Background: an optimization exercise with open tools, aiming at a short achievable clock period and few clock cycles. Do not read the settings as production practice. Function was checked by simulation only, so behaviour that the tests miss may differ from the original. The series may have gaps, and a smaller design here may also do less where the tests do not look. Power is estimated from default activity; no workload was simulated.

[flow/design.v]
module microprocessor(clk, rst, imem_addr, imem_data, dmem_addr, dmem_data, dbg_sel, dbg_data, done, data_out);
	input clk;
	input rst;
	output [7:0] imem_addr;
	input [31:0] imem_data;
	output [7:0] dmem_addr;
	input [7:0] dmem_data;
	input [4:0] dbg_sel;
	output [7:0] dbg_data;
	output done;
	output [7:0] data_out;
	reg [7:0] data_out;
	reg [7:0] register_file [31:0];
	reg [7:0] pc;
	reg [31:0] instruction;
	reg [5:0] opcode;
	reg [4:0] rs;
	reg [4:0] rt;
	reg [4:0] rd;
	reg [4:0] shift;
	reg [5:0] function_field;
	reg [7:0] immediate;
	reg [7:0] register_operand_1;
	reg [7:0] register_operand_2;
	reg [7:0] address;
	reg [7:0] lw_read_data;
	reg [2:0] state;
	integer i;
	assign imem_addr = pc;
	assign dmem_addr = address;
	assign dbg_data = register_file[dbg_sel];
	assign done = (state == 3'd7);
	always @(posedge clk) begin
		if (rst) begin
			state <= 0;
			pc <= 8'b00000000;
			address <= 8'b00000000;
			for (i = 0; i < 32; i = i + 1)
				register_file[i] <= 8'b00000000;
		end
		else begin
		case(state) 
			0 :
			begin
				instruction <= imem_data;
				state <= state + 1;
			end
			1 : 
			begin
				opcode <= instruction[31:26];
				case(instruction[31:26])
					0 : 
					begin
						rs <= instruction[25:21];
						rt <= instruction[20:16];
						rd <= instruction[15:11];
						shift <= instruction[10:6];
						function_field <= instruction[5:0];
					end
					default : 
					begin
						rs <= instruction[25:21];
						rt <= instruction[20:16];
						immediate <= instruction[7:0];
					end
				endcase
				state <= state + 1;
			end
			2 : 
			begin
				register_operand_1 <= register_file[rs];
				register_operand_2 <= register_file[rt];
				state <= state + 1;
			end
			3 :
			begin
				case(opcode)
					0 : begin
							case(function_field)
								6'h2a : begin
									register_file[rd] <= $signed(register_operand_1) < $signed(register_operand_2) ? 8'b00000001 : 8'b00000000;
								end
								6'h21 : begin
									register_file[rd] <= register_operand_1 + register_operand_2;
								end
							endcase
							pc <= pc + 1;
						end
					6'h09 : begin
						register_file[rt] <= register_operand_1 + immediate;
						pc <= pc + 1;
					end
					6'h05 : begin
						if(register_operand_1 != register_operand_2) begin
							pc <= pc + immediate;
						end
						else begin
							pc <= pc + 1;
						end
					end
					6'h04 : begin
						if(register_operand_1 == register_operand_2) begin
							pc <= pc + immediate;
						end
						else begin
							pc <= pc + 1;
						end
					end
					6'h23 : begin
						address <= register_operand_1 + immediate;
						pc <= pc + 1;
					end
				endcase
				state <= state + 1;
			end
			4 : 
			begin
				case(opcode) 
					6'h23 : begin
						lw_read_data <= dmem_data;
					end
				endcase
				state <= state + 1;
			end
			5 : 
			begin
				case(opcode)
					6'h23 : begin
						register_file[rt] <= lw_read_data;
					end
				endcase
				if(pc >= 8'h80) begin
					state <= 6;
				end
				else begin
					state <= 0;
				end
			end
			6 :
			begin
				state <= state + 1;
			end
		endcase
		end
	end
	always @(posedge clk)begin
		data_out <= register_file[8'h04];
	end
endmodule
[flow/constraint.sdc]
create_clock -name core_clock -period 10.0 [get_ports {clk}]
set_input_delay 2.0000 -clock core_clock [delete_from_list [all_inputs] [get_ports {clk}]]
set_output_delay 2.0000 -clock core_clock [all_outputs]
set_load 0.01 [all_outputs]
[flow/config.mk]
export PLATFORM = sky130hd
export DESIGN_NAME = microprocessor
export DESIGN_NICKNAME = microprocessor
export VERILOG_FILES = /design/flow/design.v
export SDC_FILE = /design/flow/constraint.sdc
export NUM_CORES = 4
export LEC_CHECK = 0
export CAP_MARGIN = 20
export CORE_MARGIN = 2
export CORE_UTILIZATION = 40
export PLACE_DENSITY = 0.6
export SLEW_MARGIN = 20
[flow/run.sh]
#!/bin/bash
# synth_recipe.tcl (not shown) runs the flow's synth.tcl, then flattens the netlist and writes it again
# the make line also repeats each setting of config.mk as NAME=value (left out here)
make -C /OpenROAD-flow-scripts/flow DESIGN_CONFIG=/design/flow/config.mk WORK_HOME=/design/flow/orfs CLKGATE_MAP_FILE= SYNTH_SCRIPT=/design/flow/synth_recipe.tcl finish
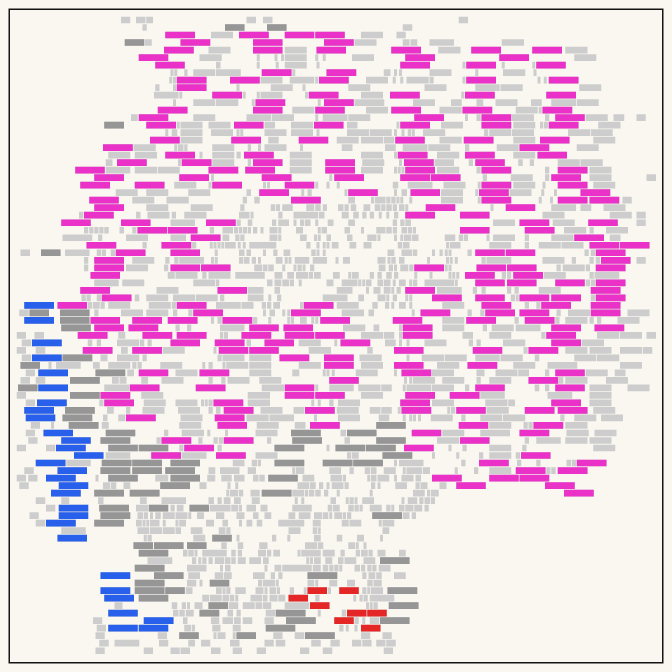
run_1/registers.png
Other sequential cells in the stronger grey, the rest of the logic in the fainter grey.
[magenta] `register_file` | flops: 256
[blue] `instruction` | flops: 29
[red] `address` | flops: 8 | where: bottom middle
not coloured: 78
Seq/total area: 0.443
Reg area: 10900 um^2
post-route core utilization: 0.458
sequential group power: 1810 uW

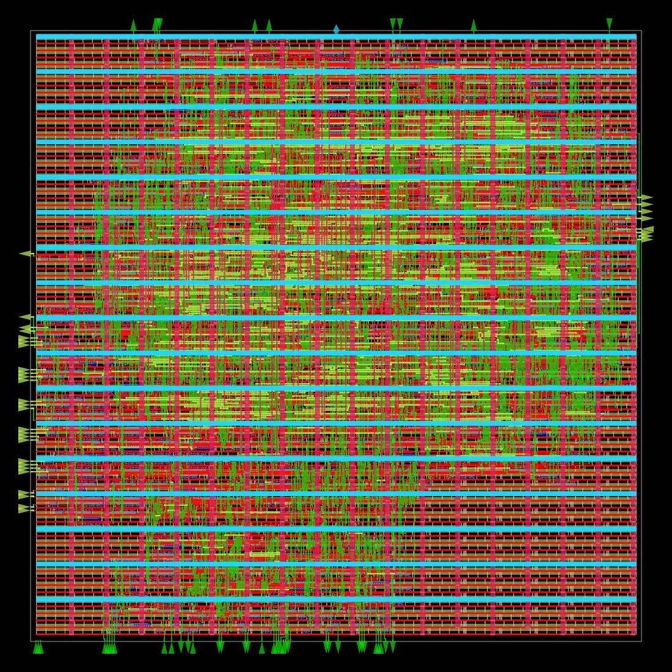
run_1/final_all.png
Rows: 85
Post-Route WL: 70700 um
Non-Filler Instances: 2309
die width: 236 um
final instance area: 24600 um^2

==> results.ini, run 1 <==
[power]
clkPwrFrac = 0.427
vdd_drop_max_uv = 114
p_sw_uw = 980
power_leader = sequential cells
p_leak_uw = 0.00802
clk-power_uw = 1690

[layout]
nonClkBufAreaFrac = 0.0423
clk_share = 0.0614
num_antenna_cells = 1
num-multi-input-gates = 1018
drive_above_1_share = 0.259

[setup_path]
ff2ff_path_depth = 5
ff2ff_setup_slack_ps = 5850
worstSetupEndpointType = output pin
worstReg2RegEnd = register_file[12][5]
crit_path_start_kind = input port
crit_chain = buf_4, buf_4, mux4_2, mux4_2, mux2_2, clkdlybuf4s50_1
required_ps = 8000
cp.arrival_ps = 5220
r2r_start = rt[0]

[timing]
fin_setup_tns_ps = 0
finalCritPeriodShare = 0.722
worstMarginPinSlew_ps = 1170

[global_route]
grt_pass1_vias = 15029
grt_use_total = 0.255
antenna_found_initial = 0
grt_util_met1 = 0.348

[logic_synthesis]
synth_fa_ha_area_frac = 0.0243
synthSimpleGateAreaFrac = 0.0922
synth_common_cells = edfxtp_1 (344), mux4_2 (240), a21oi_1 (164)
syn_nets = 1618
yosys.area.top_type_share = 0.479
yosys.area_share.xor_xnor = 0.00609
synth-async-reset-ratio = 0
yosysMostFrequentCell = edfxtp_1
synth_edf_count = 344
synth_ff_type = edfxtp_1
synth_top_family_by_area = multiplexers
synth_mux_area_frac = 0.269

[place]
gp_congestion = 0.950

[run_status]
status = timing/DRC/antenna clean

[route]
wl_met2_um = 32400
drc = 0
vias_per_cell = 6.61

[cts]
cts_buffer_depth = 3
cts_tree = yes
htree_levels = 2
hold_buffers = 0
clock-sinks = 371

[floorplanning]
num_io_pins = 80

[hold_path]
whs_endpoint = immediate[6]
hold_path.class = reg2reg

Testbench counts for the RTL of run 1, summed over its fixed seeds: cycles 311,328.
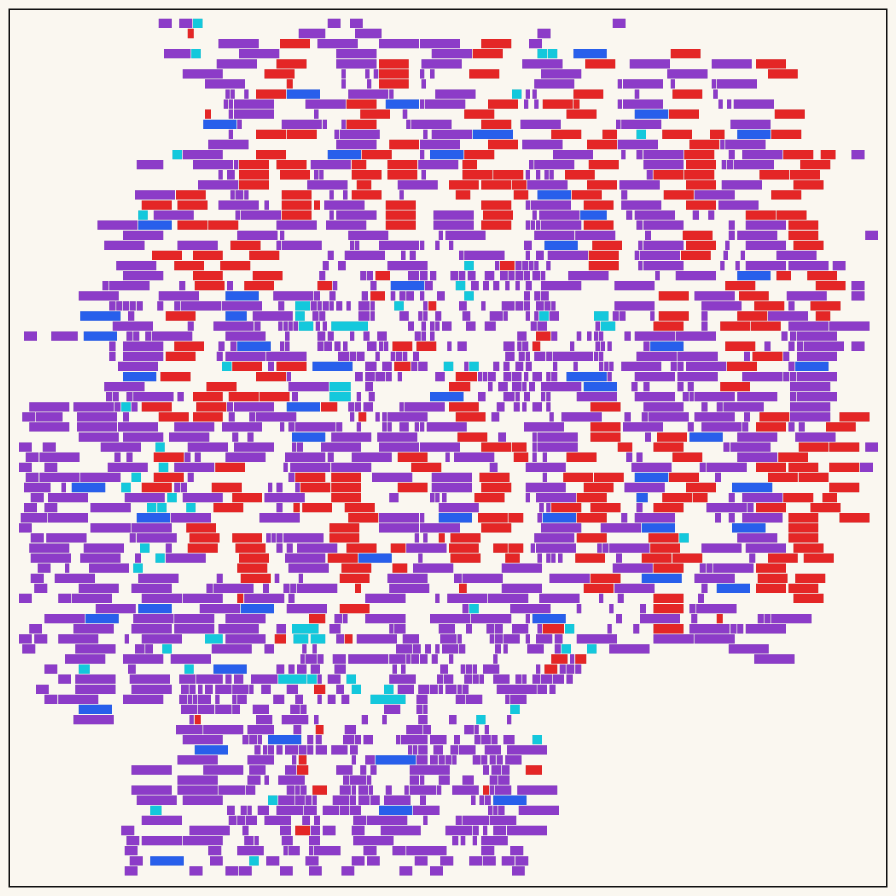
run_1/drive_strength.png
[blue] drive 6 and up | cells: 54 | most used: clkbuf_16
[red] drive 2 | cells: 303 | most used: mux4_2
[cyan] drive 3 to 4 | cells: 60 | most used: buf_4
[purple] drive 1 or less | cells: 1195 | most used: edfxtp_1
Final WS setup: 2780 ps
Signal buffers: 114

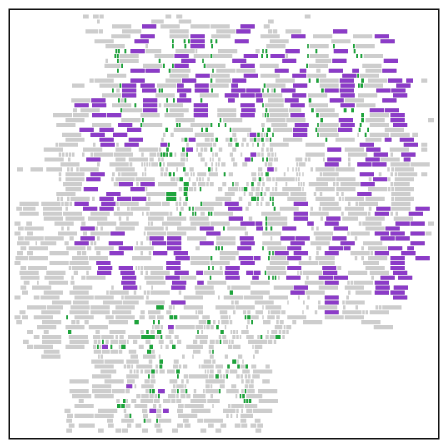
run_1/gate_families.png
[green] NOR gates | cells: 234 | most used: nor2_1
[purple] multiplexers | cells: 275 | most used: mux4_2
fraction of area in multi-input gates: 0.414
commonest non-fill, non-tap cell in the layout: edfxtp_1

-- run 1: how the worst max path moves through the flow --
| stage | slack, ps | to | cells after the start | start |
|---|---|---|---|---|
| after CTS | 2670 | dbg_data[3] | 6 | dbg_sel[0] |
| after global routing | 2590 | dbg_data[3] | 6 | dbg_sel[0] |
| after detailed placement | 2670 | dbg_data[3] | 6 | dbg_sel[0] |
| after floorplan | 3950 | dbg_data[0] | 5 | dbg_sel[0] |
| after global placement | 2710 | dbg_data[3] | 6 | dbg_sel[0] |
| final | 2780 | dbg_data[5] | 6 | dbg_sel[0] |
-- run 1: cell families after synthesis --
| kind of cell | Yosys count |
|---|---|
| flip-flops | 371 |
| AND/OR/NAND/NOR | 409 |
| buffers and inverters | 142 |
| XOR/XNOR | 15 |
| multiplexers | 275 |
| adder cells (fa/ha/maj) | 40 |
| AO/OA/AOI/OAI | 279 |
-- run 1: sequential cells by signal, summed over array words and instances, names as in the netlist --
register	count
opcode	6
lw_read_data	8
register_operand_2	8
address	8
rd	5
register_operand_1	8
state	3
data_out	8
rt	5
immediate	8
register_file	256
rs	5
instruction	29
function_field	6
pc	8
-- run 1: critical path, delay by kind of cell --
kind	cells	cell delay, ps
buffers and inverters	3	1750
multiplexers	3	1390
run_1/metal_stack.png
Bar = 50 um. Only two layers are drawn.
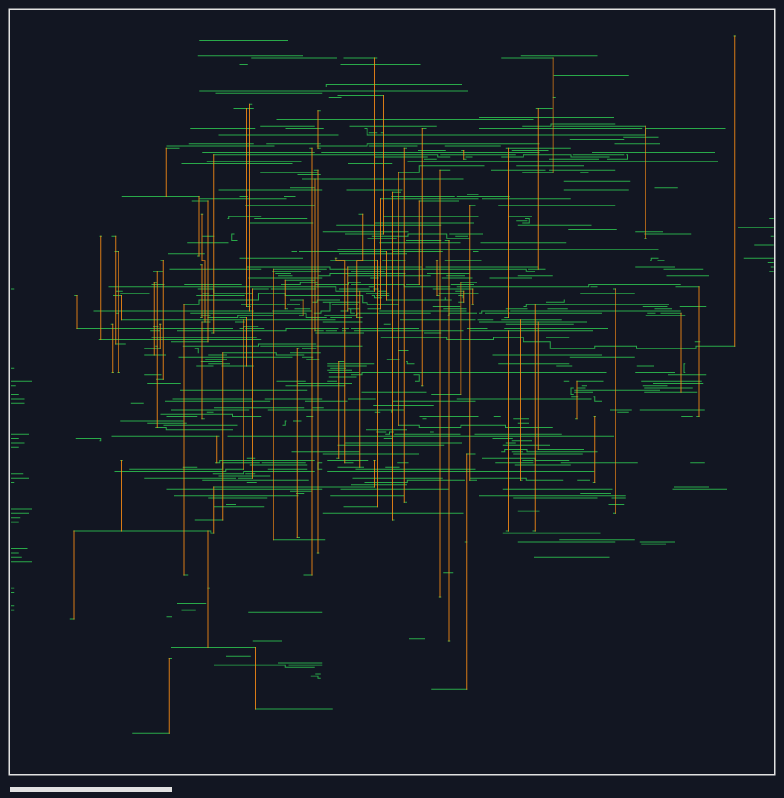

==> run 1 -> run 2 <==
==> flow/design.v (replaced) <==
module microprocessor(clk, rst, imem_addr, imem_data, dmem_addr, dmem_data, dbg_sel, dbg_data, done, data_out);
	input clk;
	input rst;
	output [7:0] imem_addr;
	input [31:0] imem_data;
	output [7:0] dmem_addr;
	input [7:0] dmem_data;
	input [4:0] dbg_sel;
	output [7:0] dbg_data;
	output done;
	output [7:0] data_out;
	reg [7:0] register_file [31:0];
	reg [7:0] pc;
	reg [7:0] address;
	reg [31:0] lw_pending;	 
	reg halted;
	reg done_r;
	integer i;
	wire [5:0] opcode = imem_data[31:26];
	wire [4:0] rs = imem_data[25:21];
	wire [4:0] rt = imem_data[20:16];
	wire [4:0] rd = imem_data[15:11];
	wire [5:0] function_field = imem_data[5:0];
	wire [7:0] immediate = imem_data[7:0];
	reg [7:0] operand_file [31:0];
	always @(*)
		for (i = 0; i < 32; i = i + 1)
			operand_file[i] = lw_pending[i] ? dmem_data : register_file[i];
	wire [7:0] register_operand_1 = operand_file[rs];
	wire [7:0] register_operand_2 = operand_file[rt];
	wire is_r = (opcode == 6'h00);
	wire is_addu = is_r && (function_field == 6'h21);
	wire is_slt = is_r && (function_field == 6'h2a);
	wire is_addiu = (opcode == 6'h09);
	wire is_lw = (opcode == 6'h23);
	wire is_beq = (opcode == 6'h04);
	wire is_bne = (opcode == 6'h05);
	wire [7:0] sum_rr = register_operand_1 + register_operand_2;
	wire [7:0] sum_ri = register_operand_1 + immediate;
	wire less = $signed(register_operand_1) < $signed(register_operand_2);
	wire equal = (register_operand_1 == register_operand_2);
	wire taken = (is_beq && equal) || (is_bne && !equal);
	wire [7:0] next_pc = taken ? pc + immediate : pc + 8'd1;
	wire write_en = is_addu || is_slt || is_addiu;
	wire [4:0] write_reg = is_r ? rd : rt;
	wire [7:0] write_data = is_addu ? sum_rr : is_slt ? {7'd0, less} : sum_ri;
	wire run = !halted;
	wire halt_now = run && (next_pc >= 8'h80);
	assign imem_addr = pc;
	assign dmem_addr = address;
	assign dbg_data = register_file[dbg_sel];
	assign data_out = register_file[8'h04];
	assign done = done_r;
	always @(posedge clk) begin
		if (rst) begin
			pc <= 8'd0;
			halted <= 1'b0;
			done_r <= 1'b0;
			lw_pending <= 32'd0;
			for (i = 0; i < 32; i = i + 1)
				register_file[i] <= 8'd0;
		end
		else begin
			for (i = 0; i < 32; i = i + 1) begin
				if (run && write_en && write_reg == i)
					register_file[i] <= write_data;
				else if (lw_pending[i])
					register_file[i] <= dmem_data;
			end
			for (i = 0; i < 32; i = i + 1)
				lw_pending[i] <= run && is_lw && rt == i;
			if (run)
				pc <= next_pc;
			if (halt_now)
				halted <= 1'b1;
			done_r <= halted || (halt_now && !is_lw);
		end
	end
	always @(posedge clk)
		address <= sum_ri;
endmodule
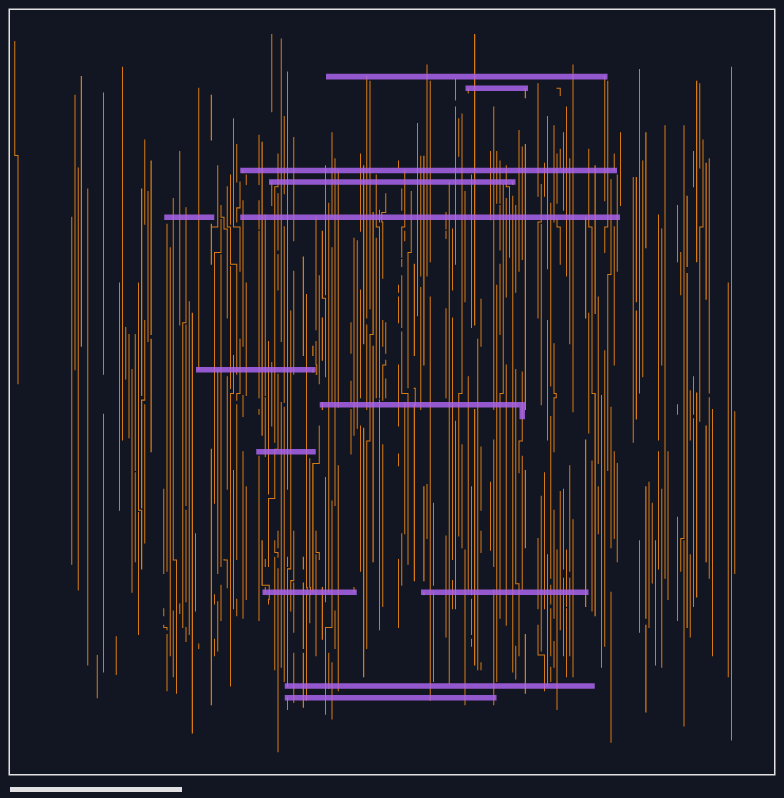
run_2/metal_stack.png
Bar = 50 um. Only two layers are drawn.
[orange] met4 | wire length: 14400 um
[purple] met5 | wire length: 727 um
Routed WL per cell: 46.0 um
via count: 23067
GRT Resource Usage Total: 0.537
Post-Route WL: 137000 um

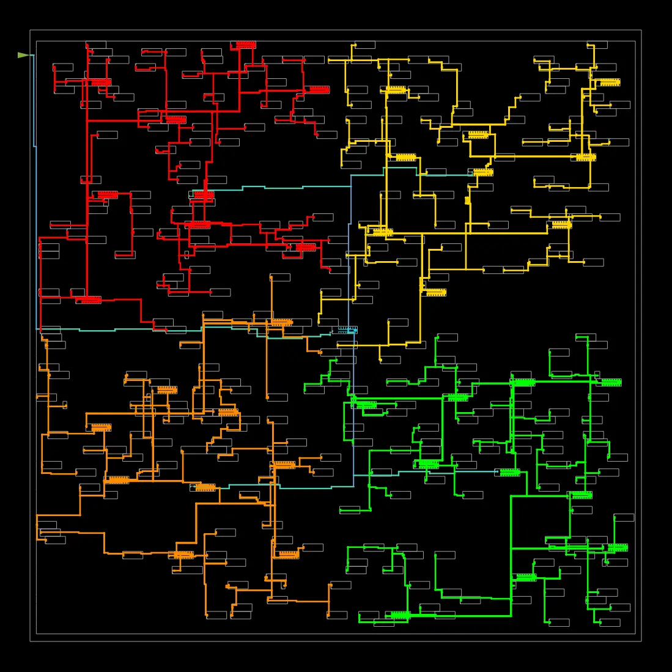
run_2/cts_layout.png
Root Buffer: clkbuf_16
CTS Sinks: 306
CTS Buf Count: 38
sequential cell count: 306
H-tree levels: 2

==> run 2 against run 1 <==
Compared with the run above:
- synthesized cell count is 49% higher
- setup slack worse by 1500 ps
- design area is 10% lower
- still clean on timing, DRC and antenna
==> results.ini, run 2 <==
[setup_path]
required_ps = 10490  ; +2490 ps
crit_path_start_kind = input port
cp.arrival_ps = 9240  ; +4020 ps
worstSetupEndpointType = flip-flop
path_buf_inv = 2  ; -1
cp_top_family = simple AND/OR/NAND/NOR gates

[cts]
cts_tree = yes
cts_buffer_depth = 3  ; unchanged

[place]
gp_congestion = 1.18  ; +24%

[layout]
signal_buffers = 208  ; +82%
num-multi-input-gates = 1767  ; +74%
largest_register_ffs = 256  ; unchanged
seq_share = 0.279  ; -0.164
drive_above_1_share = 0.121  ; -0.137
fin_cells = 2982  ; +29%
fin_util = 0.471  ; +0.0132
num_antenna_cells = 4  ; +3
clk_share = 0.0563  ; -0.00506
final_common_cell = nor2_1
multi_input_area_share = 0.545  ; +0.132
regMostFlops = register_file
seqCellArea_um2 = 6130  ; -44%
nonClkBufAreaFrac = 0.0805  ; +0.0382

[timing]
fin_setup_tns_ps = 0  ; unchanged
finalCritPeriodShare = 0.875  ; +0.154
hold_slack_ps = 491
worstMarginPinSlew_ps = 1390  ; +214 ps

[logic_synthesis]
synth_fa_ha_area_frac = 0.0223  ; -0.00193
synthSimpleGateAreaFrac = 0.177  ; +0.0848
synth_top_family_by_area = compound AO/OA/AOI/OAI gates
yosys.area.top_type_share = 0.323  ; -0.156
yosysMostFrequentCell = nor2_1
synth_common_cells = nor2_1 (383), dfxtp_1 (306), mux2i_1 (228)

[route]
drc = 0  ; unchanged

[job]
max_cap_violations = 0

[power]
powerSeq_uw = 1230  ; -32%
clk-power_uw = 1450  ; -14%
vdd_drop_max_uv = 123  ; +7.5%
p_leak_uw = 0.00695  ; -13%
p_sw_uw = 833  ; -15%
power_leader = the clock network

[floorplanning]
rows = 79  ; -7.1%
die-width_um = 222  ; -6.2%

[global_route]
grt_pass1_vias = 20695  ; +38%
grt_overflow_total = 0

[run_status]
status = timing/DRC/antenna clean

Testbench counts for the RTL of run 2, summed over its fixed seeds: cycles 51,952.
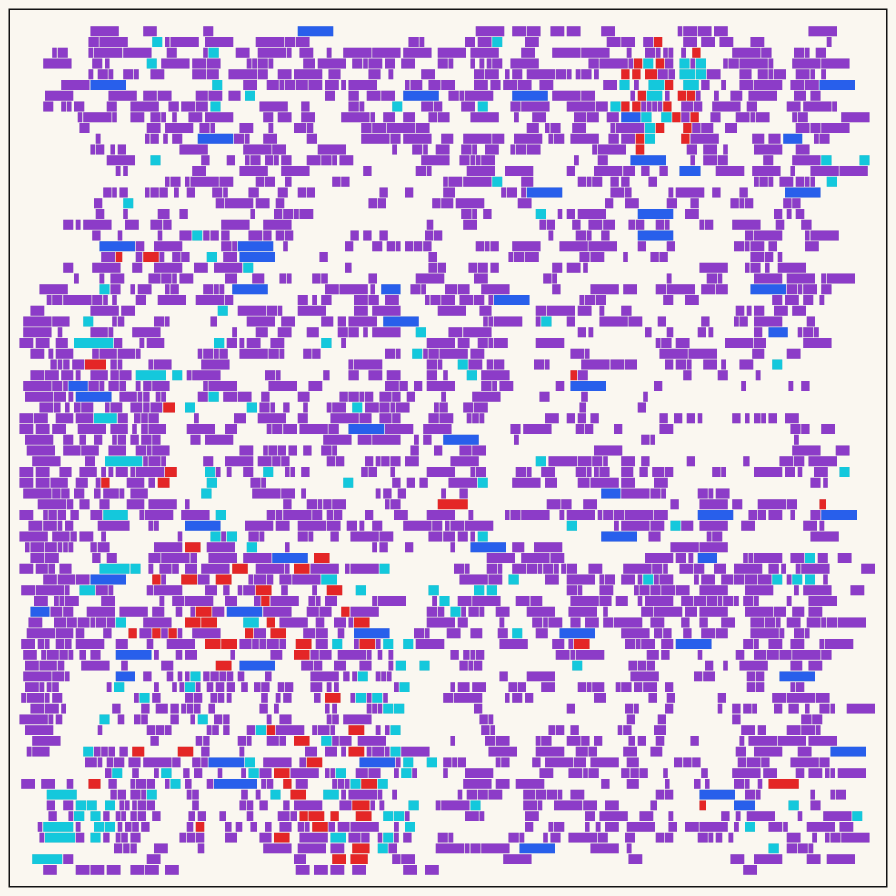
run_2/drive_strength.png
[red] drive 2 | cells: 85 | most used: mux2_2
[purple] drive 1 or less | cells: 2083 | most used: nor2_1
[cyan] drive 3 to 4 | cells: 150 | most used: buf_4
[blue] drive 6 and up | cells: 53 | most used: clkbuf_16
final instance area: 22000 um^2
Area Growth Syn to Fin: 16.1%
Final WS setup: 1250 ps

==> run 2: cell types whose count changed after synthesis, moves of 44 or more <==
cell | previous run | this run
a211oi_1 | 12 | 222
a21oi_1 | 164 | 56
a22o_1 | 2 | 50
mux2i_1 | 6 | 228
edfxtp_1 | 344 | 0
a221oi_1 | 1 | 55
dfxtp_1 | 27 | 306
nor2_1 | 161 | 383
nand3_1 | 15 | 63
mux4_2 | 240 | 0
o22ai_1 | 0 | 208
buf_2 | 23 | 67
==> run 2: kinds of logic (layout without fill, tap and decap cells) <==
kind of cell,after synthesis,count (layout)
simple gates,731,731
fa+ha+maj,32,32
other cells,0,4
flops,306,306
mux,262,262
compound gates,724,724
buf+inv,213,298
xor+xnor,18,18
==> run 2: metal layers <==
metal / GRT usage / part of all wire
met3: 0.345 / 0.18
met1: 0.615 / 0.35
met4: 0.419 / 0.10
met5: 0.0762 / 0.0053
met2: 0.690 / 0.36
==> run 2: worst paths after layout <==
path                  startpoint  endpoint  slack [ps]  depth (start not counted)
setup / recovery    dmem_data[6]     pc[7]        1250                         22
hold / removal             pc[3]     pc[3]         490                          2
setup reg to reg  lw_pending[30]     pc[7]        2840                         21
hold reg to reg            pc[3]     pc[3]         490                          2
run_2/gate_families.png
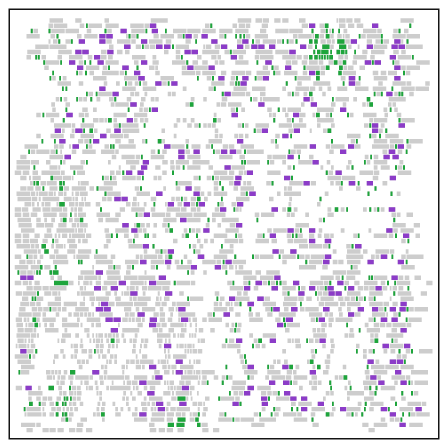

==> run 2 -> run 3 <==
==> flow/design.v (replaced) <==
module microprocessor(clk, rst, imem_addr, imem_data, dmem_addr, dmem_data, dbg_sel, dbg_data, done, data_out);
	input clk;
	input rst;
	output [7:0] imem_addr;
	input [31:0] imem_data;
	output [7:0] dmem_addr;
	input [7:0] dmem_data;
	input [4:0] dbg_sel;
	output [7:0] dbg_data;
	output done;
	output [7:0] data_out;
	function [7:0] prefix_carry;
		input [7:0] a;
		input [7:0] b;
		input cin;
		reg [7:0] g, p, g1, p1, g2, p2, g3;
		begin
			g = a & b;
			p = a ^ b;
			g[0] = g[0] | (p[0] & cin);
			g1 = g | ((p & {g[6:0], 1'b0}));
			p1 = p & {p[6:0], 1'b1};
			g2 = g1 | ((p1 & {g1[5:0], 2'b0}));
			p2 = p1 & {p1[5:0], 2'b11};
			g3 = g2 | ((p2 & {g2[3:0], 4'b0}));
			prefix_carry = g3;
		end
	endfunction
	function [7:0] add8;
		input [7:0] a;
		input [7:0] b;
		reg [7:0] c;
		begin
			c = prefix_carry(a, b, 1'b0);
			add8 = (a ^ b) ^ {c[6:0], 1'b0};
		end
	endfunction
	reg [7:0] register_file [31:0];
	reg [7:0] pc;
	reg [7:0] alu_out;	 
	reg load_pending;	 
	reg [31:0] write_pending;	 
	reg halted;
	reg done_r;
	integer i;
	wire [5:0] opcode = imem_data[31:26];
	wire [4:0] rs = imem_data[25:21];
	wire [4:0] rt = imem_data[20:16];
	wire [4:0] rd = imem_data[15:11];
	wire [5:0] function_field = imem_data[5:0];
	wire [7:0] immediate = imem_data[7:0];
	wire [7:0] write_back = load_pending ? dmem_data : alu_out;
	reg [7:0] operand_file [31:0];
	always @(*)
		for (i = 0; i < 32; i = i + 1)
			operand_file[i] = write_pending[i] ? write_back : register_file[i];
	wire is_r = (opcode == 6'h00);
	wire is_addu = is_r && (function_field == 6'h21);
	wire is_slt = is_r && (function_field == 6'h2a);
	wire is_addiu = (opcode == 6'h09);
	wire is_lw = (opcode == 6'h23);
	wire is_beq = (opcode == 6'h04);
	wire is_bne = (opcode == 6'h05);
	wire use_imm = is_addiu || is_lw;
	wire [7:0] register_operand_1 = operand_file[rs];
	wire [7:0] register_operand_2 = use_imm ? immediate : operand_file[rt];
	wire [7:0] sum = add8(register_operand_1, register_operand_2);
	wire [7:0] cmp_carry = prefix_carry({1'b0, register_operand_1[6:0]}, {1'b0, ~register_operand_2[6:0]}, 1'b1);
	wire low_ge = cmp_carry[6];
	wire less = (register_operand_1[7] != register_operand_2[7]) ? register_operand_1[7] : !low_ge;
	wire equal = (register_operand_1 == register_operand_2);
	wire taken = (is_beq && equal) || (is_bne && !equal);
	wire [7:0] pc_target = add8(pc, immediate);
	wire [7:0] pc_inc = pc + 8'd1;
	wire [7:0] next_pc = ({8{taken}} & pc_target) | ({8{!taken}} & pc_inc);
	wire write_en = is_addu || is_slt || is_addiu || is_lw;
	wire [4:0] write_reg = is_r ? rd : rt;
	wire run = !halted;
	wire halt_now = run && next_pc[7];
	assign imem_addr = pc;
	assign dmem_addr = alu_out;
	assign dbg_data = register_file[dbg_sel];
	assign data_out = register_file[8'h04];
	assign done = done_r;
	always @(posedge clk) begin
		if (rst) begin
			pc <= 8'd0;
			halted <= 1'b0;
			done_r <= 1'b0;
			write_pending <= 32'd0;
			for (i = 0; i < 32; i = i + 1)
				register_file[i] <= 8'd0;
		end
		else begin
			for (i = 0; i < 32; i = i + 1)
				if (write_pending[i])
					register_file[i] <= write_back;
			for (i = 0; i < 32; i = i + 1)
				write_pending[i] <= run && write_en && write_reg == i;
			if (run)
				pc <= next_pc;
			if (halt_now)
				halted <= 1'b1;
			done_r <= halted || (halt_now && !write_en);
		end
	end
	always @(posedge clk) begin
		alu_out <= is_slt ? {7'd0, less} : sum;
		load_pending <= is_lw;
	end
endmodule
--- a/flow/config.mk
+++ b/flow/config.mk
@@ -9,4 +9,5 @@
 export CORE_MARGIN = 2
 export CORE_UTILIZATION = 40
 export PLACE_DENSITY = 0.6
+export SETUP_SLACK_MARGIN = 5
 export SLEW_MARGIN = 20
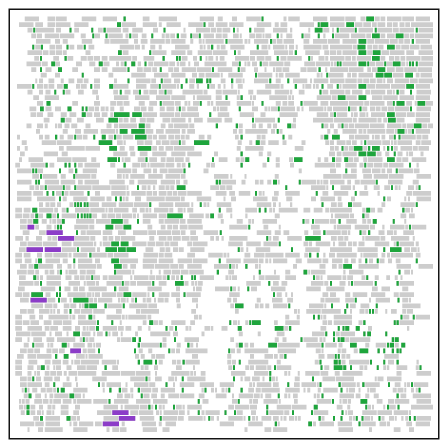
run_3/gate_families.png
[green] NOR gates | cells: 538 | most used: nor2_1 | where: spread over the die
[purple] multiplexers | cells: 10 | most used: mux2i_4
fraction of area in multi-input gates: 0.492
commonest non-fill, non-tap cell in the layout: nor2_1
Non-Filler Instances: 3122

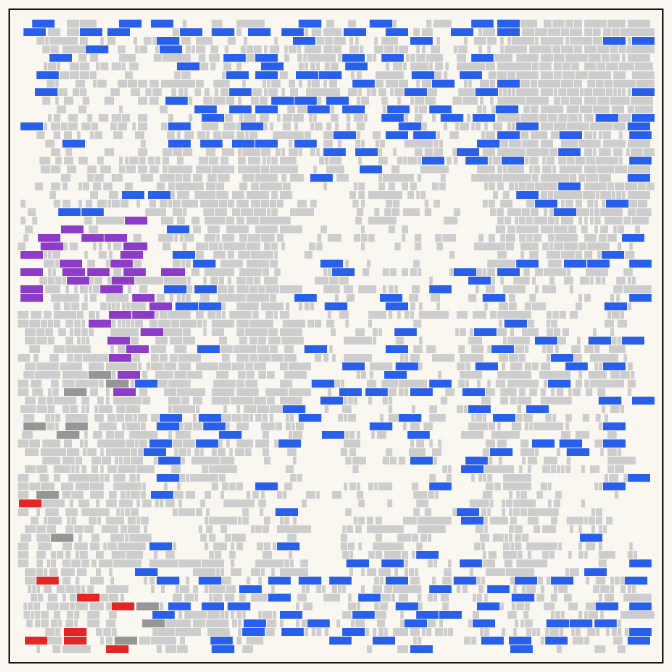
run_3/registers.png
Other sequential cells in the stronger grey, the rest of the logic in the fainter grey.
[red] `pc` | flops: 8 | where: bottom left
[purple] `write_pending` | flops: 32 | where: left middle
[blue] `register_file` | flops: 256 | where: spread over the die
post-route core utilization: 0.629
sequential group power: 1240 uW
Seq/total area: 0.240
Reg area: 6150 um^2

==> run 3 against run 2 <==
Compared with the run above:
- combinational power up 48%
- sequential share of layout area is 3.9 points lower
- design area up 17%
- still clean on timing, DRC and antenna
- synthesized cell count fell by 1.5%
- global-route usage up 0.73 points
- critical endpoint is now dbg_data[3]
- worst hold slack improved by 40 ps
- largest cell class unchanged
==> results.ini, run 3 <==
[cts]
cts_buffers = 38  ; unchanged
cts_root_buf = clkbuf_16
cts_buffer_depth = 3  ; unchanged
cts_tree = yes
htree_levels = 2  ; unchanged

[logic_synthesis]
synth_fa_ha_area_frac = 0.0197  ; -0.00258
synthesis.instances = 2252
yosys.area.top_type_share = 0.373  ; +0.0496
synthSimpleGateAreaFrac = 0.257  ; +0.0804
synth_top_family_by_area = compound AO/OA/AOI/OAI gates
yosysMostFrequentCell = nor2_1
synth_common_cells = nor2_1 (448), nand2_1 (325), dfxtp_1 (307)

[timing]
fin_setup_tns_ps = 0  ; unchanged
finalCritPeriodShare = 0.595  ; -0.280
worstMarginPinSlew_ps = 1220  ; -168 ps

[floorplanning]
rows = 74  ; -6.3%
die-width_um = 207  ; -6.6%

[global_route]
grt_use_met3 = 0.334  ; -0.0113
busiest_layer = met2
grt_overflow_total = 0  ; unchanged
grt_util_met1 = 0.612  ; -0.00236
grtUsageMet2 = 0.723  ; +0.0325
grt_pass1_vias = 20873  ; +0.86%
grt_use_total = 0.544  ; +0.00734

[setup_path]
cp.arrival_ps = 3950  ; -5290 ps
cp_top_family = simple AND/OR/NAND/NOR gates
crit_path_start_kind = input port
path_buf_inv = 2  ; unchanged

[route]
finalWirelength_um = 122000  ; -11%
wl_met1_um = 41800  ; -13%
wl_met2_um = 46400  ; -6.0%
wire_per_inst_um = 39.1  ; -15%
highest_layer = met5
wl_met3_um = 21300  ; -14%

[run_status]
status = timing/DRC/antenna clean

[layout]
final_cell_area_um2 = 25600  ; +17%
drive_above_1_share = 0.344  ; +0.222
regMostFlops = register_file
largest_register_ffs = 256  ; unchanged
syn_to_final_growth_pct = 55.6

[place]
gp_congestion = 1.06  ; -10%

[job]
max_cap_violations = 0  ; unchanged

[power]
p_leak_uw = 0.00914  ; +32%

Testbench counts for the RTL of run 3, summed over its fixed seeds: cycles 51,952.
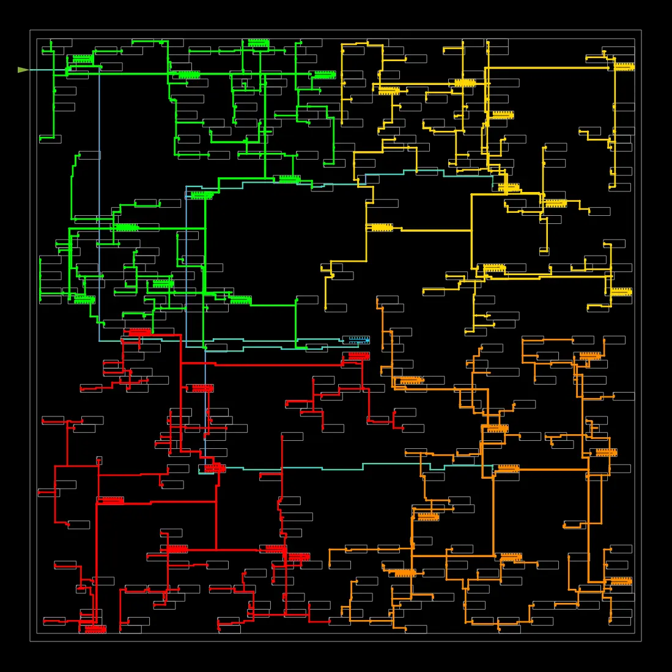
run_3/cts_layout.png
sequential cell count: 307
CTS Sinks: 307

[run 3: stage by stage]
step                 util  cells  setup WS [ps]  total power, uW  hold WS [ps]
floorplan               -   2252           4790             1400           481
global placement    0.441   2767           2770             1500           515
detailed placement  0.441   2767           2730             1500           530
CTS                 0.589   3046           4150             3270           520
global route        0.629   3116           4080             3390           546
finish              0.629   3122           4050             3360           531
[run 3: report_power, final]
part / switching [uW] / internal, uW
Clock: 631 / 1070
Combinational: 251 / 166
Sequential: 13.4 / 1230
[run 3: layout make-up]
cell class	count	area, um^2	share of cell area
multi-input cells	1779	12600	0.492
flip-flops and latches	307	6150	0.240
diodes	8	20.0	0.000781
clock inverters	22	417	0.0162
inverters	25	100	0.00390
repair buffers	403	4590	0.179
well taps	532	666	0.0260
clock buffers	46	1090	0.0427
[run 3: path summary, 6_finish.rpt]
check | from | to | slack (ps) | cells after the start
max | dbg_sel[4] | dbg_data[3] | 4050 | 9
min | register_file[26][6] | register_file[26][6] | 530 | 2
max reg2reg | load_pending | pc[0] | 5030 | 18
min reg2reg | register_file[26][6] | register_file[26][6] | 530 | 2
[run 3: tightest hold or removal path, delay by kind of cell, from the launching register on]
family,cells,cell delay (ps)
simple gates,1,80
flops,1,340
compound gates,1,80
run_3/final_all.png
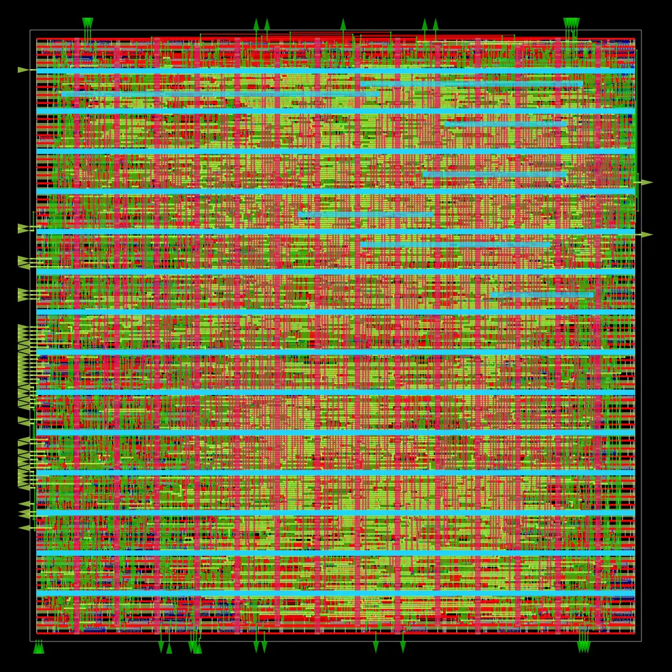

==> run 3 -> run 4 <==
--- a/flow/design.v
+++ b/flow/design.v
@@ -36,6 +36,7 @@
 		end
 	endfunction
 	reg [7:0] register_file [31:0];
+	reg [7:0] debug_file [31:0];	 
 	reg [7:0] pc;
 	reg [7:0] alu_out;	 
 	reg load_pending;	 
@@ -79,8 +80,8 @@
 	wire halt_now = run && next_pc[7];
 	assign imem_addr = pc;
 	assign dmem_addr = alu_out;
-	assign dbg_data = register_file[dbg_sel];
-	assign data_out = register_file[8'h04];
+	assign dbg_data = debug_file[dbg_sel];
+	assign data_out = debug_file[8'h04];
 	assign done = done_r;
 	always @(posedge clk) begin
 		if (rst) begin
@@ -88,17 +89,20 @@
 			halted <= 1'b0;
 			done_r <= 1'b0;
 			write_pending <= 32'd0;
-			for (i = 0; i < 32; i = i + 1)
+			for (i = 0; i < 32; i = i + 1) begin
 				register_file[i] <= 8'd0;
+				debug_file[i] <= 8'd0;
+			end
 		end
 		else begin
 			for (i = 0; i < 32; i = i + 1)
-				if (write_pending[i])
+				if (write_pending[i]) begin
 					register_file[i] <= write_back;
+					debug_file[i] <= write_back;
+				end
 			for (i = 0; i < 32; i = i + 1)
 				write_pending[i] <= run && write_en && write_reg == i;
-			if (run)
-				pc <= next_pc;
+			pc <= next_pc;
 			if (halt_now)
 				halted <= 1'b1;
 			done_r <= halted || (halt_now && !write_en);
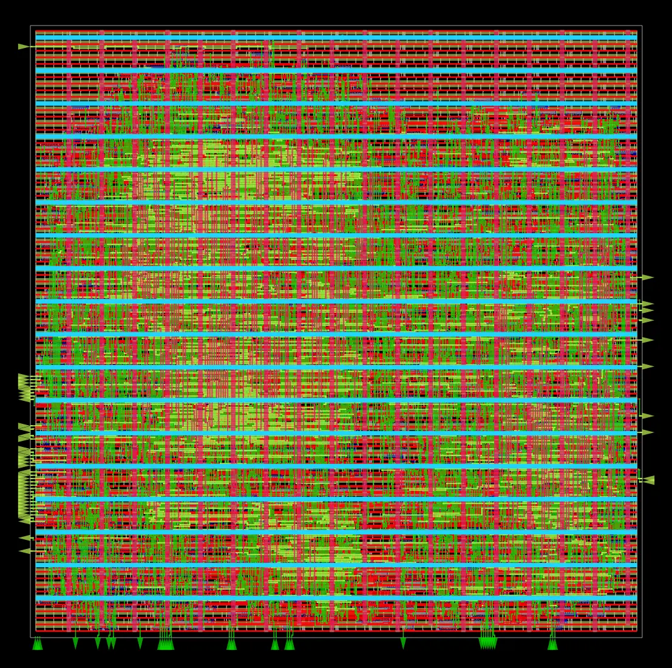
run_4/final_all.png
Non-Filler Instances: 4097
final instance area: 33300 um^2
post-route core utilization: 0.542

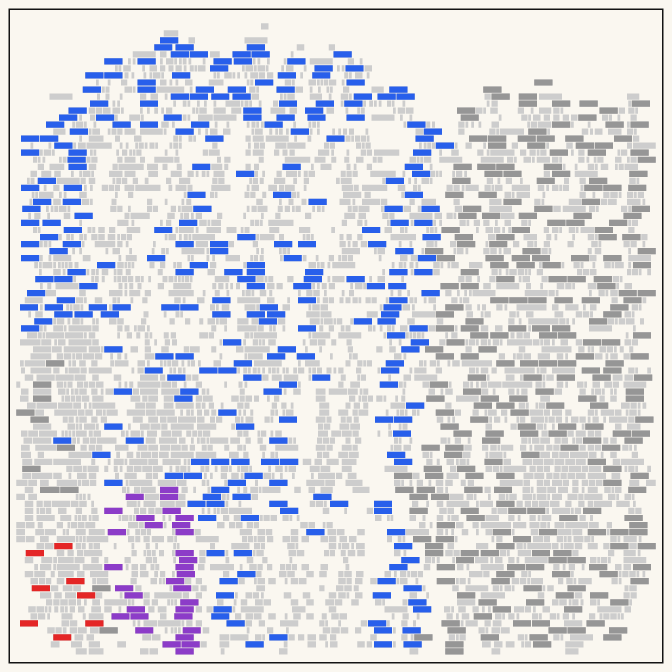
run_4/registers.png
Other sequential cells in the stronger grey, the rest of the logic in the fainter grey.
[red] `pc` | flops: 8 | where: bottom left
[purple] `write_pending` | flops: 32 | where: bottom left
[blue] `register_file` | flops: 256
not coloured: 267
Reg area: 11300 um^2
Seq/total area: 0.339
sequential group power: 2250 uW

==> run 4 against run 3 <==
Compared with the run above:
- total power up 48%
- synthesized cell count increased by 37%
- area after synthesis is 50% higher
- via count up 16%
- critical endpoint is now dbg_data[0]
- largest cell class unchanged
==> results.ini, run 4 <==
[layout]
final_common_cell = nor2_1
multi_input_area_um2 = 15100  ; +20%
num_antenna_cells = 0  ; -8

[hold_path]
whs_path_depth = 2  ; unchanged
whs_endpoint = debug_file[13][2]
min-delay-start = debug_file[13][2]

[floorplanning]
rows = 91  ; +23%

[power]
p_comb_uw = 391  ; -6.2%
intPower_uw = 3740  ; +52%
combPwrFrac = 0.079  ; -0.045
power.total_uw = 4980  ; +48%
clkPwrFrac = 0.468  ; -0.038
clk-power_uw = 2330  ; +37%
netSwitchingFraction = 0.249  ; -0.0176
pwr-share-seq = 0.453  ; +0.083
p_sw_uw = 1240  ; +38%
power_leader = the clock network

[logic_synthesis]
yosysMostFrequentCell = nor2_1
synthesis.instances = 3076  ; +37%
synth_common_cells = nor2_1 (700), dfxtp_1 (563), nand2_1 (322)

[place]
gp_congestion = 1.02  ; -3.6%
place_inst = 3758  ; +36%
place_ws_ps = 2590  ; -146 ps

[setup_path]
cp.depth = 8  ; -1
worstReg2RegEnd = pc[0]
cp_top_family = compound AO/OA/AOI/OAI gates
endpoint = dbg_data[0]
crit_path_start = dbg_sel[0]
crit_path_start_kind = input port
r2r_start = load_pending
cp.arrival_ps = 3920  ; -30 ps

[timing]
hold_slack_ps = 484  ; -46.4 ps
fin_setup_tns_ps = 0  ; unchanged
finalCritPeriodShare = 0.592  ; -0.00348
worstMarginPinSlew_ps = 1110  ; -114 ps

[cts]
cts_root_buf = clkbuf_16
cts_buffer_depth = 3  ; unchanged
htree_levels = 2  ; unchanged
cts_buffers = 60  ; +58%
clock-sinks = 563  ; +83%

[run_status]
status = timing/DRC/antenna clean

[global_route]
grt_pass1_vias = 25339  ; +21%
grt_overflow_total = 0  ; unchanged
grt_use_total = 0.374  ; -0.171

[job]
max_cap_violations = 0  ; unchanged

Testbench counts for the RTL of run 4, summed over its fixed seeds: cycles 51,952.
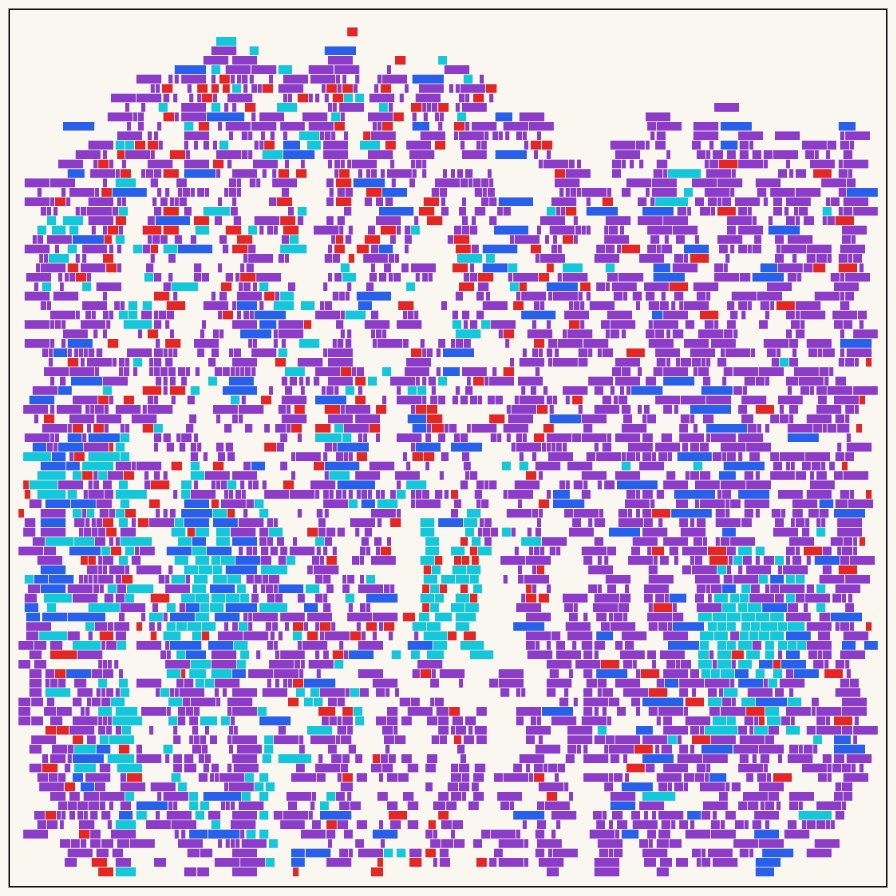
run_4/drive_strength.png
[blue] drive 6 and up | cells: 185 | most used: clkbuf_16
[cyan] drive 3 to 4 | cells: 379 | most used: buf_4
[purple] drive 1 or less | cells: 2466 | most used: nor2_1
[red] drive 2 | cells: 277 | most used: o21ai_2
Final WS setup: 4080 ps
Area Growth Syn to Fin: 34.7%

## run 4: changes by cell type after synthesis, moves of 8 or more
cell       before  now
a211oi_1       31  288
a31oi_1        17    4
nor2_1        448  700
a2111oi_0      47   62
clkbuf_1      122  192
a22o_1         40   48
dfxtp_1       307  563
a22oi_1        41   24
a221oi_1       40   50
buf_1           6   39
or2_2          11    3
## run 4: final cells by class
| cell class | instances | share of cell area |
|---|---|---|
| Inverter | 20 | 0.00271 |
| Tap cell | 790 | 0.0297 |
| Multi-Input combinational cell | 2258 | 0.455 |
| Sequential cell | 563 | 0.339 |
| Clock inverter | 18 | 0.00734 |
| Timing Repair Buffer | 355 | 0.113 |
| Clock buffer | 93 | 0.0543 |
## run 4: cells by family after synthesis
kind of cell,share of synthesized area
compound gates,0.274
xor+xnor,0.00674
fa+ha+maj,0.0132
buf+inv,0.0413
flops,0.456
mux,0.00456
simple gates,0.204
## run 4: tightest hold or removal path: stages, from the launching register on
cell	delay, ps
dfxtp_1	310
nor2_1	80
a211oi_1	50
## run 4: per-layer routing
metal	vias to the layer above	global-route usage	part of all wire
met5	-	0	0
met3	522	0.0969	0.11
met1	12771	0.460	0.38
li1	11655	-	-
met2	1818	0.583	0.44
met4	0	0.233	0.072
run_4/cts_layout.png
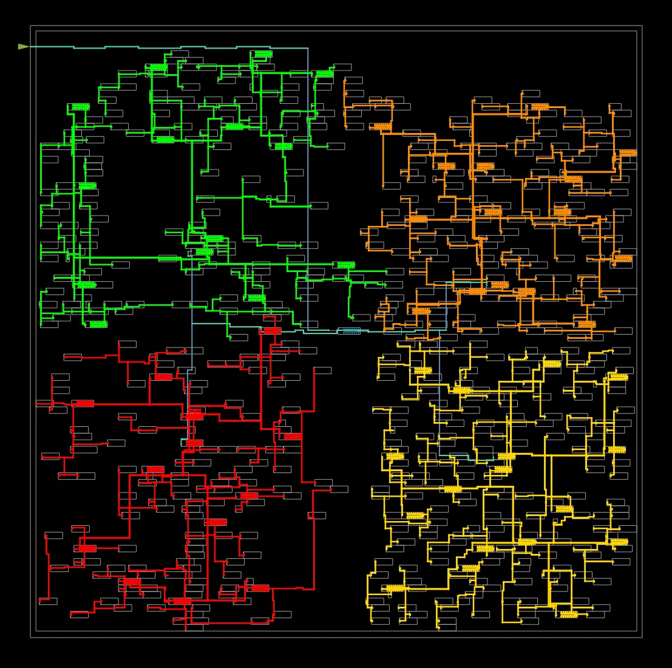

==> run 4 -> run 5 <==
--- a/flow/config.mk
+++ b/flow/config.mk
@@ -7,7 +7,7 @@
 export LEC_CHECK = 0
 export CAP_MARGIN = 20
 export CORE_MARGIN = 2
-export CORE_UTILIZATION = 40
-export PLACE_DENSITY = 0.6
+export CORE_UTILIZATION = 60
+export PLACE_DENSITY = 0.75
 export SETUP_SLACK_MARGIN = 5
 export SLEW_MARGIN = 20
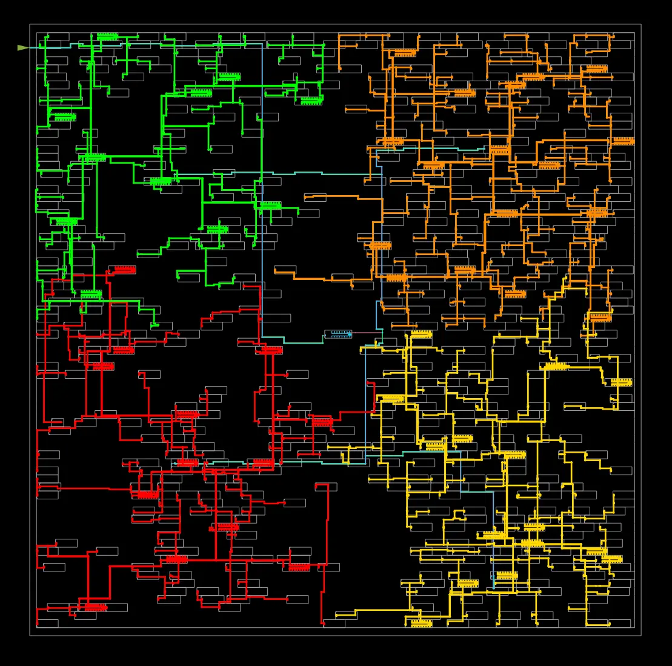
run_5/cts_layout.png
CTS Buf Count: 57
sequential cell count: 563
CTS Sinks: 563

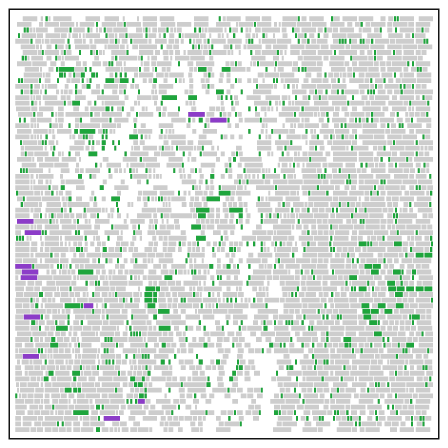
run_5/gate_families.png
[purple] multiplexers | cells: 12 | most used: mux2i_4
[green] NOR gates | cells: 771 | most used: nor2_1 | where: spread over the die
fraction of area in multi-input gates: 0.457
Non-Filler Instances: 3797

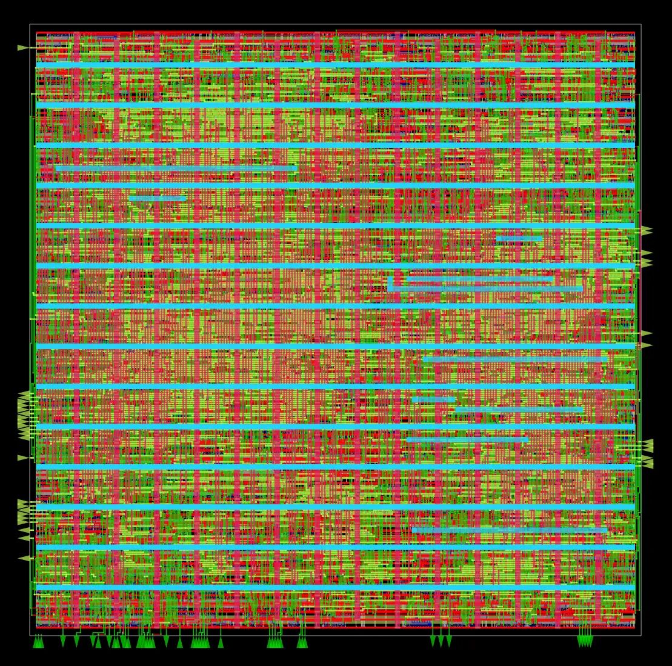
run_5/final_all.png
Rows: 74
die width: 207 um

==> run 5 against run 4 <==
Compared with the run above:
- highest routed layer is now met5
- critical endpoint is now dbg_data[3]
- sequential power about the same
- first-iteration DRC count up 75%
- setup slack worse by 390 ps
- area after synthesis is the same
- critical path type unchanged
- clock skew rose by 7.0 ps
- via count increased by 8.7%
==> results.ini, run 5 <==
[place]
place_inst = 3499  ; -6.9%
gp_congestion = 1.06  ; +3.8%
place_ws_ps = 2440  ; -145 ps

[global_route]
grt_pass1_vias = 26491  ; +4.5%
grt_use_total = 0.557  ; +0.184

[setup_path]
worstReg2RegEnd = alu_out[0]
cp.arrival_ps = 4310  ; +390 ps
ff2ff_path_depth = 22
crit_path_start_kind = input port
endpoint = dbg_data[3]
crit_path_start = dbg_sel[4]

[logic_synthesis]
yosys.area_share.xor_xnor = 0.00674  ; unchanged
synth_mux_area_frac = 0.00456  ; unchanged
synth_common_cells = nor2_1 (700), dfxtp_1 (563), nand2_1 (322)
yosysMostFrequentCell = nor2_1
synth_edf_count = 0
synth_top_family_by_area = compound AO/OA/AOI/OAI gates
synthSimpleGateAreaFrac = 0.204  ; unchanged
synth-compound-area-share = 0.274  ; unchanged
synth_fa_ha_area_frac = 0.0132  ; unchanged

[timing]
worst_slack_ps = 3690  ; -390 ps
worstMarginPinSlew_ps = 1150  ; +42.8 ps
finalCritPeriodShare = 0.631  ; +0.0390
fin_setup_tns_ps = 0  ; unchanged

[layout]
seqCellArea_um2 = 11300  ; about the same
syn_to_final_growth_pct = 29.3
final_cell_area_um2 = 31900  ; -4.0%
fin_util = 0.784  ; +0.242
final_common_cell = nor2_1
reg_top3 = debug_file x256, register_file x256, write_pending x32

[power]
intPower_uw = 3700  ; -1.0%
p_sw_uw = 1250  ; +0.69%
combPwrFrac = 0.075  ; -0.004
powerSeq_uw = 2250  ; about the same
pwr-share-seq = 0.456  ; +0.003
netSwitchingFraction = 0.252  ; +0.00326
power_leader = the clock network
p_comb_uw = 372  ; -5%
clkPwrFrac = 0.469  ; about the same

[floorplanning]
num_io_pins = 80

[cts]
htree_levels = 2  ; unchanged
cts_root_buf = clkbuf_16
cts_buffer_depth = 3  ; unchanged

[job]
max_cap_violations = 0  ; unchanged

[hold_path]
min-delay-start = debug_file[24][4]
whs_path_depth = 2  ; unchanged
whs_endpoint = debug_file[24][4]

[run_status]
status = timing/DRC/antenna clean

==> run 5: per-layer routing <==
layer  routed length [um]  GRT usage  share of wire
met5                  445     0.0438         0.0035
met4                14100      0.462           0.11
met3                20800      0.281           0.17
met2                49300      0.783           0.39
met1                40800      0.626           0.33
==> run 5: critical path, stage by stage <==
cell and delay (ps):
buf_12 120, nand3b_1 200, nor2_2 80, buf_6 170, a22o_1 240, a221oi_2 200, nand4_1 540, o32a_1 560
buf_2 160
==> run 5: layout make-up <==
cell class / count / area share
sequential: 563 / 0.353
inverter: 20 / 0.00251
clock buffer: 76 / 0.0494
clock inverter: 30 / 0.0129
antenna: 11 / 0.000862
tap: 532 / 0.0208
timing repair buffer: 308 / 0.103
multi-input combinational: 2257 / 0.457
==> run 5: what timing repair did <==
item                                    4_1_cts  5_1_grt
endpoints found under the setup margin       26       23
pin swaps                                   136       97
setup buffers                               115       46
cloned                                       19        1
resized for setup                           596      129
==> run 5: through the flow <==
stage          hold WS (ps)  total power, uW
6_report                486             4950
5_1_grt                 506             5000
4_1_cts                 485             4840
3_5_place_dp            477             2530
3_3_place_gp            471             2530
2_1_floorplan           459             2450
run_5/registers.png
Other sequential cells in the stronger grey, the rest of the logic in the fainter grey.
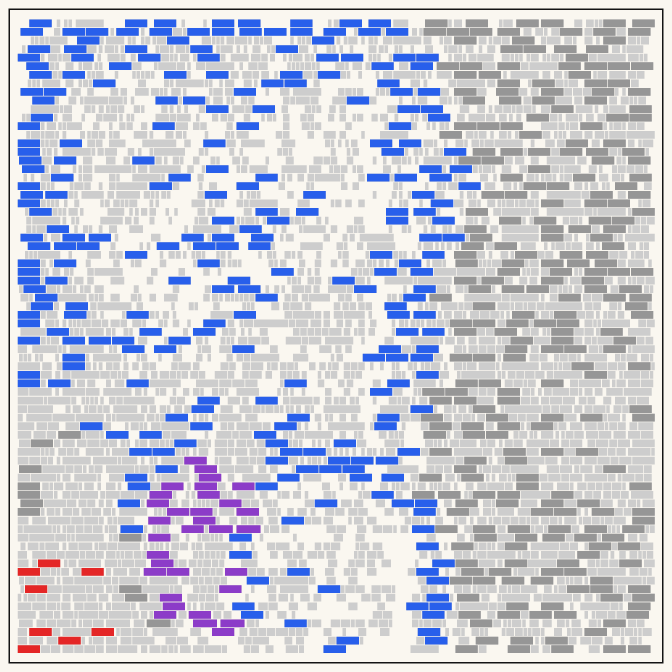

==> run 5 -> run 6 <==
--- a/flow/design.v
+++ b/flow/design.v
@@ -37,13 +37,18 @@
 	endfunction
 	reg [7:0] register_file [31:0];
 	reg [7:0] debug_file [31:0];	 
-	reg [7:0] pc;
+	reg [7:0] pc_inc;	 
+	reg [7:0] pc_target;	 
+	reg branch_taken;	 
+	reg halted;	 
 	reg [7:0] alu_out;	 
 	reg load_pending;	 
+	reg write_any;	 
 	reg [31:0] write_pending;	 
-	reg halted;
-	reg done_r;
 	integer i;
+	wire [7:0] pc = branch_taken ? pc_target : pc_inc;
+	wire stopped = halted || (pc >= 8'h80);
+	wire run = !stopped;
 	wire [5:0] opcode = imem_data[31:26];
 	wire [4:0] rs = imem_data[25:21];
 	wire [4:0] rt = imem_data[20:16];
@@ -71,23 +76,20 @@
 	wire less = (register_operand_1[7] != register_operand_2[7]) ? register_operand_1[7] : !low_ge;
 	wire equal = (register_operand_1 == register_operand_2);
 	wire taken = (is_beq && equal) || (is_bne && !equal);
-	wire [7:0] pc_target = add8(pc, immediate);
-	wire [7:0] pc_inc = pc + 8'd1;
-	wire [7:0] next_pc = ({8{taken}} & pc_target) | ({8{!taken}} & pc_inc);
 	wire write_en = is_addu || is_slt || is_addiu || is_lw;
 	wire [4:0] write_reg = is_r ? rd : rt;
-	wire run = !halted;
-	wire halt_now = run && next_pc[7];
 	assign imem_addr = pc;
 	assign dmem_addr = alu_out;
 	assign dbg_data = debug_file[dbg_sel];
 	assign data_out = debug_file[8'h04];
-	assign done = done_r;
+	assign done = stopped && !write_any;
 	always @(posedge clk) begin
 		if (rst) begin
-			pc <= 8'd0;
+			pc_inc <= 8'd0;
+			pc_target <= 8'd0;
+			branch_taken <= 1'b0;
 			halted <= 1'b0;
-			done_r <= 1'b0;
+			write_any <= 1'b0;
 			write_pending <= 32'd0;
 			for (i = 0; i < 32; i = i + 1) begin
 				register_file[i] <= 8'd0;
@@ -102,10 +104,11 @@
 				end
 			for (i = 0; i < 32; i = i + 1)
 				write_pending[i] <= run && write_en && write_reg == i;
-			pc <= next_pc;
-			if (halt_now)
-				halted <= 1'b1;
-			done_r <= halted || (halt_now && !write_en);
+			write_any <= run && write_en;
+			pc_inc <= pc + 8'd1;
+			pc_target <= add8(pc, immediate);
+			branch_taken <= taken;
+			halted <= stopped;
 		end
 	end
 	always @(posedge clk) begin
--- a/flow/config.mk
+++ b/flow/config.mk
@@ -7,7 +7,7 @@
 export LEC_CHECK = 0
 export CAP_MARGIN = 20
 export CORE_MARGIN = 2
-export CORE_UTILIZATION = 60
-export PLACE_DENSITY = 0.75
+export CORE_UTILIZATION = 40
+export PLACE_DENSITY = 0.6
 export SETUP_SLACK_MARGIN = 5
 export SLEW_MARGIN = 20
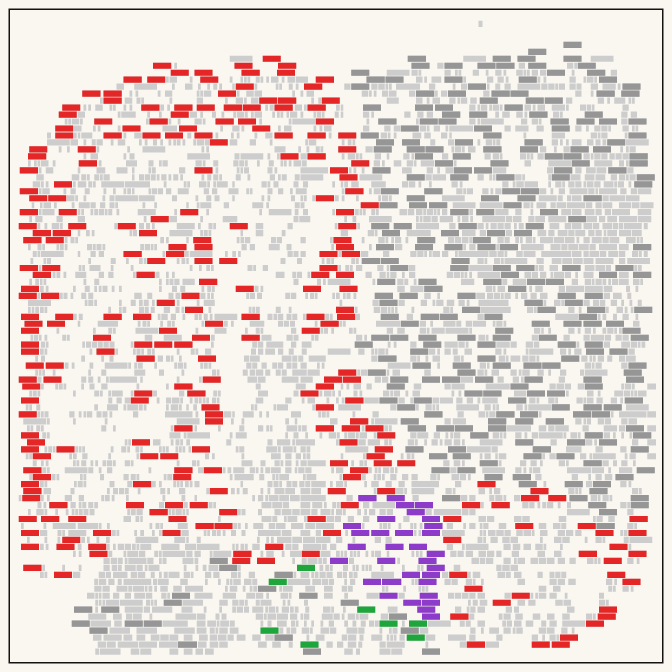
run_6/registers.png
Other sequential cells in the stronger grey, the rest of the logic in the fainter grey.
[red] `register_file` | flops: 256 | where: spread over the die
[purple] `write_pending` | flops: 32 | where: bottom middle
[green] `pc_target` | flops: 8 | where: bottom middle
not coloured: 276
post-route core utilization: 0.519
Seq/total area: 0.357
sequential group power: 2290 uW

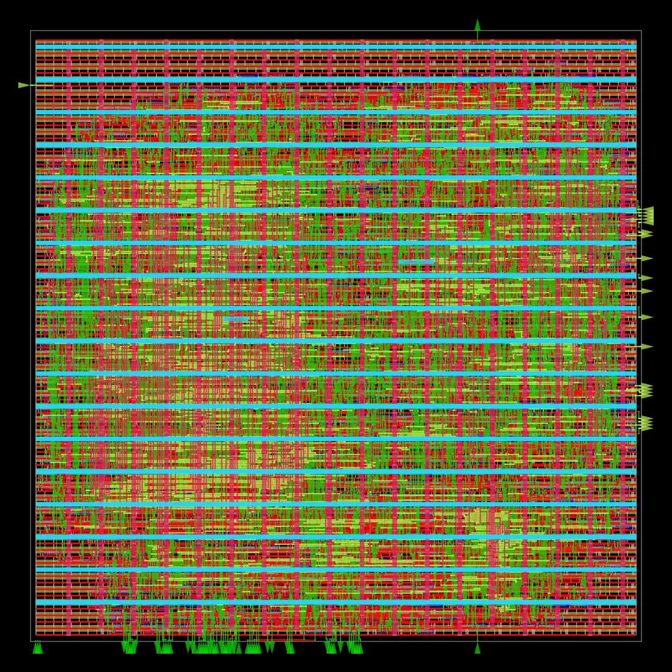
run_6/final_all.png
IO Count: 80
die width: 254 um
Non-Filler Instances: 4154
Rows: 91
Die H: 254 um

==> run 6 against run 5 <==
Compared with the run above:
- setup slack improved by 440 ps
- critical endpoint is now dbg_data[5]
- via count fell by 8.8%
- utilization fell by 26 points
- still clean on timing, DRC and antenna
- clock power rose by 3%
- sequential power rose by 2%
- total power rose by 1.5%
- largest power group unchanged
- combinational power fell by 7.5%
- clock-buffer cell count rose by 15
- area after synthesis rose by 1.5%
==> results.ini, run 6 <==
[hold_path]
min-delay-start = debug_file[5][5]
whs_path_depth = 2  ; unchanged
whs_endpoint = debug_file[5][5]

[place]
gp_congestion = 1.02  ; -3.4%
place_ws_ps = 2740  ; +300 ps
place_inst = 3902  ; +12%

[layout]
fill_cells = 5742
clk_share = 0.0652  ; +0.00290
num_antenna_cells = 1  ; -10
multi_input_area_share = 0.453  ; -0.00418
final_common_cell = nor2_1
nonClkBufAreaFrac = 0.0897  ; -0.0131
largest_class = multi-input combinational cells
final_cell_area_um2 = 32100  ; +0.48%
num-multi-input-gates = 2344  ; +3.9%
seq_cells = 572  ; +1.6%
signal_buffers = 270  ; -12%
clkbuf_count = 91  ; +20%
seqCellArea_um2 = 11500  ; +1.6%
reg_top3 = debug_file x256, register_file x256, write_pending x32
syn_to_final_growth_pct = 28.0
n_all_inverters = 17  ; -15%

[setup_path]
endpoint = dbg_data[5]
cp.arrival_ps = 3870  ; -440 ps
ff2ff_path_depth = 17  ; -23%
crit_path_start_kind = input port
worstReg2RegEnd = alu_out[7]

[logic_synthesis]
yosysMostFrequentCell = nor2_1
synth_edf_count = 0  ; unchanged
synth-compound-area-share = 0.248  ; -0.0263
synth_common_cells = nor2_1 (818), dfxtp_1 (572), nand2_1 (321)
yosys.area_share.xor_xnor = 0.00579  ; -0.000947
yosysUniqueCellTypes = 58
synth.area.top_cells = dfxtp_1 (46%), nor2_1 (12%), a211oi_1 (8.5%)
synth_top_family_by_area = compound AO/OA/AOI/OAI gates
synth-async-reset-ratio = 0
synth_mux_area_frac = 0.00854  ; +0.00398
synthSimpleGateAreaFrac = 0.228  ; +0.0243
synth_fa_ha_area_frac = 0.0126  ; -0.000591

[global_route]
grt_pass1_vias = 23946  ; -9.6%
antenna_found_initial = 3

[run_status]
status = timing/DRC/antenna clean

[cts]
cts_root_buf = clkbuf_16
cts_buffers = 61  ; +7.0%
htree_levels = 2  ; unchanged
clock-sinks = 572  ; +1.6%
cts_buffer_depth = 3  ; unchanged

[timing]
worst_slack_ps = 4130  ; +436 ps
fin_setup_tns_ps = 0  ; unchanged
worstMarginPinSlew_ps = 1220  ; +72.3 ps
hold_slack_ps = 486  ; -0.409 ps
finalCritPeriodShare = 0.587  ; -0.0436

[power]
combPwrFrac = 0.069  ; -0.006
p_sw_uw = 1240  ; -0.97%
clkPwrFrac = 0.475  ; +0.006
intPower_uw = 3780  ; +2.3%
power.total_uw = 5020  ; +1.5%
netSwitchingFraction = 0.246  ; -0.00614

[job]
max_cap_violations = 0  ; unchanged

[floorplanning]
taps = 837  ; +57%

Testbench counts for the RTL of run 6, summed over its fixed seeds: cycles 51,952.
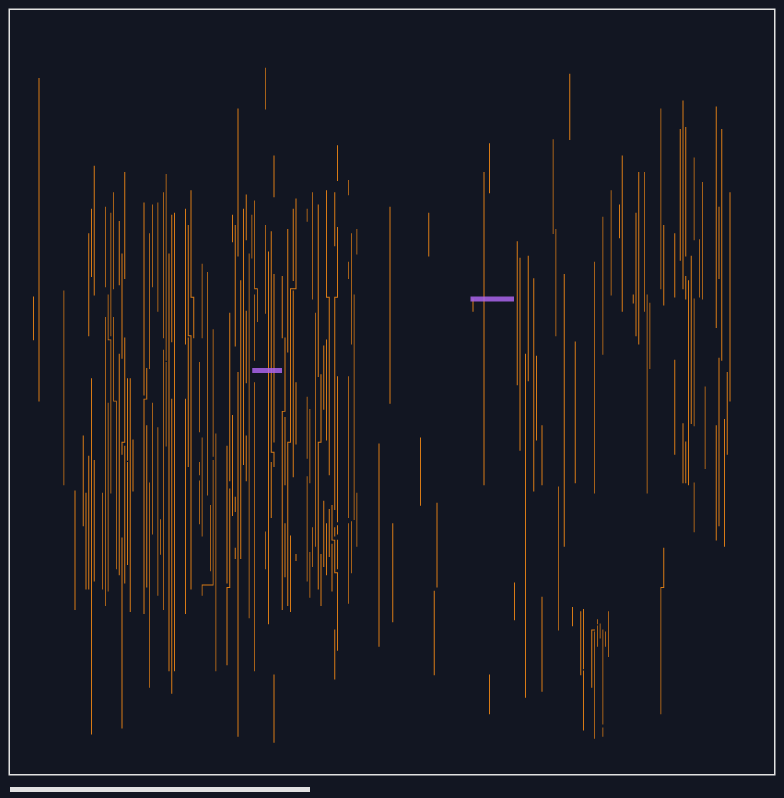
run_6/metal_stack.png
Bar = 100 um. Only two layers are drawn.
[orange] met4 | wire length: 9020 um
[purple] met5 | wire length: 21.2 um
GRT Resource Usage Total: 0.361
Routed WL per cell: 29.4 um

run 6: critical path, cell delays in order:
cell      delay [ps]
buf_8            110
or3b_4           270
buf_12           120
nor2_4            30
buf_12           130
buf_6            120
a22o_1           210
a221oi_2         200
nand4_1          200
o32a_1           330
buf_2            140
run 6: repair_timing:
item / CTS / global route
buffers inserted: 76 / 45
cloned: 9 / 8
endpoints found under the setup margin: 17 / 14
pin swaps: 57 / 74
gates resized for setup: 370 / 249
run 6: cells by family after synthesis:
group | Yosys count
AOI/OAI and AO/OA | 916
xor gates and xnor gates | 15
adders and majority gates | 24
buffers and inverters | 260
DFF | 572
muxes | 18
and+or+nand+nor | 1368
run 6: routing by layer:
metal / wire length [um] / share of wire / global-route usage
met3: 13200 / 0.11 / 0.0937
met1: 47600 / 0.39 / 0.462
met4: 9020 / 0.074 / 0.225
met5: 21 / 0.00017 / 0
met2: 52100 / 0.43 / 0.542
run 6: power groups by stage:
stage,Combinational [uW],Clock (uW),Sequential [uW]
after CTS,296,2400,2290
after global routing,351,2490,2290
after global placement,237,0,2340
final,344,2380,2290
after detailed placement,238,0,2340
after floorplan,137,0,2340
run_6/gate_families.png
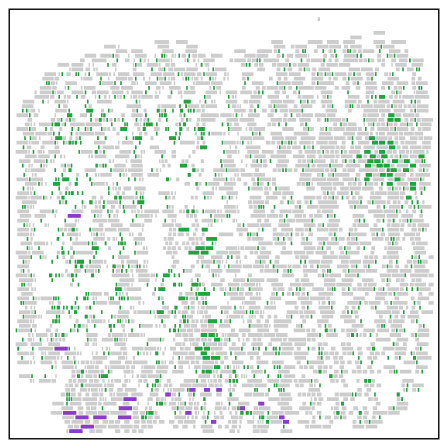

==> run 6 -> run 7 <==
--- a/flow/design.v
+++ b/flow/design.v
@@ -80,7 +80,14 @@
 	wire [4:0] write_reg = is_r ? rd : rt;
 	assign imem_addr = pc;
 	assign dmem_addr = alu_out;
-	assign dbg_data = debug_file[dbg_sel];
+	wire [255:0] debug_bits;
+	genvar g;
+	generate
+		for (g = 0; g < 32; g = g + 1) begin : debug_flat
+			assign debug_bits[8*g+7:8*g] = debug_file[g];
+		end
+	endgenerate
+	register_select debug_read(.sel(dbg_sel), .regs(debug_bits), .value(dbg_data));
 	assign data_out = debug_file[8'h04];
 	assign done = stopped && !write_any;
 	always @(posedge clk) begin
@@ -116,3 +123,16 @@
 		load_pending <= is_lw;
 	end
 endmodule
+module register_select(sel, regs, value);
+	input [4:0] sel;
+	input [255:0] regs;
+	output [7:0] value;
+	reg [7:0] acc;
+	integer i;
+	always @(*) begin
+		acc = 8'd0;
+		for (i = 0; i < 32; i = i + 1)
+			acc = acc | (regs[8*i +: 8] & {8{sel == i}});
+	end
+	assign value = acc;
+endmodule
--- a/flow/config.mk
+++ b/flow/config.mk
@@ -11,3 +11,4 @@
 export PLACE_DENSITY = 0.6
 export SETUP_SLACK_MARGIN = 5
 export SLEW_MARGIN = 20
+export SYNTH_HIERARCHICAL = 1
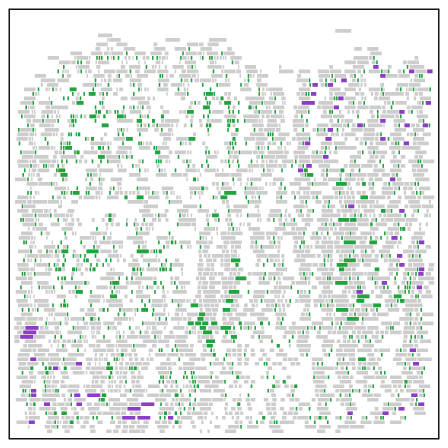
run_7/gate_families.png
[purple] multiplexers | cells: 62 | most used: mux2i_1 | where: spread over the die
[green] NOR gates | cells: 907 | most used: nor2_1 | where: spread over the die
fraction of area in multi-input gates: 0.456
Non-Filler Instances: 4250

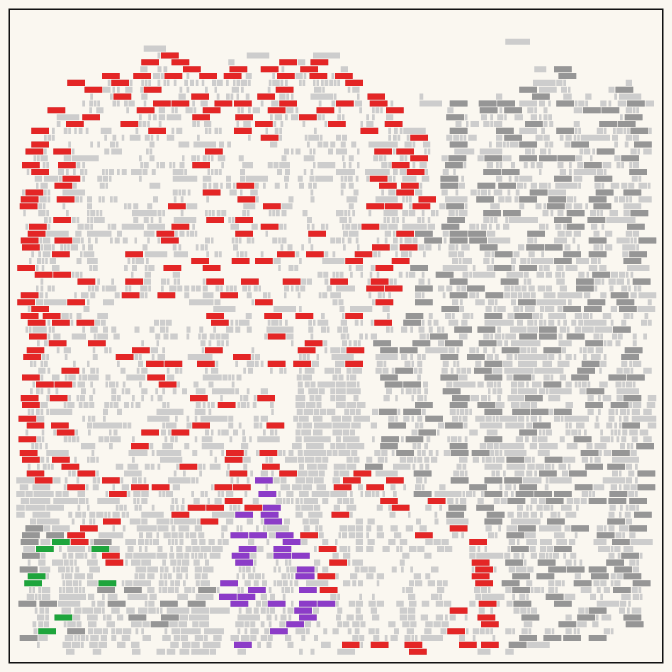
run_7/registers.png
Other sequential cells in the stronger grey, the rest of the logic in the fainter grey.
[purple] `write_pending` | flops: 32 | where: bottom middle
[green] `pc_target` | flops: 8 | where: bottom left
[red] `register_file` | flops: 256
not coloured: 276
post-route core utilization: 0.512
Reg area: 11500 um^2

==> run 7 against run 6 <==
Compared with the run above:
- utilization fell by 0.67 points
- first-iteration DRC count fell by 0.78%
- setup slack improved by 240 ps
- flip-flop and latch count did not move
- synthesized cell count rose by 3.9%
- combinational power rose by 17%
- sequential share of layout area fell by 0.96 points
- cell count rose by 2.3%
- global-route usage fell by 1.4 points
- clock power barely moved
- critical path type unchanged
- critical endpoint is now dbg_data[2]
- largest power group unchanged
==> results.ini, run 7 <==
[run_status]
status = timing/DRC/antenna clean

[logic_synthesis]
synth-compound-area-share = 0.228  ; -0.0193
yosys.area_share.xor_xnor = 0.00472  ; -0.00107
yosysMostFrequentCell = nor2_1
synth_common_cells = nor2_1 (775), dfxtp_1 (572), nand2_1 (330)
synthSimpleGateAreaFrac = 0.237  ; +0.00859
synth.area.top_cells = dfxtp_1 (44%), nor2_1 (11%), a211oi_1 (8.2%)
synth_edf_count = 0  ; unchanged

[cts]
cts_buffer_depth = 3  ; unchanged
cts_resized = 509  ; +38%
cts_root_buf = clkbuf_16
cts_setup_buffers = 70  ; -7.9%

[layout]
seq_share = 0.347  ; -0.00957
num-multi-input-gates = 2422  ; +3.3%
clk_share = 0.0627  ; -0.00258
reg_top3 = debug_file x256, register_file x256, write_pending x32
n_all_inverters = 18  ; +1
clkbuf_count = 82  ; -9.9%

[power]
combPwrFrac = 0.079  ; +0.010
intPower_uw = 3840  ; +1.4%
power.total_uw = 5090  ; +1.4%

[global_route]
grt_use_total = 0.347  ; -0.0139

[place]
place_ws_ps = 2530  ; -212 ps
place_inst = 4003  ; +2.6%

[hold_path]
whs_path_depth = 2  ; unchanged
whs_endpoint = debug_file[1][7]

[timing]
hold_slack_ps = 482  ; -3.90 ps
fin_setup_tns_ps = 0  ; unchanged
worstMarginPinSlew_ps = 1170  ; -52.9 ps
finalCritPeriodShare = 0.563  ; -0.0235

[setup_path]
cp.arrival_ps = 3630  ; -240 ps
crit_path_start_kind = input port
slowest_stage = nor4_4
crit_path_max_incr_delay_ps = 380  ; +50 ps
cp_top_family = simple AND/OR/NAND/NOR gates

[floorplanning]
rows = 93  ; +2.2%
taps = 855  ; +2.2%
die-width_um = 259  ; +1.8%

Testbench counts for the RTL of run 7, summed over its fixed seeds: cycles 51,952.
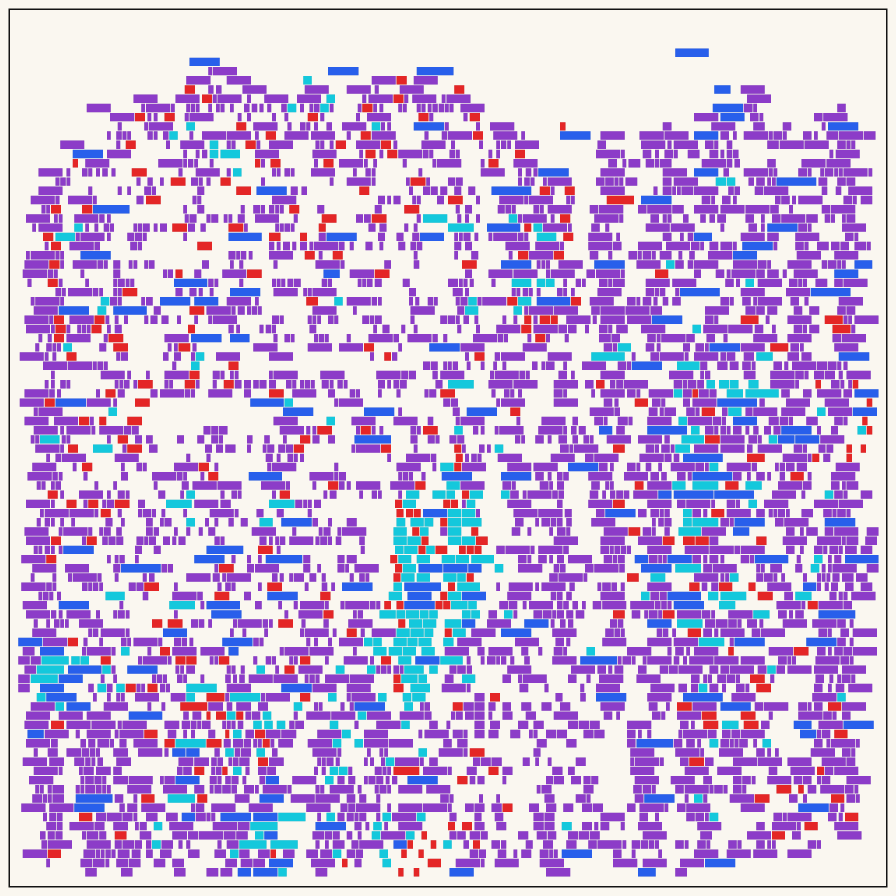
run_7/drive_strength.png
[purple] drive 1 or less | cells: 2711 | most used: nor2_1
[cyan] drive 3 to 4 | cells: 243 | most used: buf_4
[blue] drive 6 and up | cells: 158 | most used: clkbuf_16
[red] drive 2 | cells: 283 | most used: o21ai_2
Area Growth Syn to Fin: 27.0%
Final WS setup: 4370 ps
final instance area: 33000 um^2
Signal buffers: 274

[run 7: power by group through the flow]
stage	combinational, uW	clock [uW]	sequential [uW]
2_1_floorplan	161	0	2340
3_3_place_gp	261	0	2340
3_5_place_dp	264	0	2340
4_1_cts	365	2410	2290
5_1_grt	413	2510	2290
6_report	403	2390	2290
[run 7: how the worst max path moves through the flow]
stage                           from          end  depth (start not counted)
after floorplan           dbg_sel[0]  dbg_data[4]                          9
after global placement    dbg_sel[1]  dbg_data[3]                          8
after detailed placement  dbg_sel[1]  dbg_data[3]                          8
after CTS                 dbg_sel[0]  dbg_data[5]                          9
after global routing      dbg_sel[0]  dbg_data[3]                          9
final                     dbg_sel[0]  dbg_data[2]                          8
[run 7: modules after synthesis, one instance, submodules excluded]
module | area [um^2] | flip-flops and latches | cells | times used
register_select | 2410 | 0 | 344 | 1
microprocessor | 23600 | 572 | 2953 | 1
[run 7: layer usage]
metal  up-vias  track usage  part of all wire
met1     12890        0.434              0.39
met3       436       0.0747             0.094
met2      1582        0.544              0.44
met4         0        0.216             0.075
li1      11967            -                 -
met5         -            0                 0
run_7/metal_stack.png
Bar = 100 um. Only two layers are drawn.
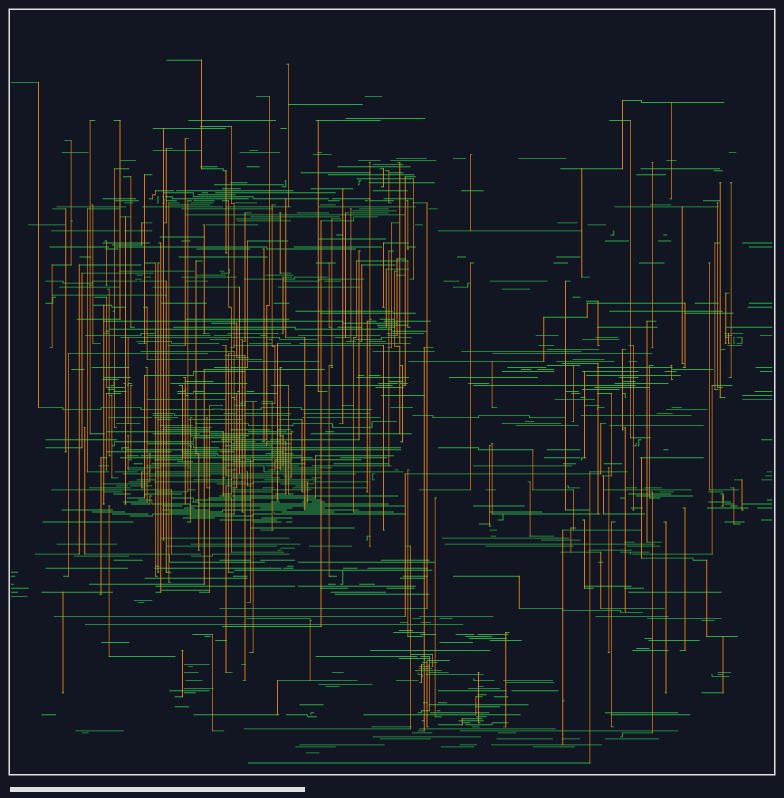

==> run 7 -> run 8 <==
--- a/flow/design.v
+++ b/flow/design.v
@@ -127,12 +127,20 @@
 	input [4:0] sel;
 	input [255:0] regs;
 	output [7:0] value;
+	wire [3:0] lo = 4'b1 << sel[1:0];
+	wire [7:0] hi = 8'b1 << sel[4:2];
+	reg [7:0] grp [7:0];
 	reg [7:0] acc;
-	integer i;
+	integer i, j;
 	always @(*) begin
+		for (j = 0; j < 8; j = j + 1) begin
+			grp[j] = 8'd0;
+			for (i = 0; i < 4; i = i + 1)
+				grp[j] = grp[j] | (regs[8*(4*j+i) +: 8] & {8{lo[i]}});
+		end
 		acc = 8'd0;
-		for (i = 0; i < 32; i = i + 1)
-			acc = acc | (regs[8*i +: 8] & {8{sel == i}});
+		for (j = 0; j < 8; j = j + 1)
+			acc = acc | (grp[j] & {8{hi[j]}});
 	end
 	assign value = acc;
 endmodule
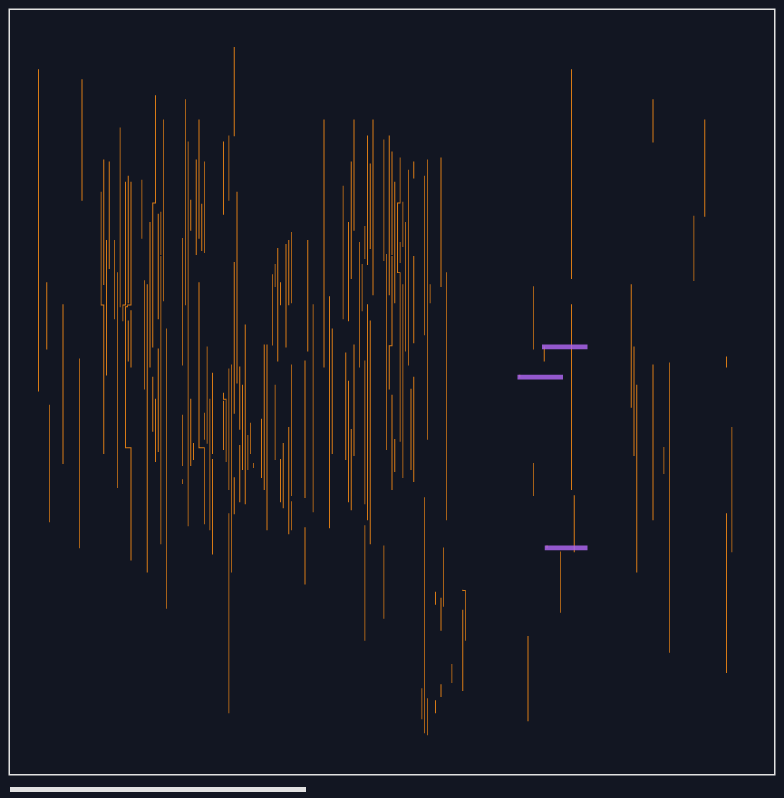
run_8/metal_stack.png
Bar = 100 um. Only two layers are drawn.
[purple] met5 | wire length: 40.5 um
[orange] met4 | wire length: 6320 um
GRT Resource Usage Total: 0.336
via count: 25965
Routed WL per cell: 28.0 um
Post-Route WL: 118000 um

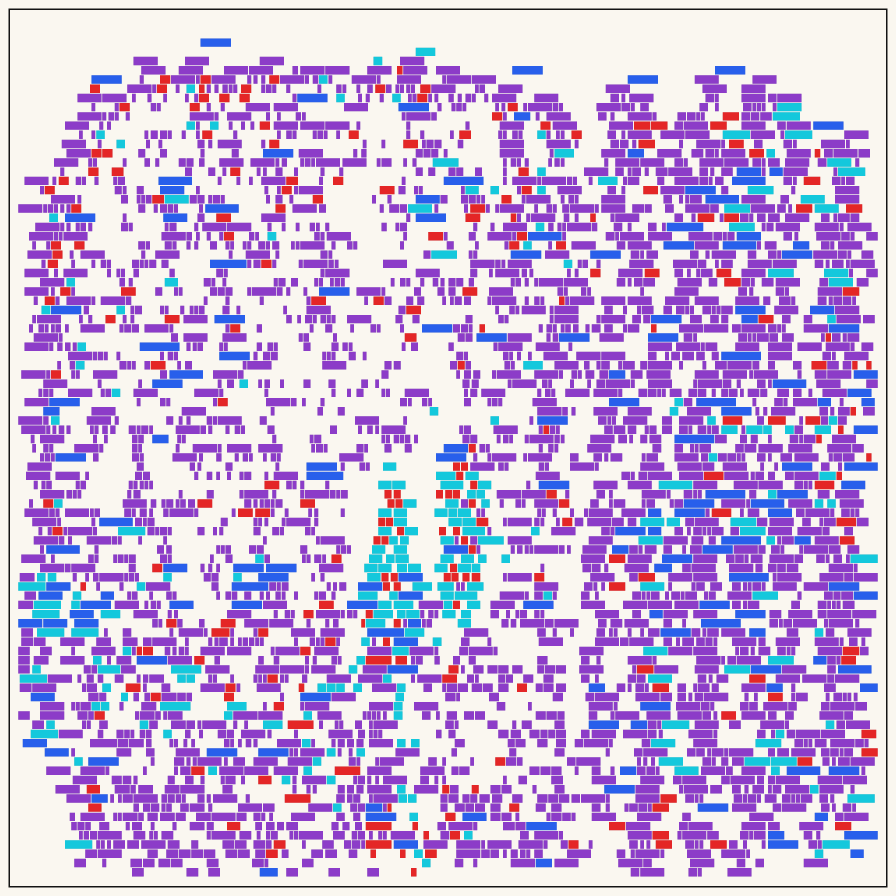
run_8/drive_strength.png
[blue] drive 6 and up | cells: 161 | most used: clkbuf_16
[purple] drive 1 or less | cells: 2708 | most used: nor2_1
[red] drive 2 | cells: 236 | most used: o21ai_2
[cyan] drive 3 to 4 | cells: 233 | most used: buf_4
Signal buffers: 253
Area Growth Syn to Fin: 27.0%
Final WS setup: 4520 ps

==> run 8 against run 7 <==
Compared with the run above:
- critical path depth rose by 1
- clock skew up 12 ps
- via count down 3.4%
- critical endpoint is now dbg_data[5]
- combinational power down 6.7%
- flip-flop and latch count is the same
- highest routed layer is now met5
- synthesized cell count down 1.7%
- design area shrank 0.16%
- largest cell class unchanged
==> results.ini, run 8 <==
[layout]
fin_util = 0.512  ; about the same
reg_top3 = debug_file x256, register_file x256, write_pending x32
seqCellArea_um2 = 11500  ; about the same

[place]
place_ws_ps = 2940  ; +412 ps
place_inst = 3962  ; -1.0%

[logic_synthesis]
synthSimpleGateAreaFrac = 0.220  ; -0.0171
synth_edf_count = 0  ; unchanged
yosys.area_share.xor_xnor = 0.00560  ; +0.000879
yosysMostFrequentCell = nor2_1
synth.area.top_cells = dfxtp_1 (44%), nor2_1 (12%), a211oi_1 (8.2%)
synth-compound-area-share = 0.213  ; -0.0152

[run_status]
status = timing/DRC/antenna clean

[global_route]
grtUsageMet2 = 0.536  ; -0.00886
grt_util_met1 = 0.427  ; -0.00673
busiest_layer = met2
grt_use_met3 = 0.0819  ; +0.00714

[setup_path]
cp_top_family = buffers and inverters
slowest_stage = nor4_4
cp.arrival_ps = 3480  ; -150 ps
crit_path_start_kind = input port
endpoint = dbg_data[5]
crit_path_start = dbg_sel[0]
crit_path_max_incr_delay_ps = 340  ; -40 ps

[power]
power.total_uw = 5000  ; -1.7%

[timing]
hold_slack_ps = 476  ; -6.12 ps
fin_setup_tns_ps = 0  ; unchanged
worstMarginPinSlew_ps = 1340  ; +173 ps

[route]
wl_met2_um = 52200  ; -1.6%
highest_layer = met5

[floorplanning]
rows = 93  ; unchanged

[hold_path]
whs_endpoint = write_any
whs_path_depth = 1  ; -1

[cts]
cts_buffer_depth = 3  ; unchanged

Testbench counts for the RTL of run 8, summed over its fixed seeds: cycles 51,952.
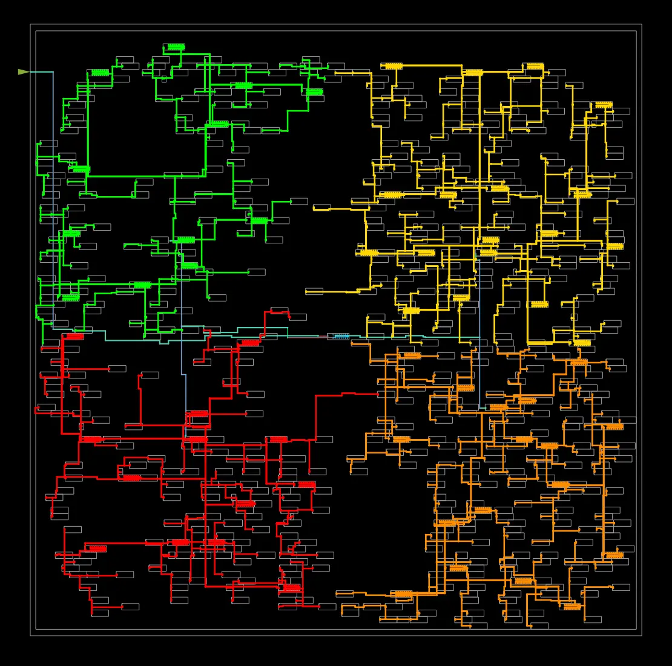
run_8/cts_layout.png
CTS Buf Count: 61
CTS Sinks: 572
sequential cell count: 572

-- run 8: cell count changes in the layout (fill, tap and decap cells not counted), moves of 12 or more --
cell	delta
mux2i_1	+62
nand3_1	-55
nor2_1	+37
o21ai_2	-27
mux2i_2	+26
o22ai_1	+24
o21ai_0	+23
a22oi_1	-18
buf_4	-17
nand4_1	-15
o22ai_4	+15
clkbuf_8	+12
-- run 8: what timing repair did --
action	CTS	global route
gates cloned	21	7
pin swaps	62	42
endpoints found under the setup margin	17	14
buffers inserted	63	27
gates resized for setup	489	193
hold buffers	0	0
-- run 8: area by class of cell --
| cell class | instances | share of cell area |
|---|---|---|
| inverters | 18 | 0.00224 |
| clock buffers | 91 | 0.0559 |
| repair buffers | 253 | 0.0945 |
| clock inverters | 22 | 0.00745 |
| diodes | 1 | 0.0000760 |
| multi-input cells | 2382 | 0.459 |
| well taps | 855 | 0.0325 |
| flip-flops and latches | 572 | 0.348 |
-- run 8: report_power, final --
part           internal [uW]  switching (uW)
sequential              2290            4.69
combinational            139             237
clock                   1350             984
run_8/registers.png
Other sequential cells in the stronger grey, the rest of the logic in the fainter grey.
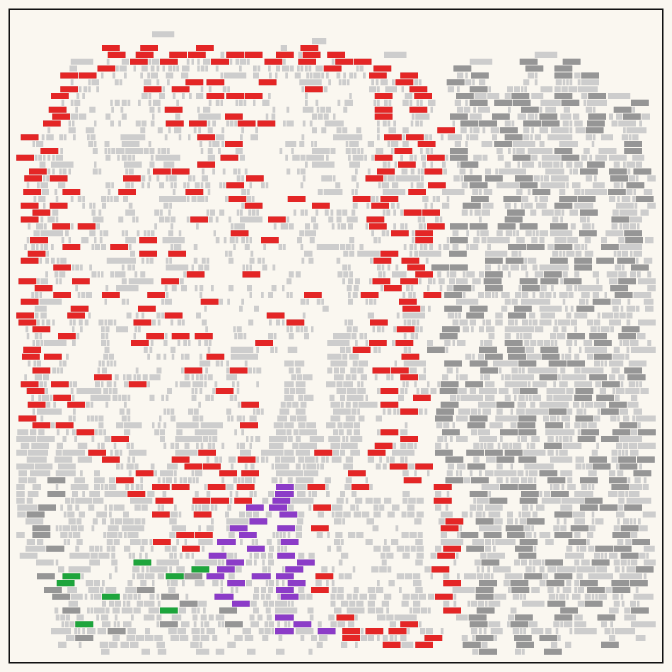

==> run 8 -> run 9 <==
--- a/flow/config.mk
+++ b/flow/config.mk
@@ -7,8 +7,8 @@
 export LEC_CHECK = 0
 export CAP_MARGIN = 20
 export CORE_MARGIN = 2
-export CORE_UTILIZATION = 40
-export PLACE_DENSITY = 0.6
+export CORE_UTILIZATION = 60
+export PLACE_DENSITY = 0.75
 export SETUP_SLACK_MARGIN = 5
 export SLEW_MARGIN = 20
 export SYNTH_HIERARCHICAL = 1
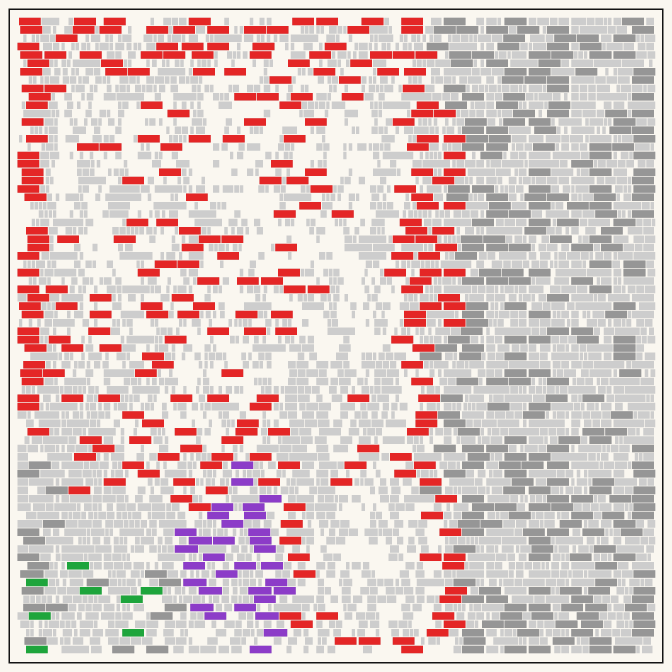
run_9/registers.png
Other sequential cells in the stronger grey, the rest of the logic in the fainter grey.
[purple] `write_pending` | flops: 32
[green] `pc_target` | flops: 8 | where: bottom left
[red] `register_file` | flops: 256 | where: spread over the die
not coloured: 276
Seq/total area: 0.348
post-route core utilization: 0.767
Reg area: 11500 um^2

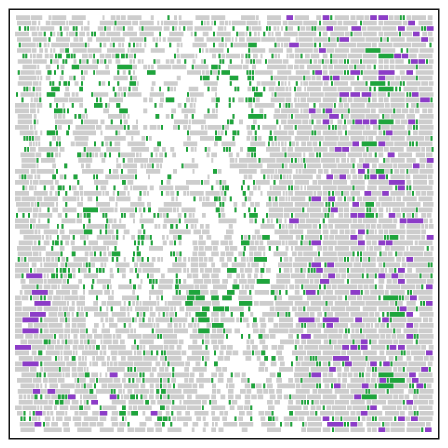
run_9/gate_families.png
[green] NOR gates | cells: 929 | most used: nor2_1 | where: spread over the die
[purple] multiplexers | cells: 147 | most used: mux2i_1 | where: spread over the die
Non-Filler Instances: 3970
fraction of area in multi-input gates: 0.465

==> run 9 against run 8 <==
Compared with the run above:
- still clean
- utilization is 25 points higher
- clock-buffer cell count shrank 2
- synthesized cell count stayed put
- first-iteration DRC count is 110% higher
- non-clock buffer count up 37
- wire length rose by 13%
- critical path depth fell by 3
- setup slack got worse by 1000 ps
- global-route usage up 18 points
- design area barely moved
- worst hold slack got worse by 8.2 ps
==> results.ini, run 9 <==
[global_route]
grtUsageMet2 = 0.764  ; +0.229
grt_use_met3 = 0.207  ; +0.125
busiest_layer = met2
grt_util_met1 = 0.599  ; +0.172

[layout]
signal_buffers = 290  ; +15%
largest_class = multi-input combinational cells
syn_to_final_growth_pct = 27.0  ; about the same
reg_top3 = debug_file x256, register_file x256, write_pending x32
seq_cells = 572  ; unchanged
clkbuf_count = 89  ; -2.2%
nonClkBufAreaFrac = 0.101  ; +0.00644
clk_share = 0.0596  ; -0.00381
num-multi-input-gates = 2381  ; -0.042%
n_all_inverters = 18  ; unchanged

[cts]
cts_setup_buffers = 67  ; +6.3%
cts_resized = 482  ; -1.4%
hold_buffers = 0  ; unchanged
clock-sinks = 572  ; unchanged
cts_buffer_depth = 3  ; unchanged

[setup_path]
crit_path_start_kind = input port
cp.arrival_ps = 4500  ; +1020 ps
crit_path_start = dbg_sel[0]
endpoint = dbg_data[6]

[run_status]
status = timing/DRC/antenna clean

[power]
power_leader = sequential cells
p_sw_uw = 1260  ; +2.7%
powerSeq_uw = 2290  ; about the same
combPwrFrac = 0.081  ; +0.006
clk-power_uw = 2280  ; -2%
netSwitchingFraction = 0.253  ; +0.00817
intPower_uw = 3710  ; -1.7%
p_per_area_nw_per_um2 = 151
p_comb_uw = 403  ; +7.2%

[timing]
fin_setup_tns_ps = 0  ; unchanged

[logic_synthesis]
yosysMostFrequentCell = nor2_1
synth.area.top_cells = dfxtp_1 (44%), nor2_1 (12%), a211oi_1 (8.2%)
synth_edf_count = 0  ; unchanged

[hold_path]
whs_path_depth = 1  ; unchanged

[floorplanning]
rows = 76  ; -18%
taps = 585  ; -32%

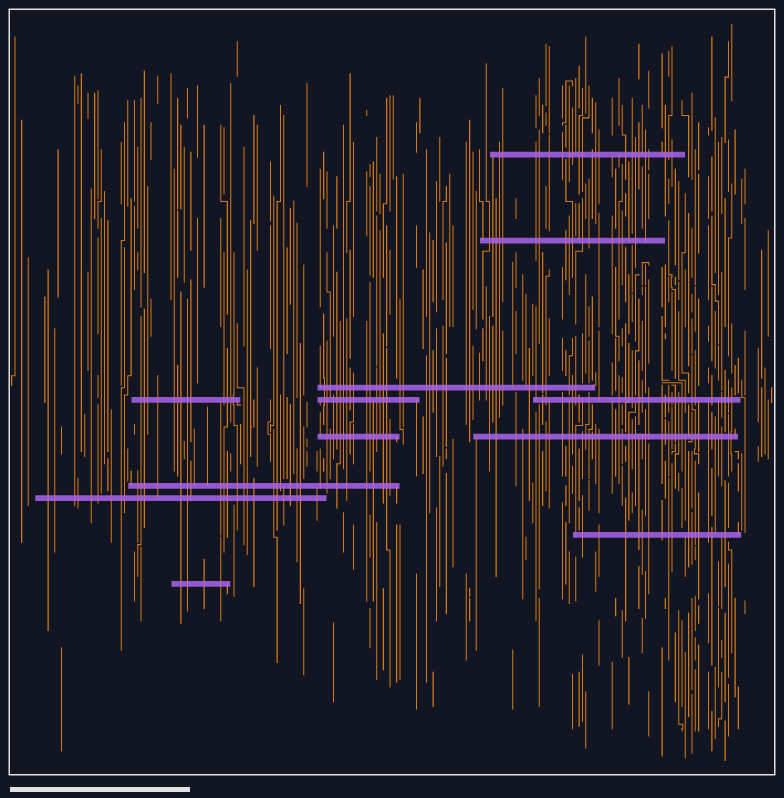
run_9/metal_stack.png
Bar = 50 um. Only two layers are drawn.
[orange] met4 | wire length: 14100 um
[purple] met5 | wire length: 594 um
via count: 29938
GRT Resource Usage Total: 0.518
Routed WL per cell: 33.5 um
Post-Route WL: 133000 um

==> run 9: cell counts after synthesis <==
Identical to the previous run, type by type.
==> run 9: metrics by stage <==
step	setup slack (ps)	utilization	power, uW	hold WS (ps)	std cells
2_1_floorplan	4930	-	2490	422	3241
3_3_place_gp	3020	0.621	2570	443	3678
3_5_place_dp	2970	0.621	2580	458	3678
4_1_cts	4570	0.728	4840	468	3869
5_1_grt	3220	0.766	5030	499	3959
6_report	3500	0.767	4970	467	3970
==> run 9: per-layer routing <==
layer / part of all wire / routed length [um]
met5: 0.0045 / 594
met4: 0.11 / 14100
met3: 0.16 / 21900
met2: 0.40 / 52500
met1: 0.33 / 43700
==> run 9: kinds of logic after synthesis <==
| group | share of synthesized area |
|---|---|
| flops | 0.442 |
| mux | 0.0579 |
| compound gates | 0.213 |
| simple gates | 0.220 |
| fa+ha+maj | 0.0122 |
| buf+inv | 0.0496 |
| xor+xnor | 0.00560 |
==> run 9: worst max-delay path, stage by stage <==
cell	delay, ps
buf_16	240
mux2i_1	1100
o22ai_4	290
nor4_4	520
nand2_1	150
buf_2	180
run_9/drive_strength.png
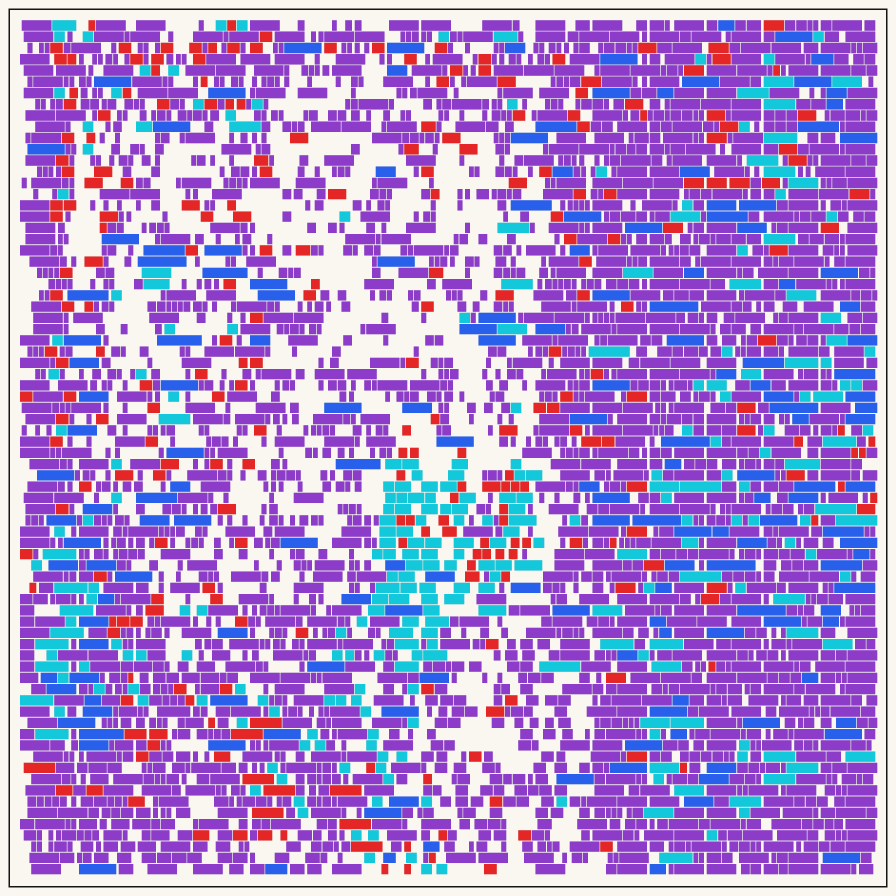

==> run 9 -> run 10 <==
--- a/flow/config.mk
+++ b/flow/config.mk
@@ -7,8 +7,8 @@
 export LEC_CHECK = 0
 export CAP_MARGIN = 20
 export CORE_MARGIN = 2
-export CORE_UTILIZATION = 60
-export PLACE_DENSITY = 0.75
+export CORE_UTILIZATION = 50
+export PLACE_DENSITY = 0.68
 export SETUP_SLACK_MARGIN = 5
 export SLEW_MARGIN = 20
 export SYNTH_HIERARCHICAL = 1
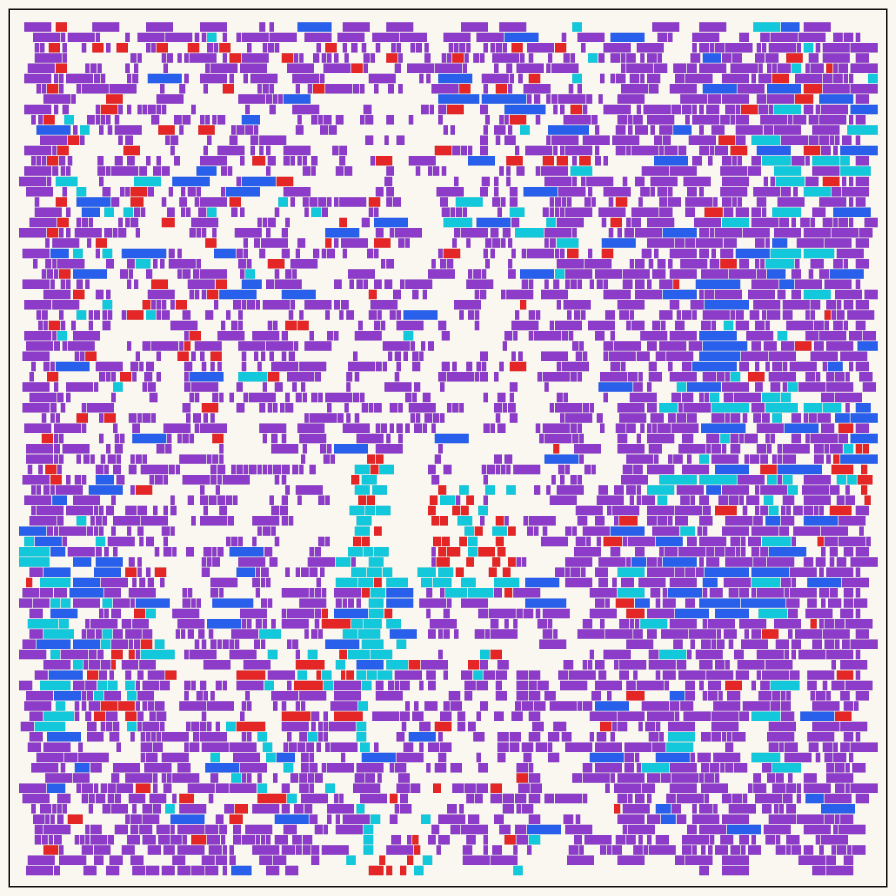
run_10/drive_strength.png
[blue] drive 6 and up | cells: 145 | most used: clkbuf_16
[cyan] drive 3 to 4 | cells: 219 | most used: buf_4
[red] drive 2 | cells: 222 | most used: o21ai_2
[purple] drive 1 or less | cells: 2735 | most used: nor2_1
Final WS setup: 4540 ps
Signal buffers: 241
Area Growth Syn to Fin: 23.9%
final instance area: 32100 um^2

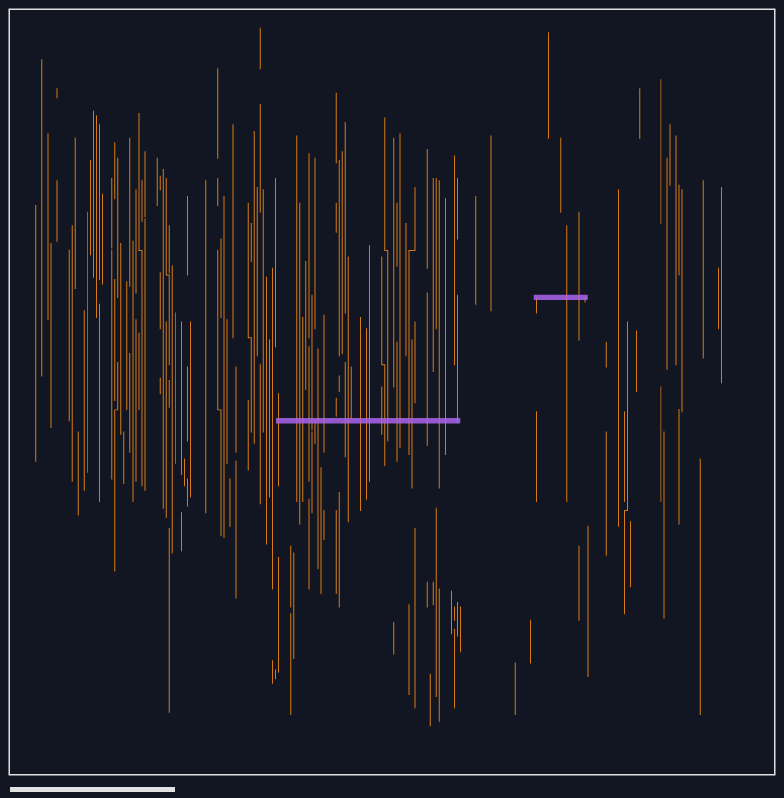
run_10/metal_stack.png
Bar = 50 um. Only two layers are drawn.
[orange] met4 | wire length: 7760 um
[purple] met5 | wire length: 69.0 um
Post-Route WL: 112000 um
Routed WL per cell: 27.9 um

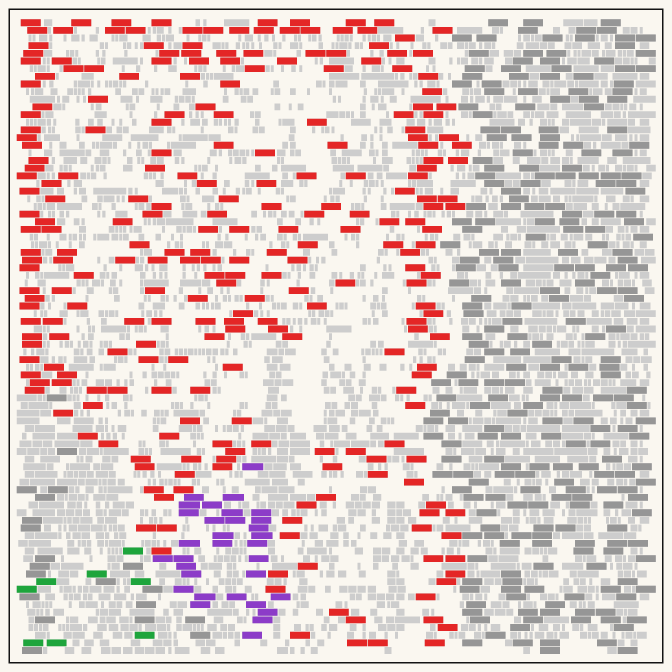
run_10/registers.png
Other sequential cells in the stronger grey, the rest of the logic in the fainter grey.
[green] `pc_target` | flops: 8 | where: bottom left
[red] `register_file` | flops: 256
[purple] `write_pending` | flops: 32
post-route core utilization: 0.626
Reg area: 11500 um^2

==> run 10 against run 9 <==
Compared with the run above:
- register-to-register slack worse by 110 ps
- clock skew is 5.0 ps higher
- non-clock buffer count is 49 lower
- combinational power is 12% lower
- area after synthesis stayed put
- sequential share of layout area is 0.85 points higher
- first-iteration DRC count is 48% lower
- die area is 20% higher
- utilization is 14 points lower
- critical path type unchanged
==> results.ini, run 10 <==
[run_status]
status = timing/DRC/antenna clean

[logic_synthesis]
synth_edf_count = 0  ; unchanged
syn_avg_cell_area_um2 = 7.99
synth_ff_type = dfxtp_1
synth_common_cells = nor2_1 (803), dfxtp_1 (572), nand2_1 (321)
synth.area.top_cells = dfxtp_1 (44%), nor2_1 (12%), a211oi_1 (8.2%)
yosys.area.top_type_share = 0.442
yosysMostFrequentCell = nor2_1

[setup_path]
cp.arrival_ps = 3460  ; -1040 ps
cp_top_family = simple AND/OR/NAND/NOR gates
crit_chain = buf_12, or4_4, buf_12, buf_6, o22ai_4, nor4_4, nand2_1, buf_2
path_common_cell = buf_12
required_ps = 8000
crit_path_start_kind = input port
crit_path_max_incr_delay_ps = 560  ; -540 ps
path_buf_inv = 4  ; +2
slowest_stage = or4_4

[place]
place_inst = 3780  ; +2.8%
port_buffers = 76
place_ws_ps = 2950  ; -17.1 ps
dpl-instance-area_um2 = 26800

[timing]
worstMarginPinSlew_ps = 1170
timing.slew.headroom = 0.221
rsz0062_at_grt = yes
hold_slack_ps = 465  ; -2.09 ps
fin_setup_tns_ps = 0  ; unchanged
setup_viol = 0
finalCritPeriodShare = 0.546

[floorplanning]
die-area_um2 = 53700
rows = 83  ; +9.2%
die_y_um = 232

[cts]
cts_buffers = 60
cts_buffer_depth = 3  ; unchanged
hold_buffers = 0  ; unchanged
clock-sinks = 572  ; unchanged
cts_resized = 449  ; -6.8%
cts_setup_buffers = 57  ; -15%

[route]
drc = 0
vias = 25894  ; -14%
vias_per_cell = 6.47
drt_iter0_drc = 3328

[global_route]
grt_max_degree = 158
grt_pass1_vias = 23924
grt_use_total = 0.400  ; -0.118

[layout]
fin_cells = 4001  ; +0.78%
reg_top3 = debug_file x256, register_file x256, write_pending x32
drive_above_1_share = 0.176

[power]
p_per_area_nw_per_um2 = 155  ; +2.9%
power.total_uw = 4990  ; +0.43%

run 10: cell counts after synthesis:
No cell type changed its count.
run 10: cell families after synthesis:
logic type | count (synthesis) | share of synthesized area
simple gates | 1345 | 0.220
fa+ha+maj | 24 | 0.0122
flops | 572 | 0.442
mux | 146 | 0.0579
buf+inv | 289 | 0.0496
compound gates | 850 | 0.213
xor+xnor | 15 | 0.00560
run 10: layout make-up:
type / instances / area share
multi-input combinational: 2380 / 0.464
sequential: 572 / 0.357
timing repair buffer: 241 / 0.0859
clock buffer: 86 / 0.0545
tap: 680 / 0.0265
clock inverter: 24 / 0.00990
inverter: 18 / 0.00230
run 10: layer usage:
metal	up-vias	track usage	wire, um
li1	11644	-	-
met1	12411	0.495	43600
met2	1418	0.638	49600
met3	417	0.0853	10500
met4	4	0.245	7760
met5	-	0.00735	69
run 10: final timing paths:
check / startpoint / endpoint / slack [ps] / cells after the start
setup reg to reg: load_pending / alu_out[7] / 5350 / 19
hold reg to reg: halted / write_any / 470 / 1
hold / removal: halted / write_any / 470 / 1
setup / recovery: dbg_sel[2] / dbg_data[0] / 4540 / 8
run 10: power breakdown:
group	internal [uW]	switching [uW]	total, uW
combinational	126	227	354
sequential	2290	4.05	2290
clock	1370	976	2350
run_10/final_all.png
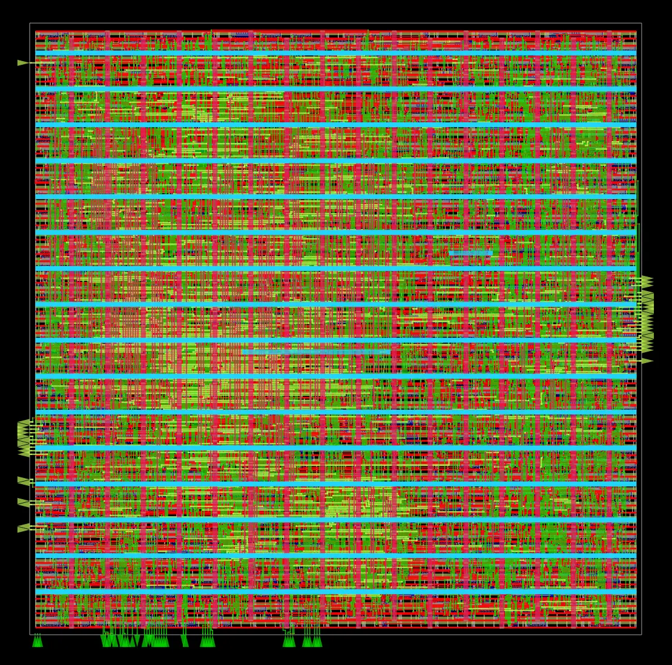

==> run 10 -> run 11 <==
==> flow/flow/run.sh (new file) <==
#!/bin/bash
# The standard layout (standard.sh) with stronger timing-driven net weights in
# global placement, so that the cells of the most critical paths are pulled
# closer together. Everything else is the standard flow.
set -euo pipefail
cd "$(dirname "$0")/.."
W=$(pwd)
export GLOBAL_PLACEMENT_ARGS="-timing_driven_net_weight_max 6 -timing_driven_nets_percentage 4"
bash standard.sh finish > "$W/standard_flow.log" 2>&1
==> flow/standard.sh (new file) <==
#!/bin/bash
# synth_recipe.tcl (not shown) runs the flow's synth.tcl, then flattens the netlist and writes it again
# the make line also repeats each setting of config.mk as NAME=value (left out here)
make -C /OpenROAD-flow-scripts/flow DESIGN_CONFIG=/design/flow/config.mk WORK_HOME=/design/flow/orfs CLKGATE_MAP_FILE= SYNTH_SCRIPT=/design/flow/synth_recipe.tcl "${@:-finish}"
--- a/flow/config.mk
+++ b/flow/config.mk
@@ -7,8 +7,8 @@
 export LEC_CHECK = 0
 export CAP_MARGIN = 20
 export CORE_MARGIN = 2
-export CORE_UTILIZATION = 50
-export PLACE_DENSITY = 0.68
+export CORE_UTILIZATION = 40
+export PLACE_DENSITY = 0.6
 export SETUP_SLACK_MARGIN = 5
 export SLEW_MARGIN = 20
 export SYNTH_HIERARCHICAL = 1
removed: flow/run.sh
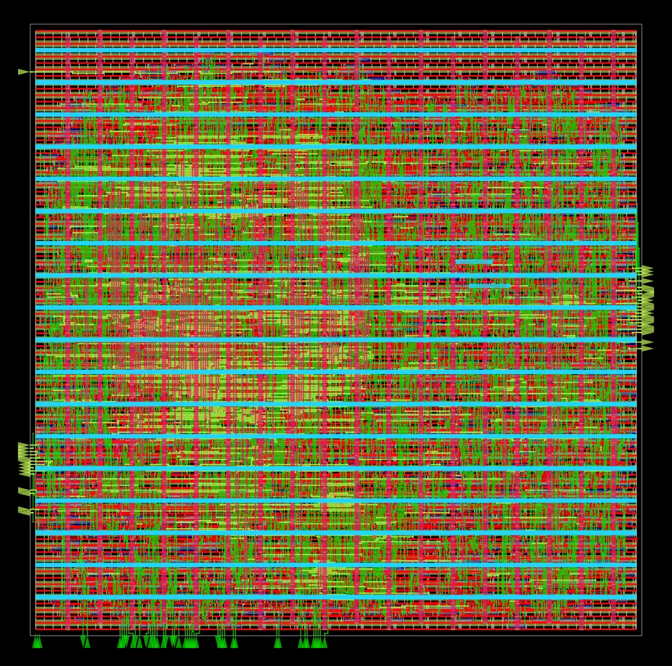
run_11/final_all.png
post-route core utilization: 0.521
Rows: 93
final instance area: 33500 um^2
Die H: 259 um

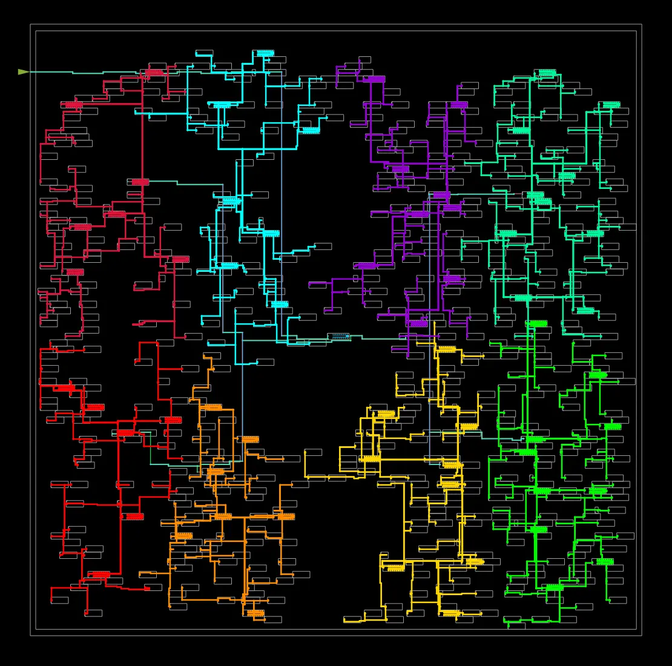
run_11/cts_layout.png
CTS Buf Count: 66
H-tree levels: 3

==> run 11 against run 10 <==
Compared with the run above:
- critical path type unchanged
- clock power rose by 6%
- wire length rose by 3.1%
- area after synthesis did not move
- fmax rose by 0.20%
==> results.ini, run 11 <==
[run_status]
status = timing/DRC/antenna clean

[route]
wl_met1_um = 46700  ; +7.0%
wl_met3_um = 10400  ; -1.0%
vias = 25665  ; -0.88%
wl_met2_um = 51000  ; +3.0%
vias_per_cell = 6.10  ; -5.8%
wire_per_inst_um = 27.3  ; -2.1%
highest_layer = met5

[timing]
setup_viol = 0  ; unchanged
worst_slack_ps = 4550  ; +11.1 ps
worstMarginPinSlew_ps = 1220  ; +52.6 ps
hold_slack_ps = 462  ; -3.15 ps
finalCritPeriodShare = 0.545  ; -0.00111
rsz0062_at_grt = yes
timing.slew.headroom = 0.186  ; -0.0351

[power]
netSwitchingFraction = 0.244  ; +0.00178
powerSeq_uw = 2290  ; about the same
pwr-share-seq = 0.443  ; -0.016
p_per_area_nw_per_um2 = 155  ; -0.49%
clk-power_uw = 2500  ; +6%
p_comb_uw = 386  ; +9.0%
power.total_uw = 5170  ; +3.7%

[global_route]
grt_use_total = 0.333  ; -0.0673
grtUsageMet2 = 0.527  ; -0.111
grt_max_degree = 217  ; +37%
grt_util_met1 = 0.425  ; -0.0695
grt_use_met3 = 0.0689  ; -0.0164

[setup_path]
cp.arrival_ps = 3450  ; about the same
crit_path_max_incr_delay_ps = 410  ; -150 ps
crit_path_start_kind = input port
crit_chain = buf_16, buf_16, mux2i_1, o22ai_2, nor4_4, nand2_1, buf_2
path_buf_inv = 3  ; -1
cp_top_family = simple AND/OR/NAND/NOR gates
path_common_cell = buf_16

[cts]
cts_buffer_depth = 3  ; unchanged

[logic_synthesis]
synth_ff_type = dfxtp_1
synth.area.top_cells = dfxtp_1 (44%), nor2_1 (12%), a211oi_1 (8.2%)
yosysMostFrequentCell = nor2_1
synth_common_cells = nor2_1 (803), dfxtp_1 (572), nand2_1 (321)
yosys.area.top_type_share = 0.442  ; unchanged
synth_edf_count = 0  ; unchanged
syn_avg_cell_area_um2 = 7.99  ; unchanged

[place]
place_ws_ps = 2960  ; +7.73 ps
place_inst = 3954  ; +4.6%
dpl-instance-area_um2 = 27000  ; +0.82%
port_buffers = 76  ; unchanged

[layout]
syn_to_final_growth_pct = 29.1
drive_above_1_share = 0.204  ; +0.0277
reg_top3 = debug_file x256, register_file x256, write_pending x32

[floorplanning]
die-area_um2 = 66800  ; +25%

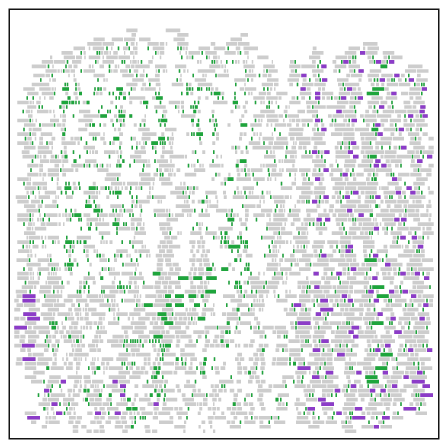
run_11/gate_families.png
[purple] multiplexers | cells: 146 | most used: mux2i_1 | where: spread over the die
[green] NOR gates | cells: 929 | most used: nor2_1 | where: spread over the die
fraction of area in multi-input gates: 0.459
Non-Filler Instances: 4210

-- run 11: cell counts after synthesis --
Identical to the previous run, type by type.
-- run 11: Yosys stat by module, one instance, submodules excluded --
module           cell area [um^2]  times used  flip-flops and latches  cells
register_select              2240           1                       0    261
microprocessor              23700           1                     572   2980
-- run 11: what timing repair did --
item | 4_1_cts | 5_1_grt
setup buffers | 71 | 44
cloned | 17 | 9
gates resized for setup | 510 | 269
pin swaps | 60 | 79
setup endpoints to repair | 17 | 14
-- run 11: final timing paths --
check / from / endpoint / slack, ps / depth (start not counted)
setup reg to reg: load_pending / alu_out[7] / 5400 / 20
hold reg to reg: halted / write_any / 460 / 1
hold / removal: halted / write_any / 460 / 1
setup / recovery: dbg_sel[0] / dbg_data[0] / 4550 / 7
-- run 11: cells by family after synthesis --
logic type / synth area share
DFF: 0.442
xor gates and xnor gates: 0.00560
and+or+nand+nor: 0.220
adders and majority gates: 0.0122
muxes: 0.0579
AOI/OAI and AO/OA: 0.213
buffers and inverters: 0.0496
-- run 11: final cells by class --
class,instances,area (um^2)
clock buffer,92,1920
clock inverter,23,314
fill,6045,30800
inverter,18,78.8
multi-input combinational,2380,15300
sequential,572,11500
tap,855,1070
timing repair buffer,270,3270

==> screenshots <==
Selected gate families.
shot_01.png
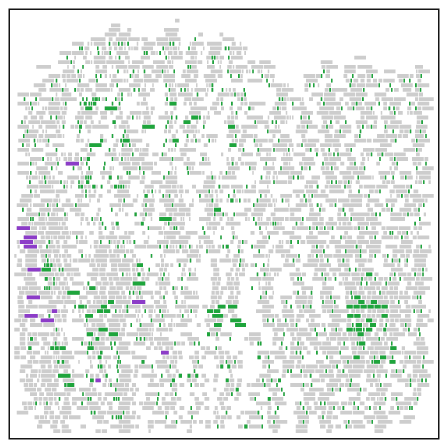
shot_02.png
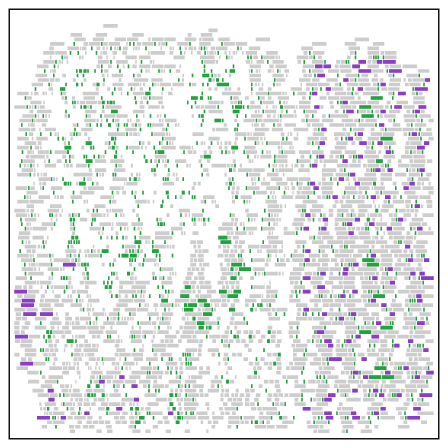
shot_01.png -> run 4
shot_02.png -> run 8

Key to shot_01.png:
[purple] multiplexers | cells: 13 | most used: mux2i_4
[green] NOR gates | cells: 771 | most used: nor2_1 | where: spread over the die


## Gallery

The whole layout, all layers.
(a)
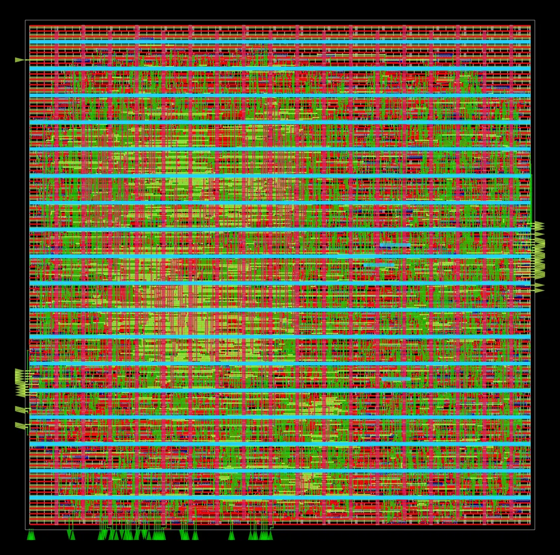
(b)
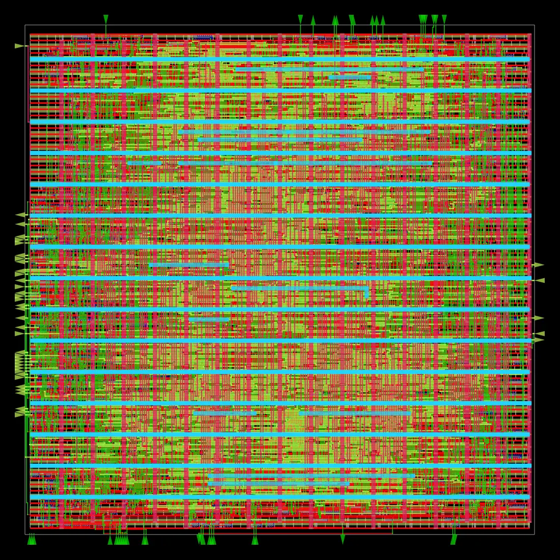
- most cells: (a)
- most wire: (b)
Run 8 is (a).
Run 2 is (b).

separate check: timing with driven ports:
In the flow no input, the clock included, has a driving cell. The finished layouts below were timed again as built, in two steps. Step 1, drivers: a clkbuf_16 drives clk and a buf_2 each remaining input, both assumed. Step 2 also shifts input and output timing later by t, the mid clock arrival at the registers, as if the neighbouring blocks saw the same clock. Slacks: no drivers / after step 1 / after step 2; pairs: no drivers / after step 1.
| run | t, ns | slack for setup (ns) | hold slack, ns | latest minus earliest clock arrival (ns) | slew at the worst register clock pin (ns) |
|---|---|---|---|---|---|
| run 1 | 0.645 | 2.785 / 2.760 / 2.760 | 0.413 / 0.413 / 0.413 | 0.026 / 0.027 | 0.07 / 0.07 |
| run 2 | 0.651 | 1.246 / 1.273 / 0.621 | 0.491 / 0.491 / 0.491 | 0.014 / 0.015 | 0.07 / 0.07 |
| run 3 | 0.662 | 4.050 / 3.975 / 3.975 | 0.531 / 0.531 / 0.531 | 0.020 / 0.020 | 0.07 / 0.07 |
| run 4 | 0.709 | 4.085 / 4.034 / 4.034 | 0.484 / 0.484 / 0.484 | 0.026 / 0.026 | 0.07 / 0.07 |
| run 5 | 0.720 | 3.695 / 3.627 / 3.627 | 0.486 / 0.486 / 0.486 | 0.038 / 0.038 | 0.07 / 0.07 |
| run 6 | 0.717 | 4.131 / 4.090 / 4.090 | 0.486 / 0.486 / 0.486 | 0.044 / 0.044 | 0.07 / 0.07 |
| run 7 | 0.705 | 4.366 / 4.235 / 4.235 | 0.482 / 0.482 / 0.482 | 0.022 / 0.022 | 0.07 / 0.07 |
| run 8 | 0.708 | 4.524 / 4.269 / 4.269 | 0.476 / 0.476 / 0.476 | 0.032 / 0.031 | 0.07 / 0.07 |
| run 9 | 0.719 | 3.496 / 3.243 / 3.243 | 0.467 / 0.467 / 0.467 | 0.046 / 0.046 | 0.08 / 0.08 |
| run 10 | 0.708 | 4.543 / 4.287 / 4.287 | 0.465 / 0.465 / 0.465 | 0.042 / 0.042 | 0.07 / 0.07 |
| run 11 | 0.674 | 4.554 / 4.285 / 4.285 | 0.462 / 0.462 / 0.462 | 0.022 / 0.022 | 0.07 / 0.07 |
After both steps setup and hold are still met in every run listed. The setup slack of run 2, which loses most, moves by +0.027 ns with the drivers and by -0.625 ns with both steps.
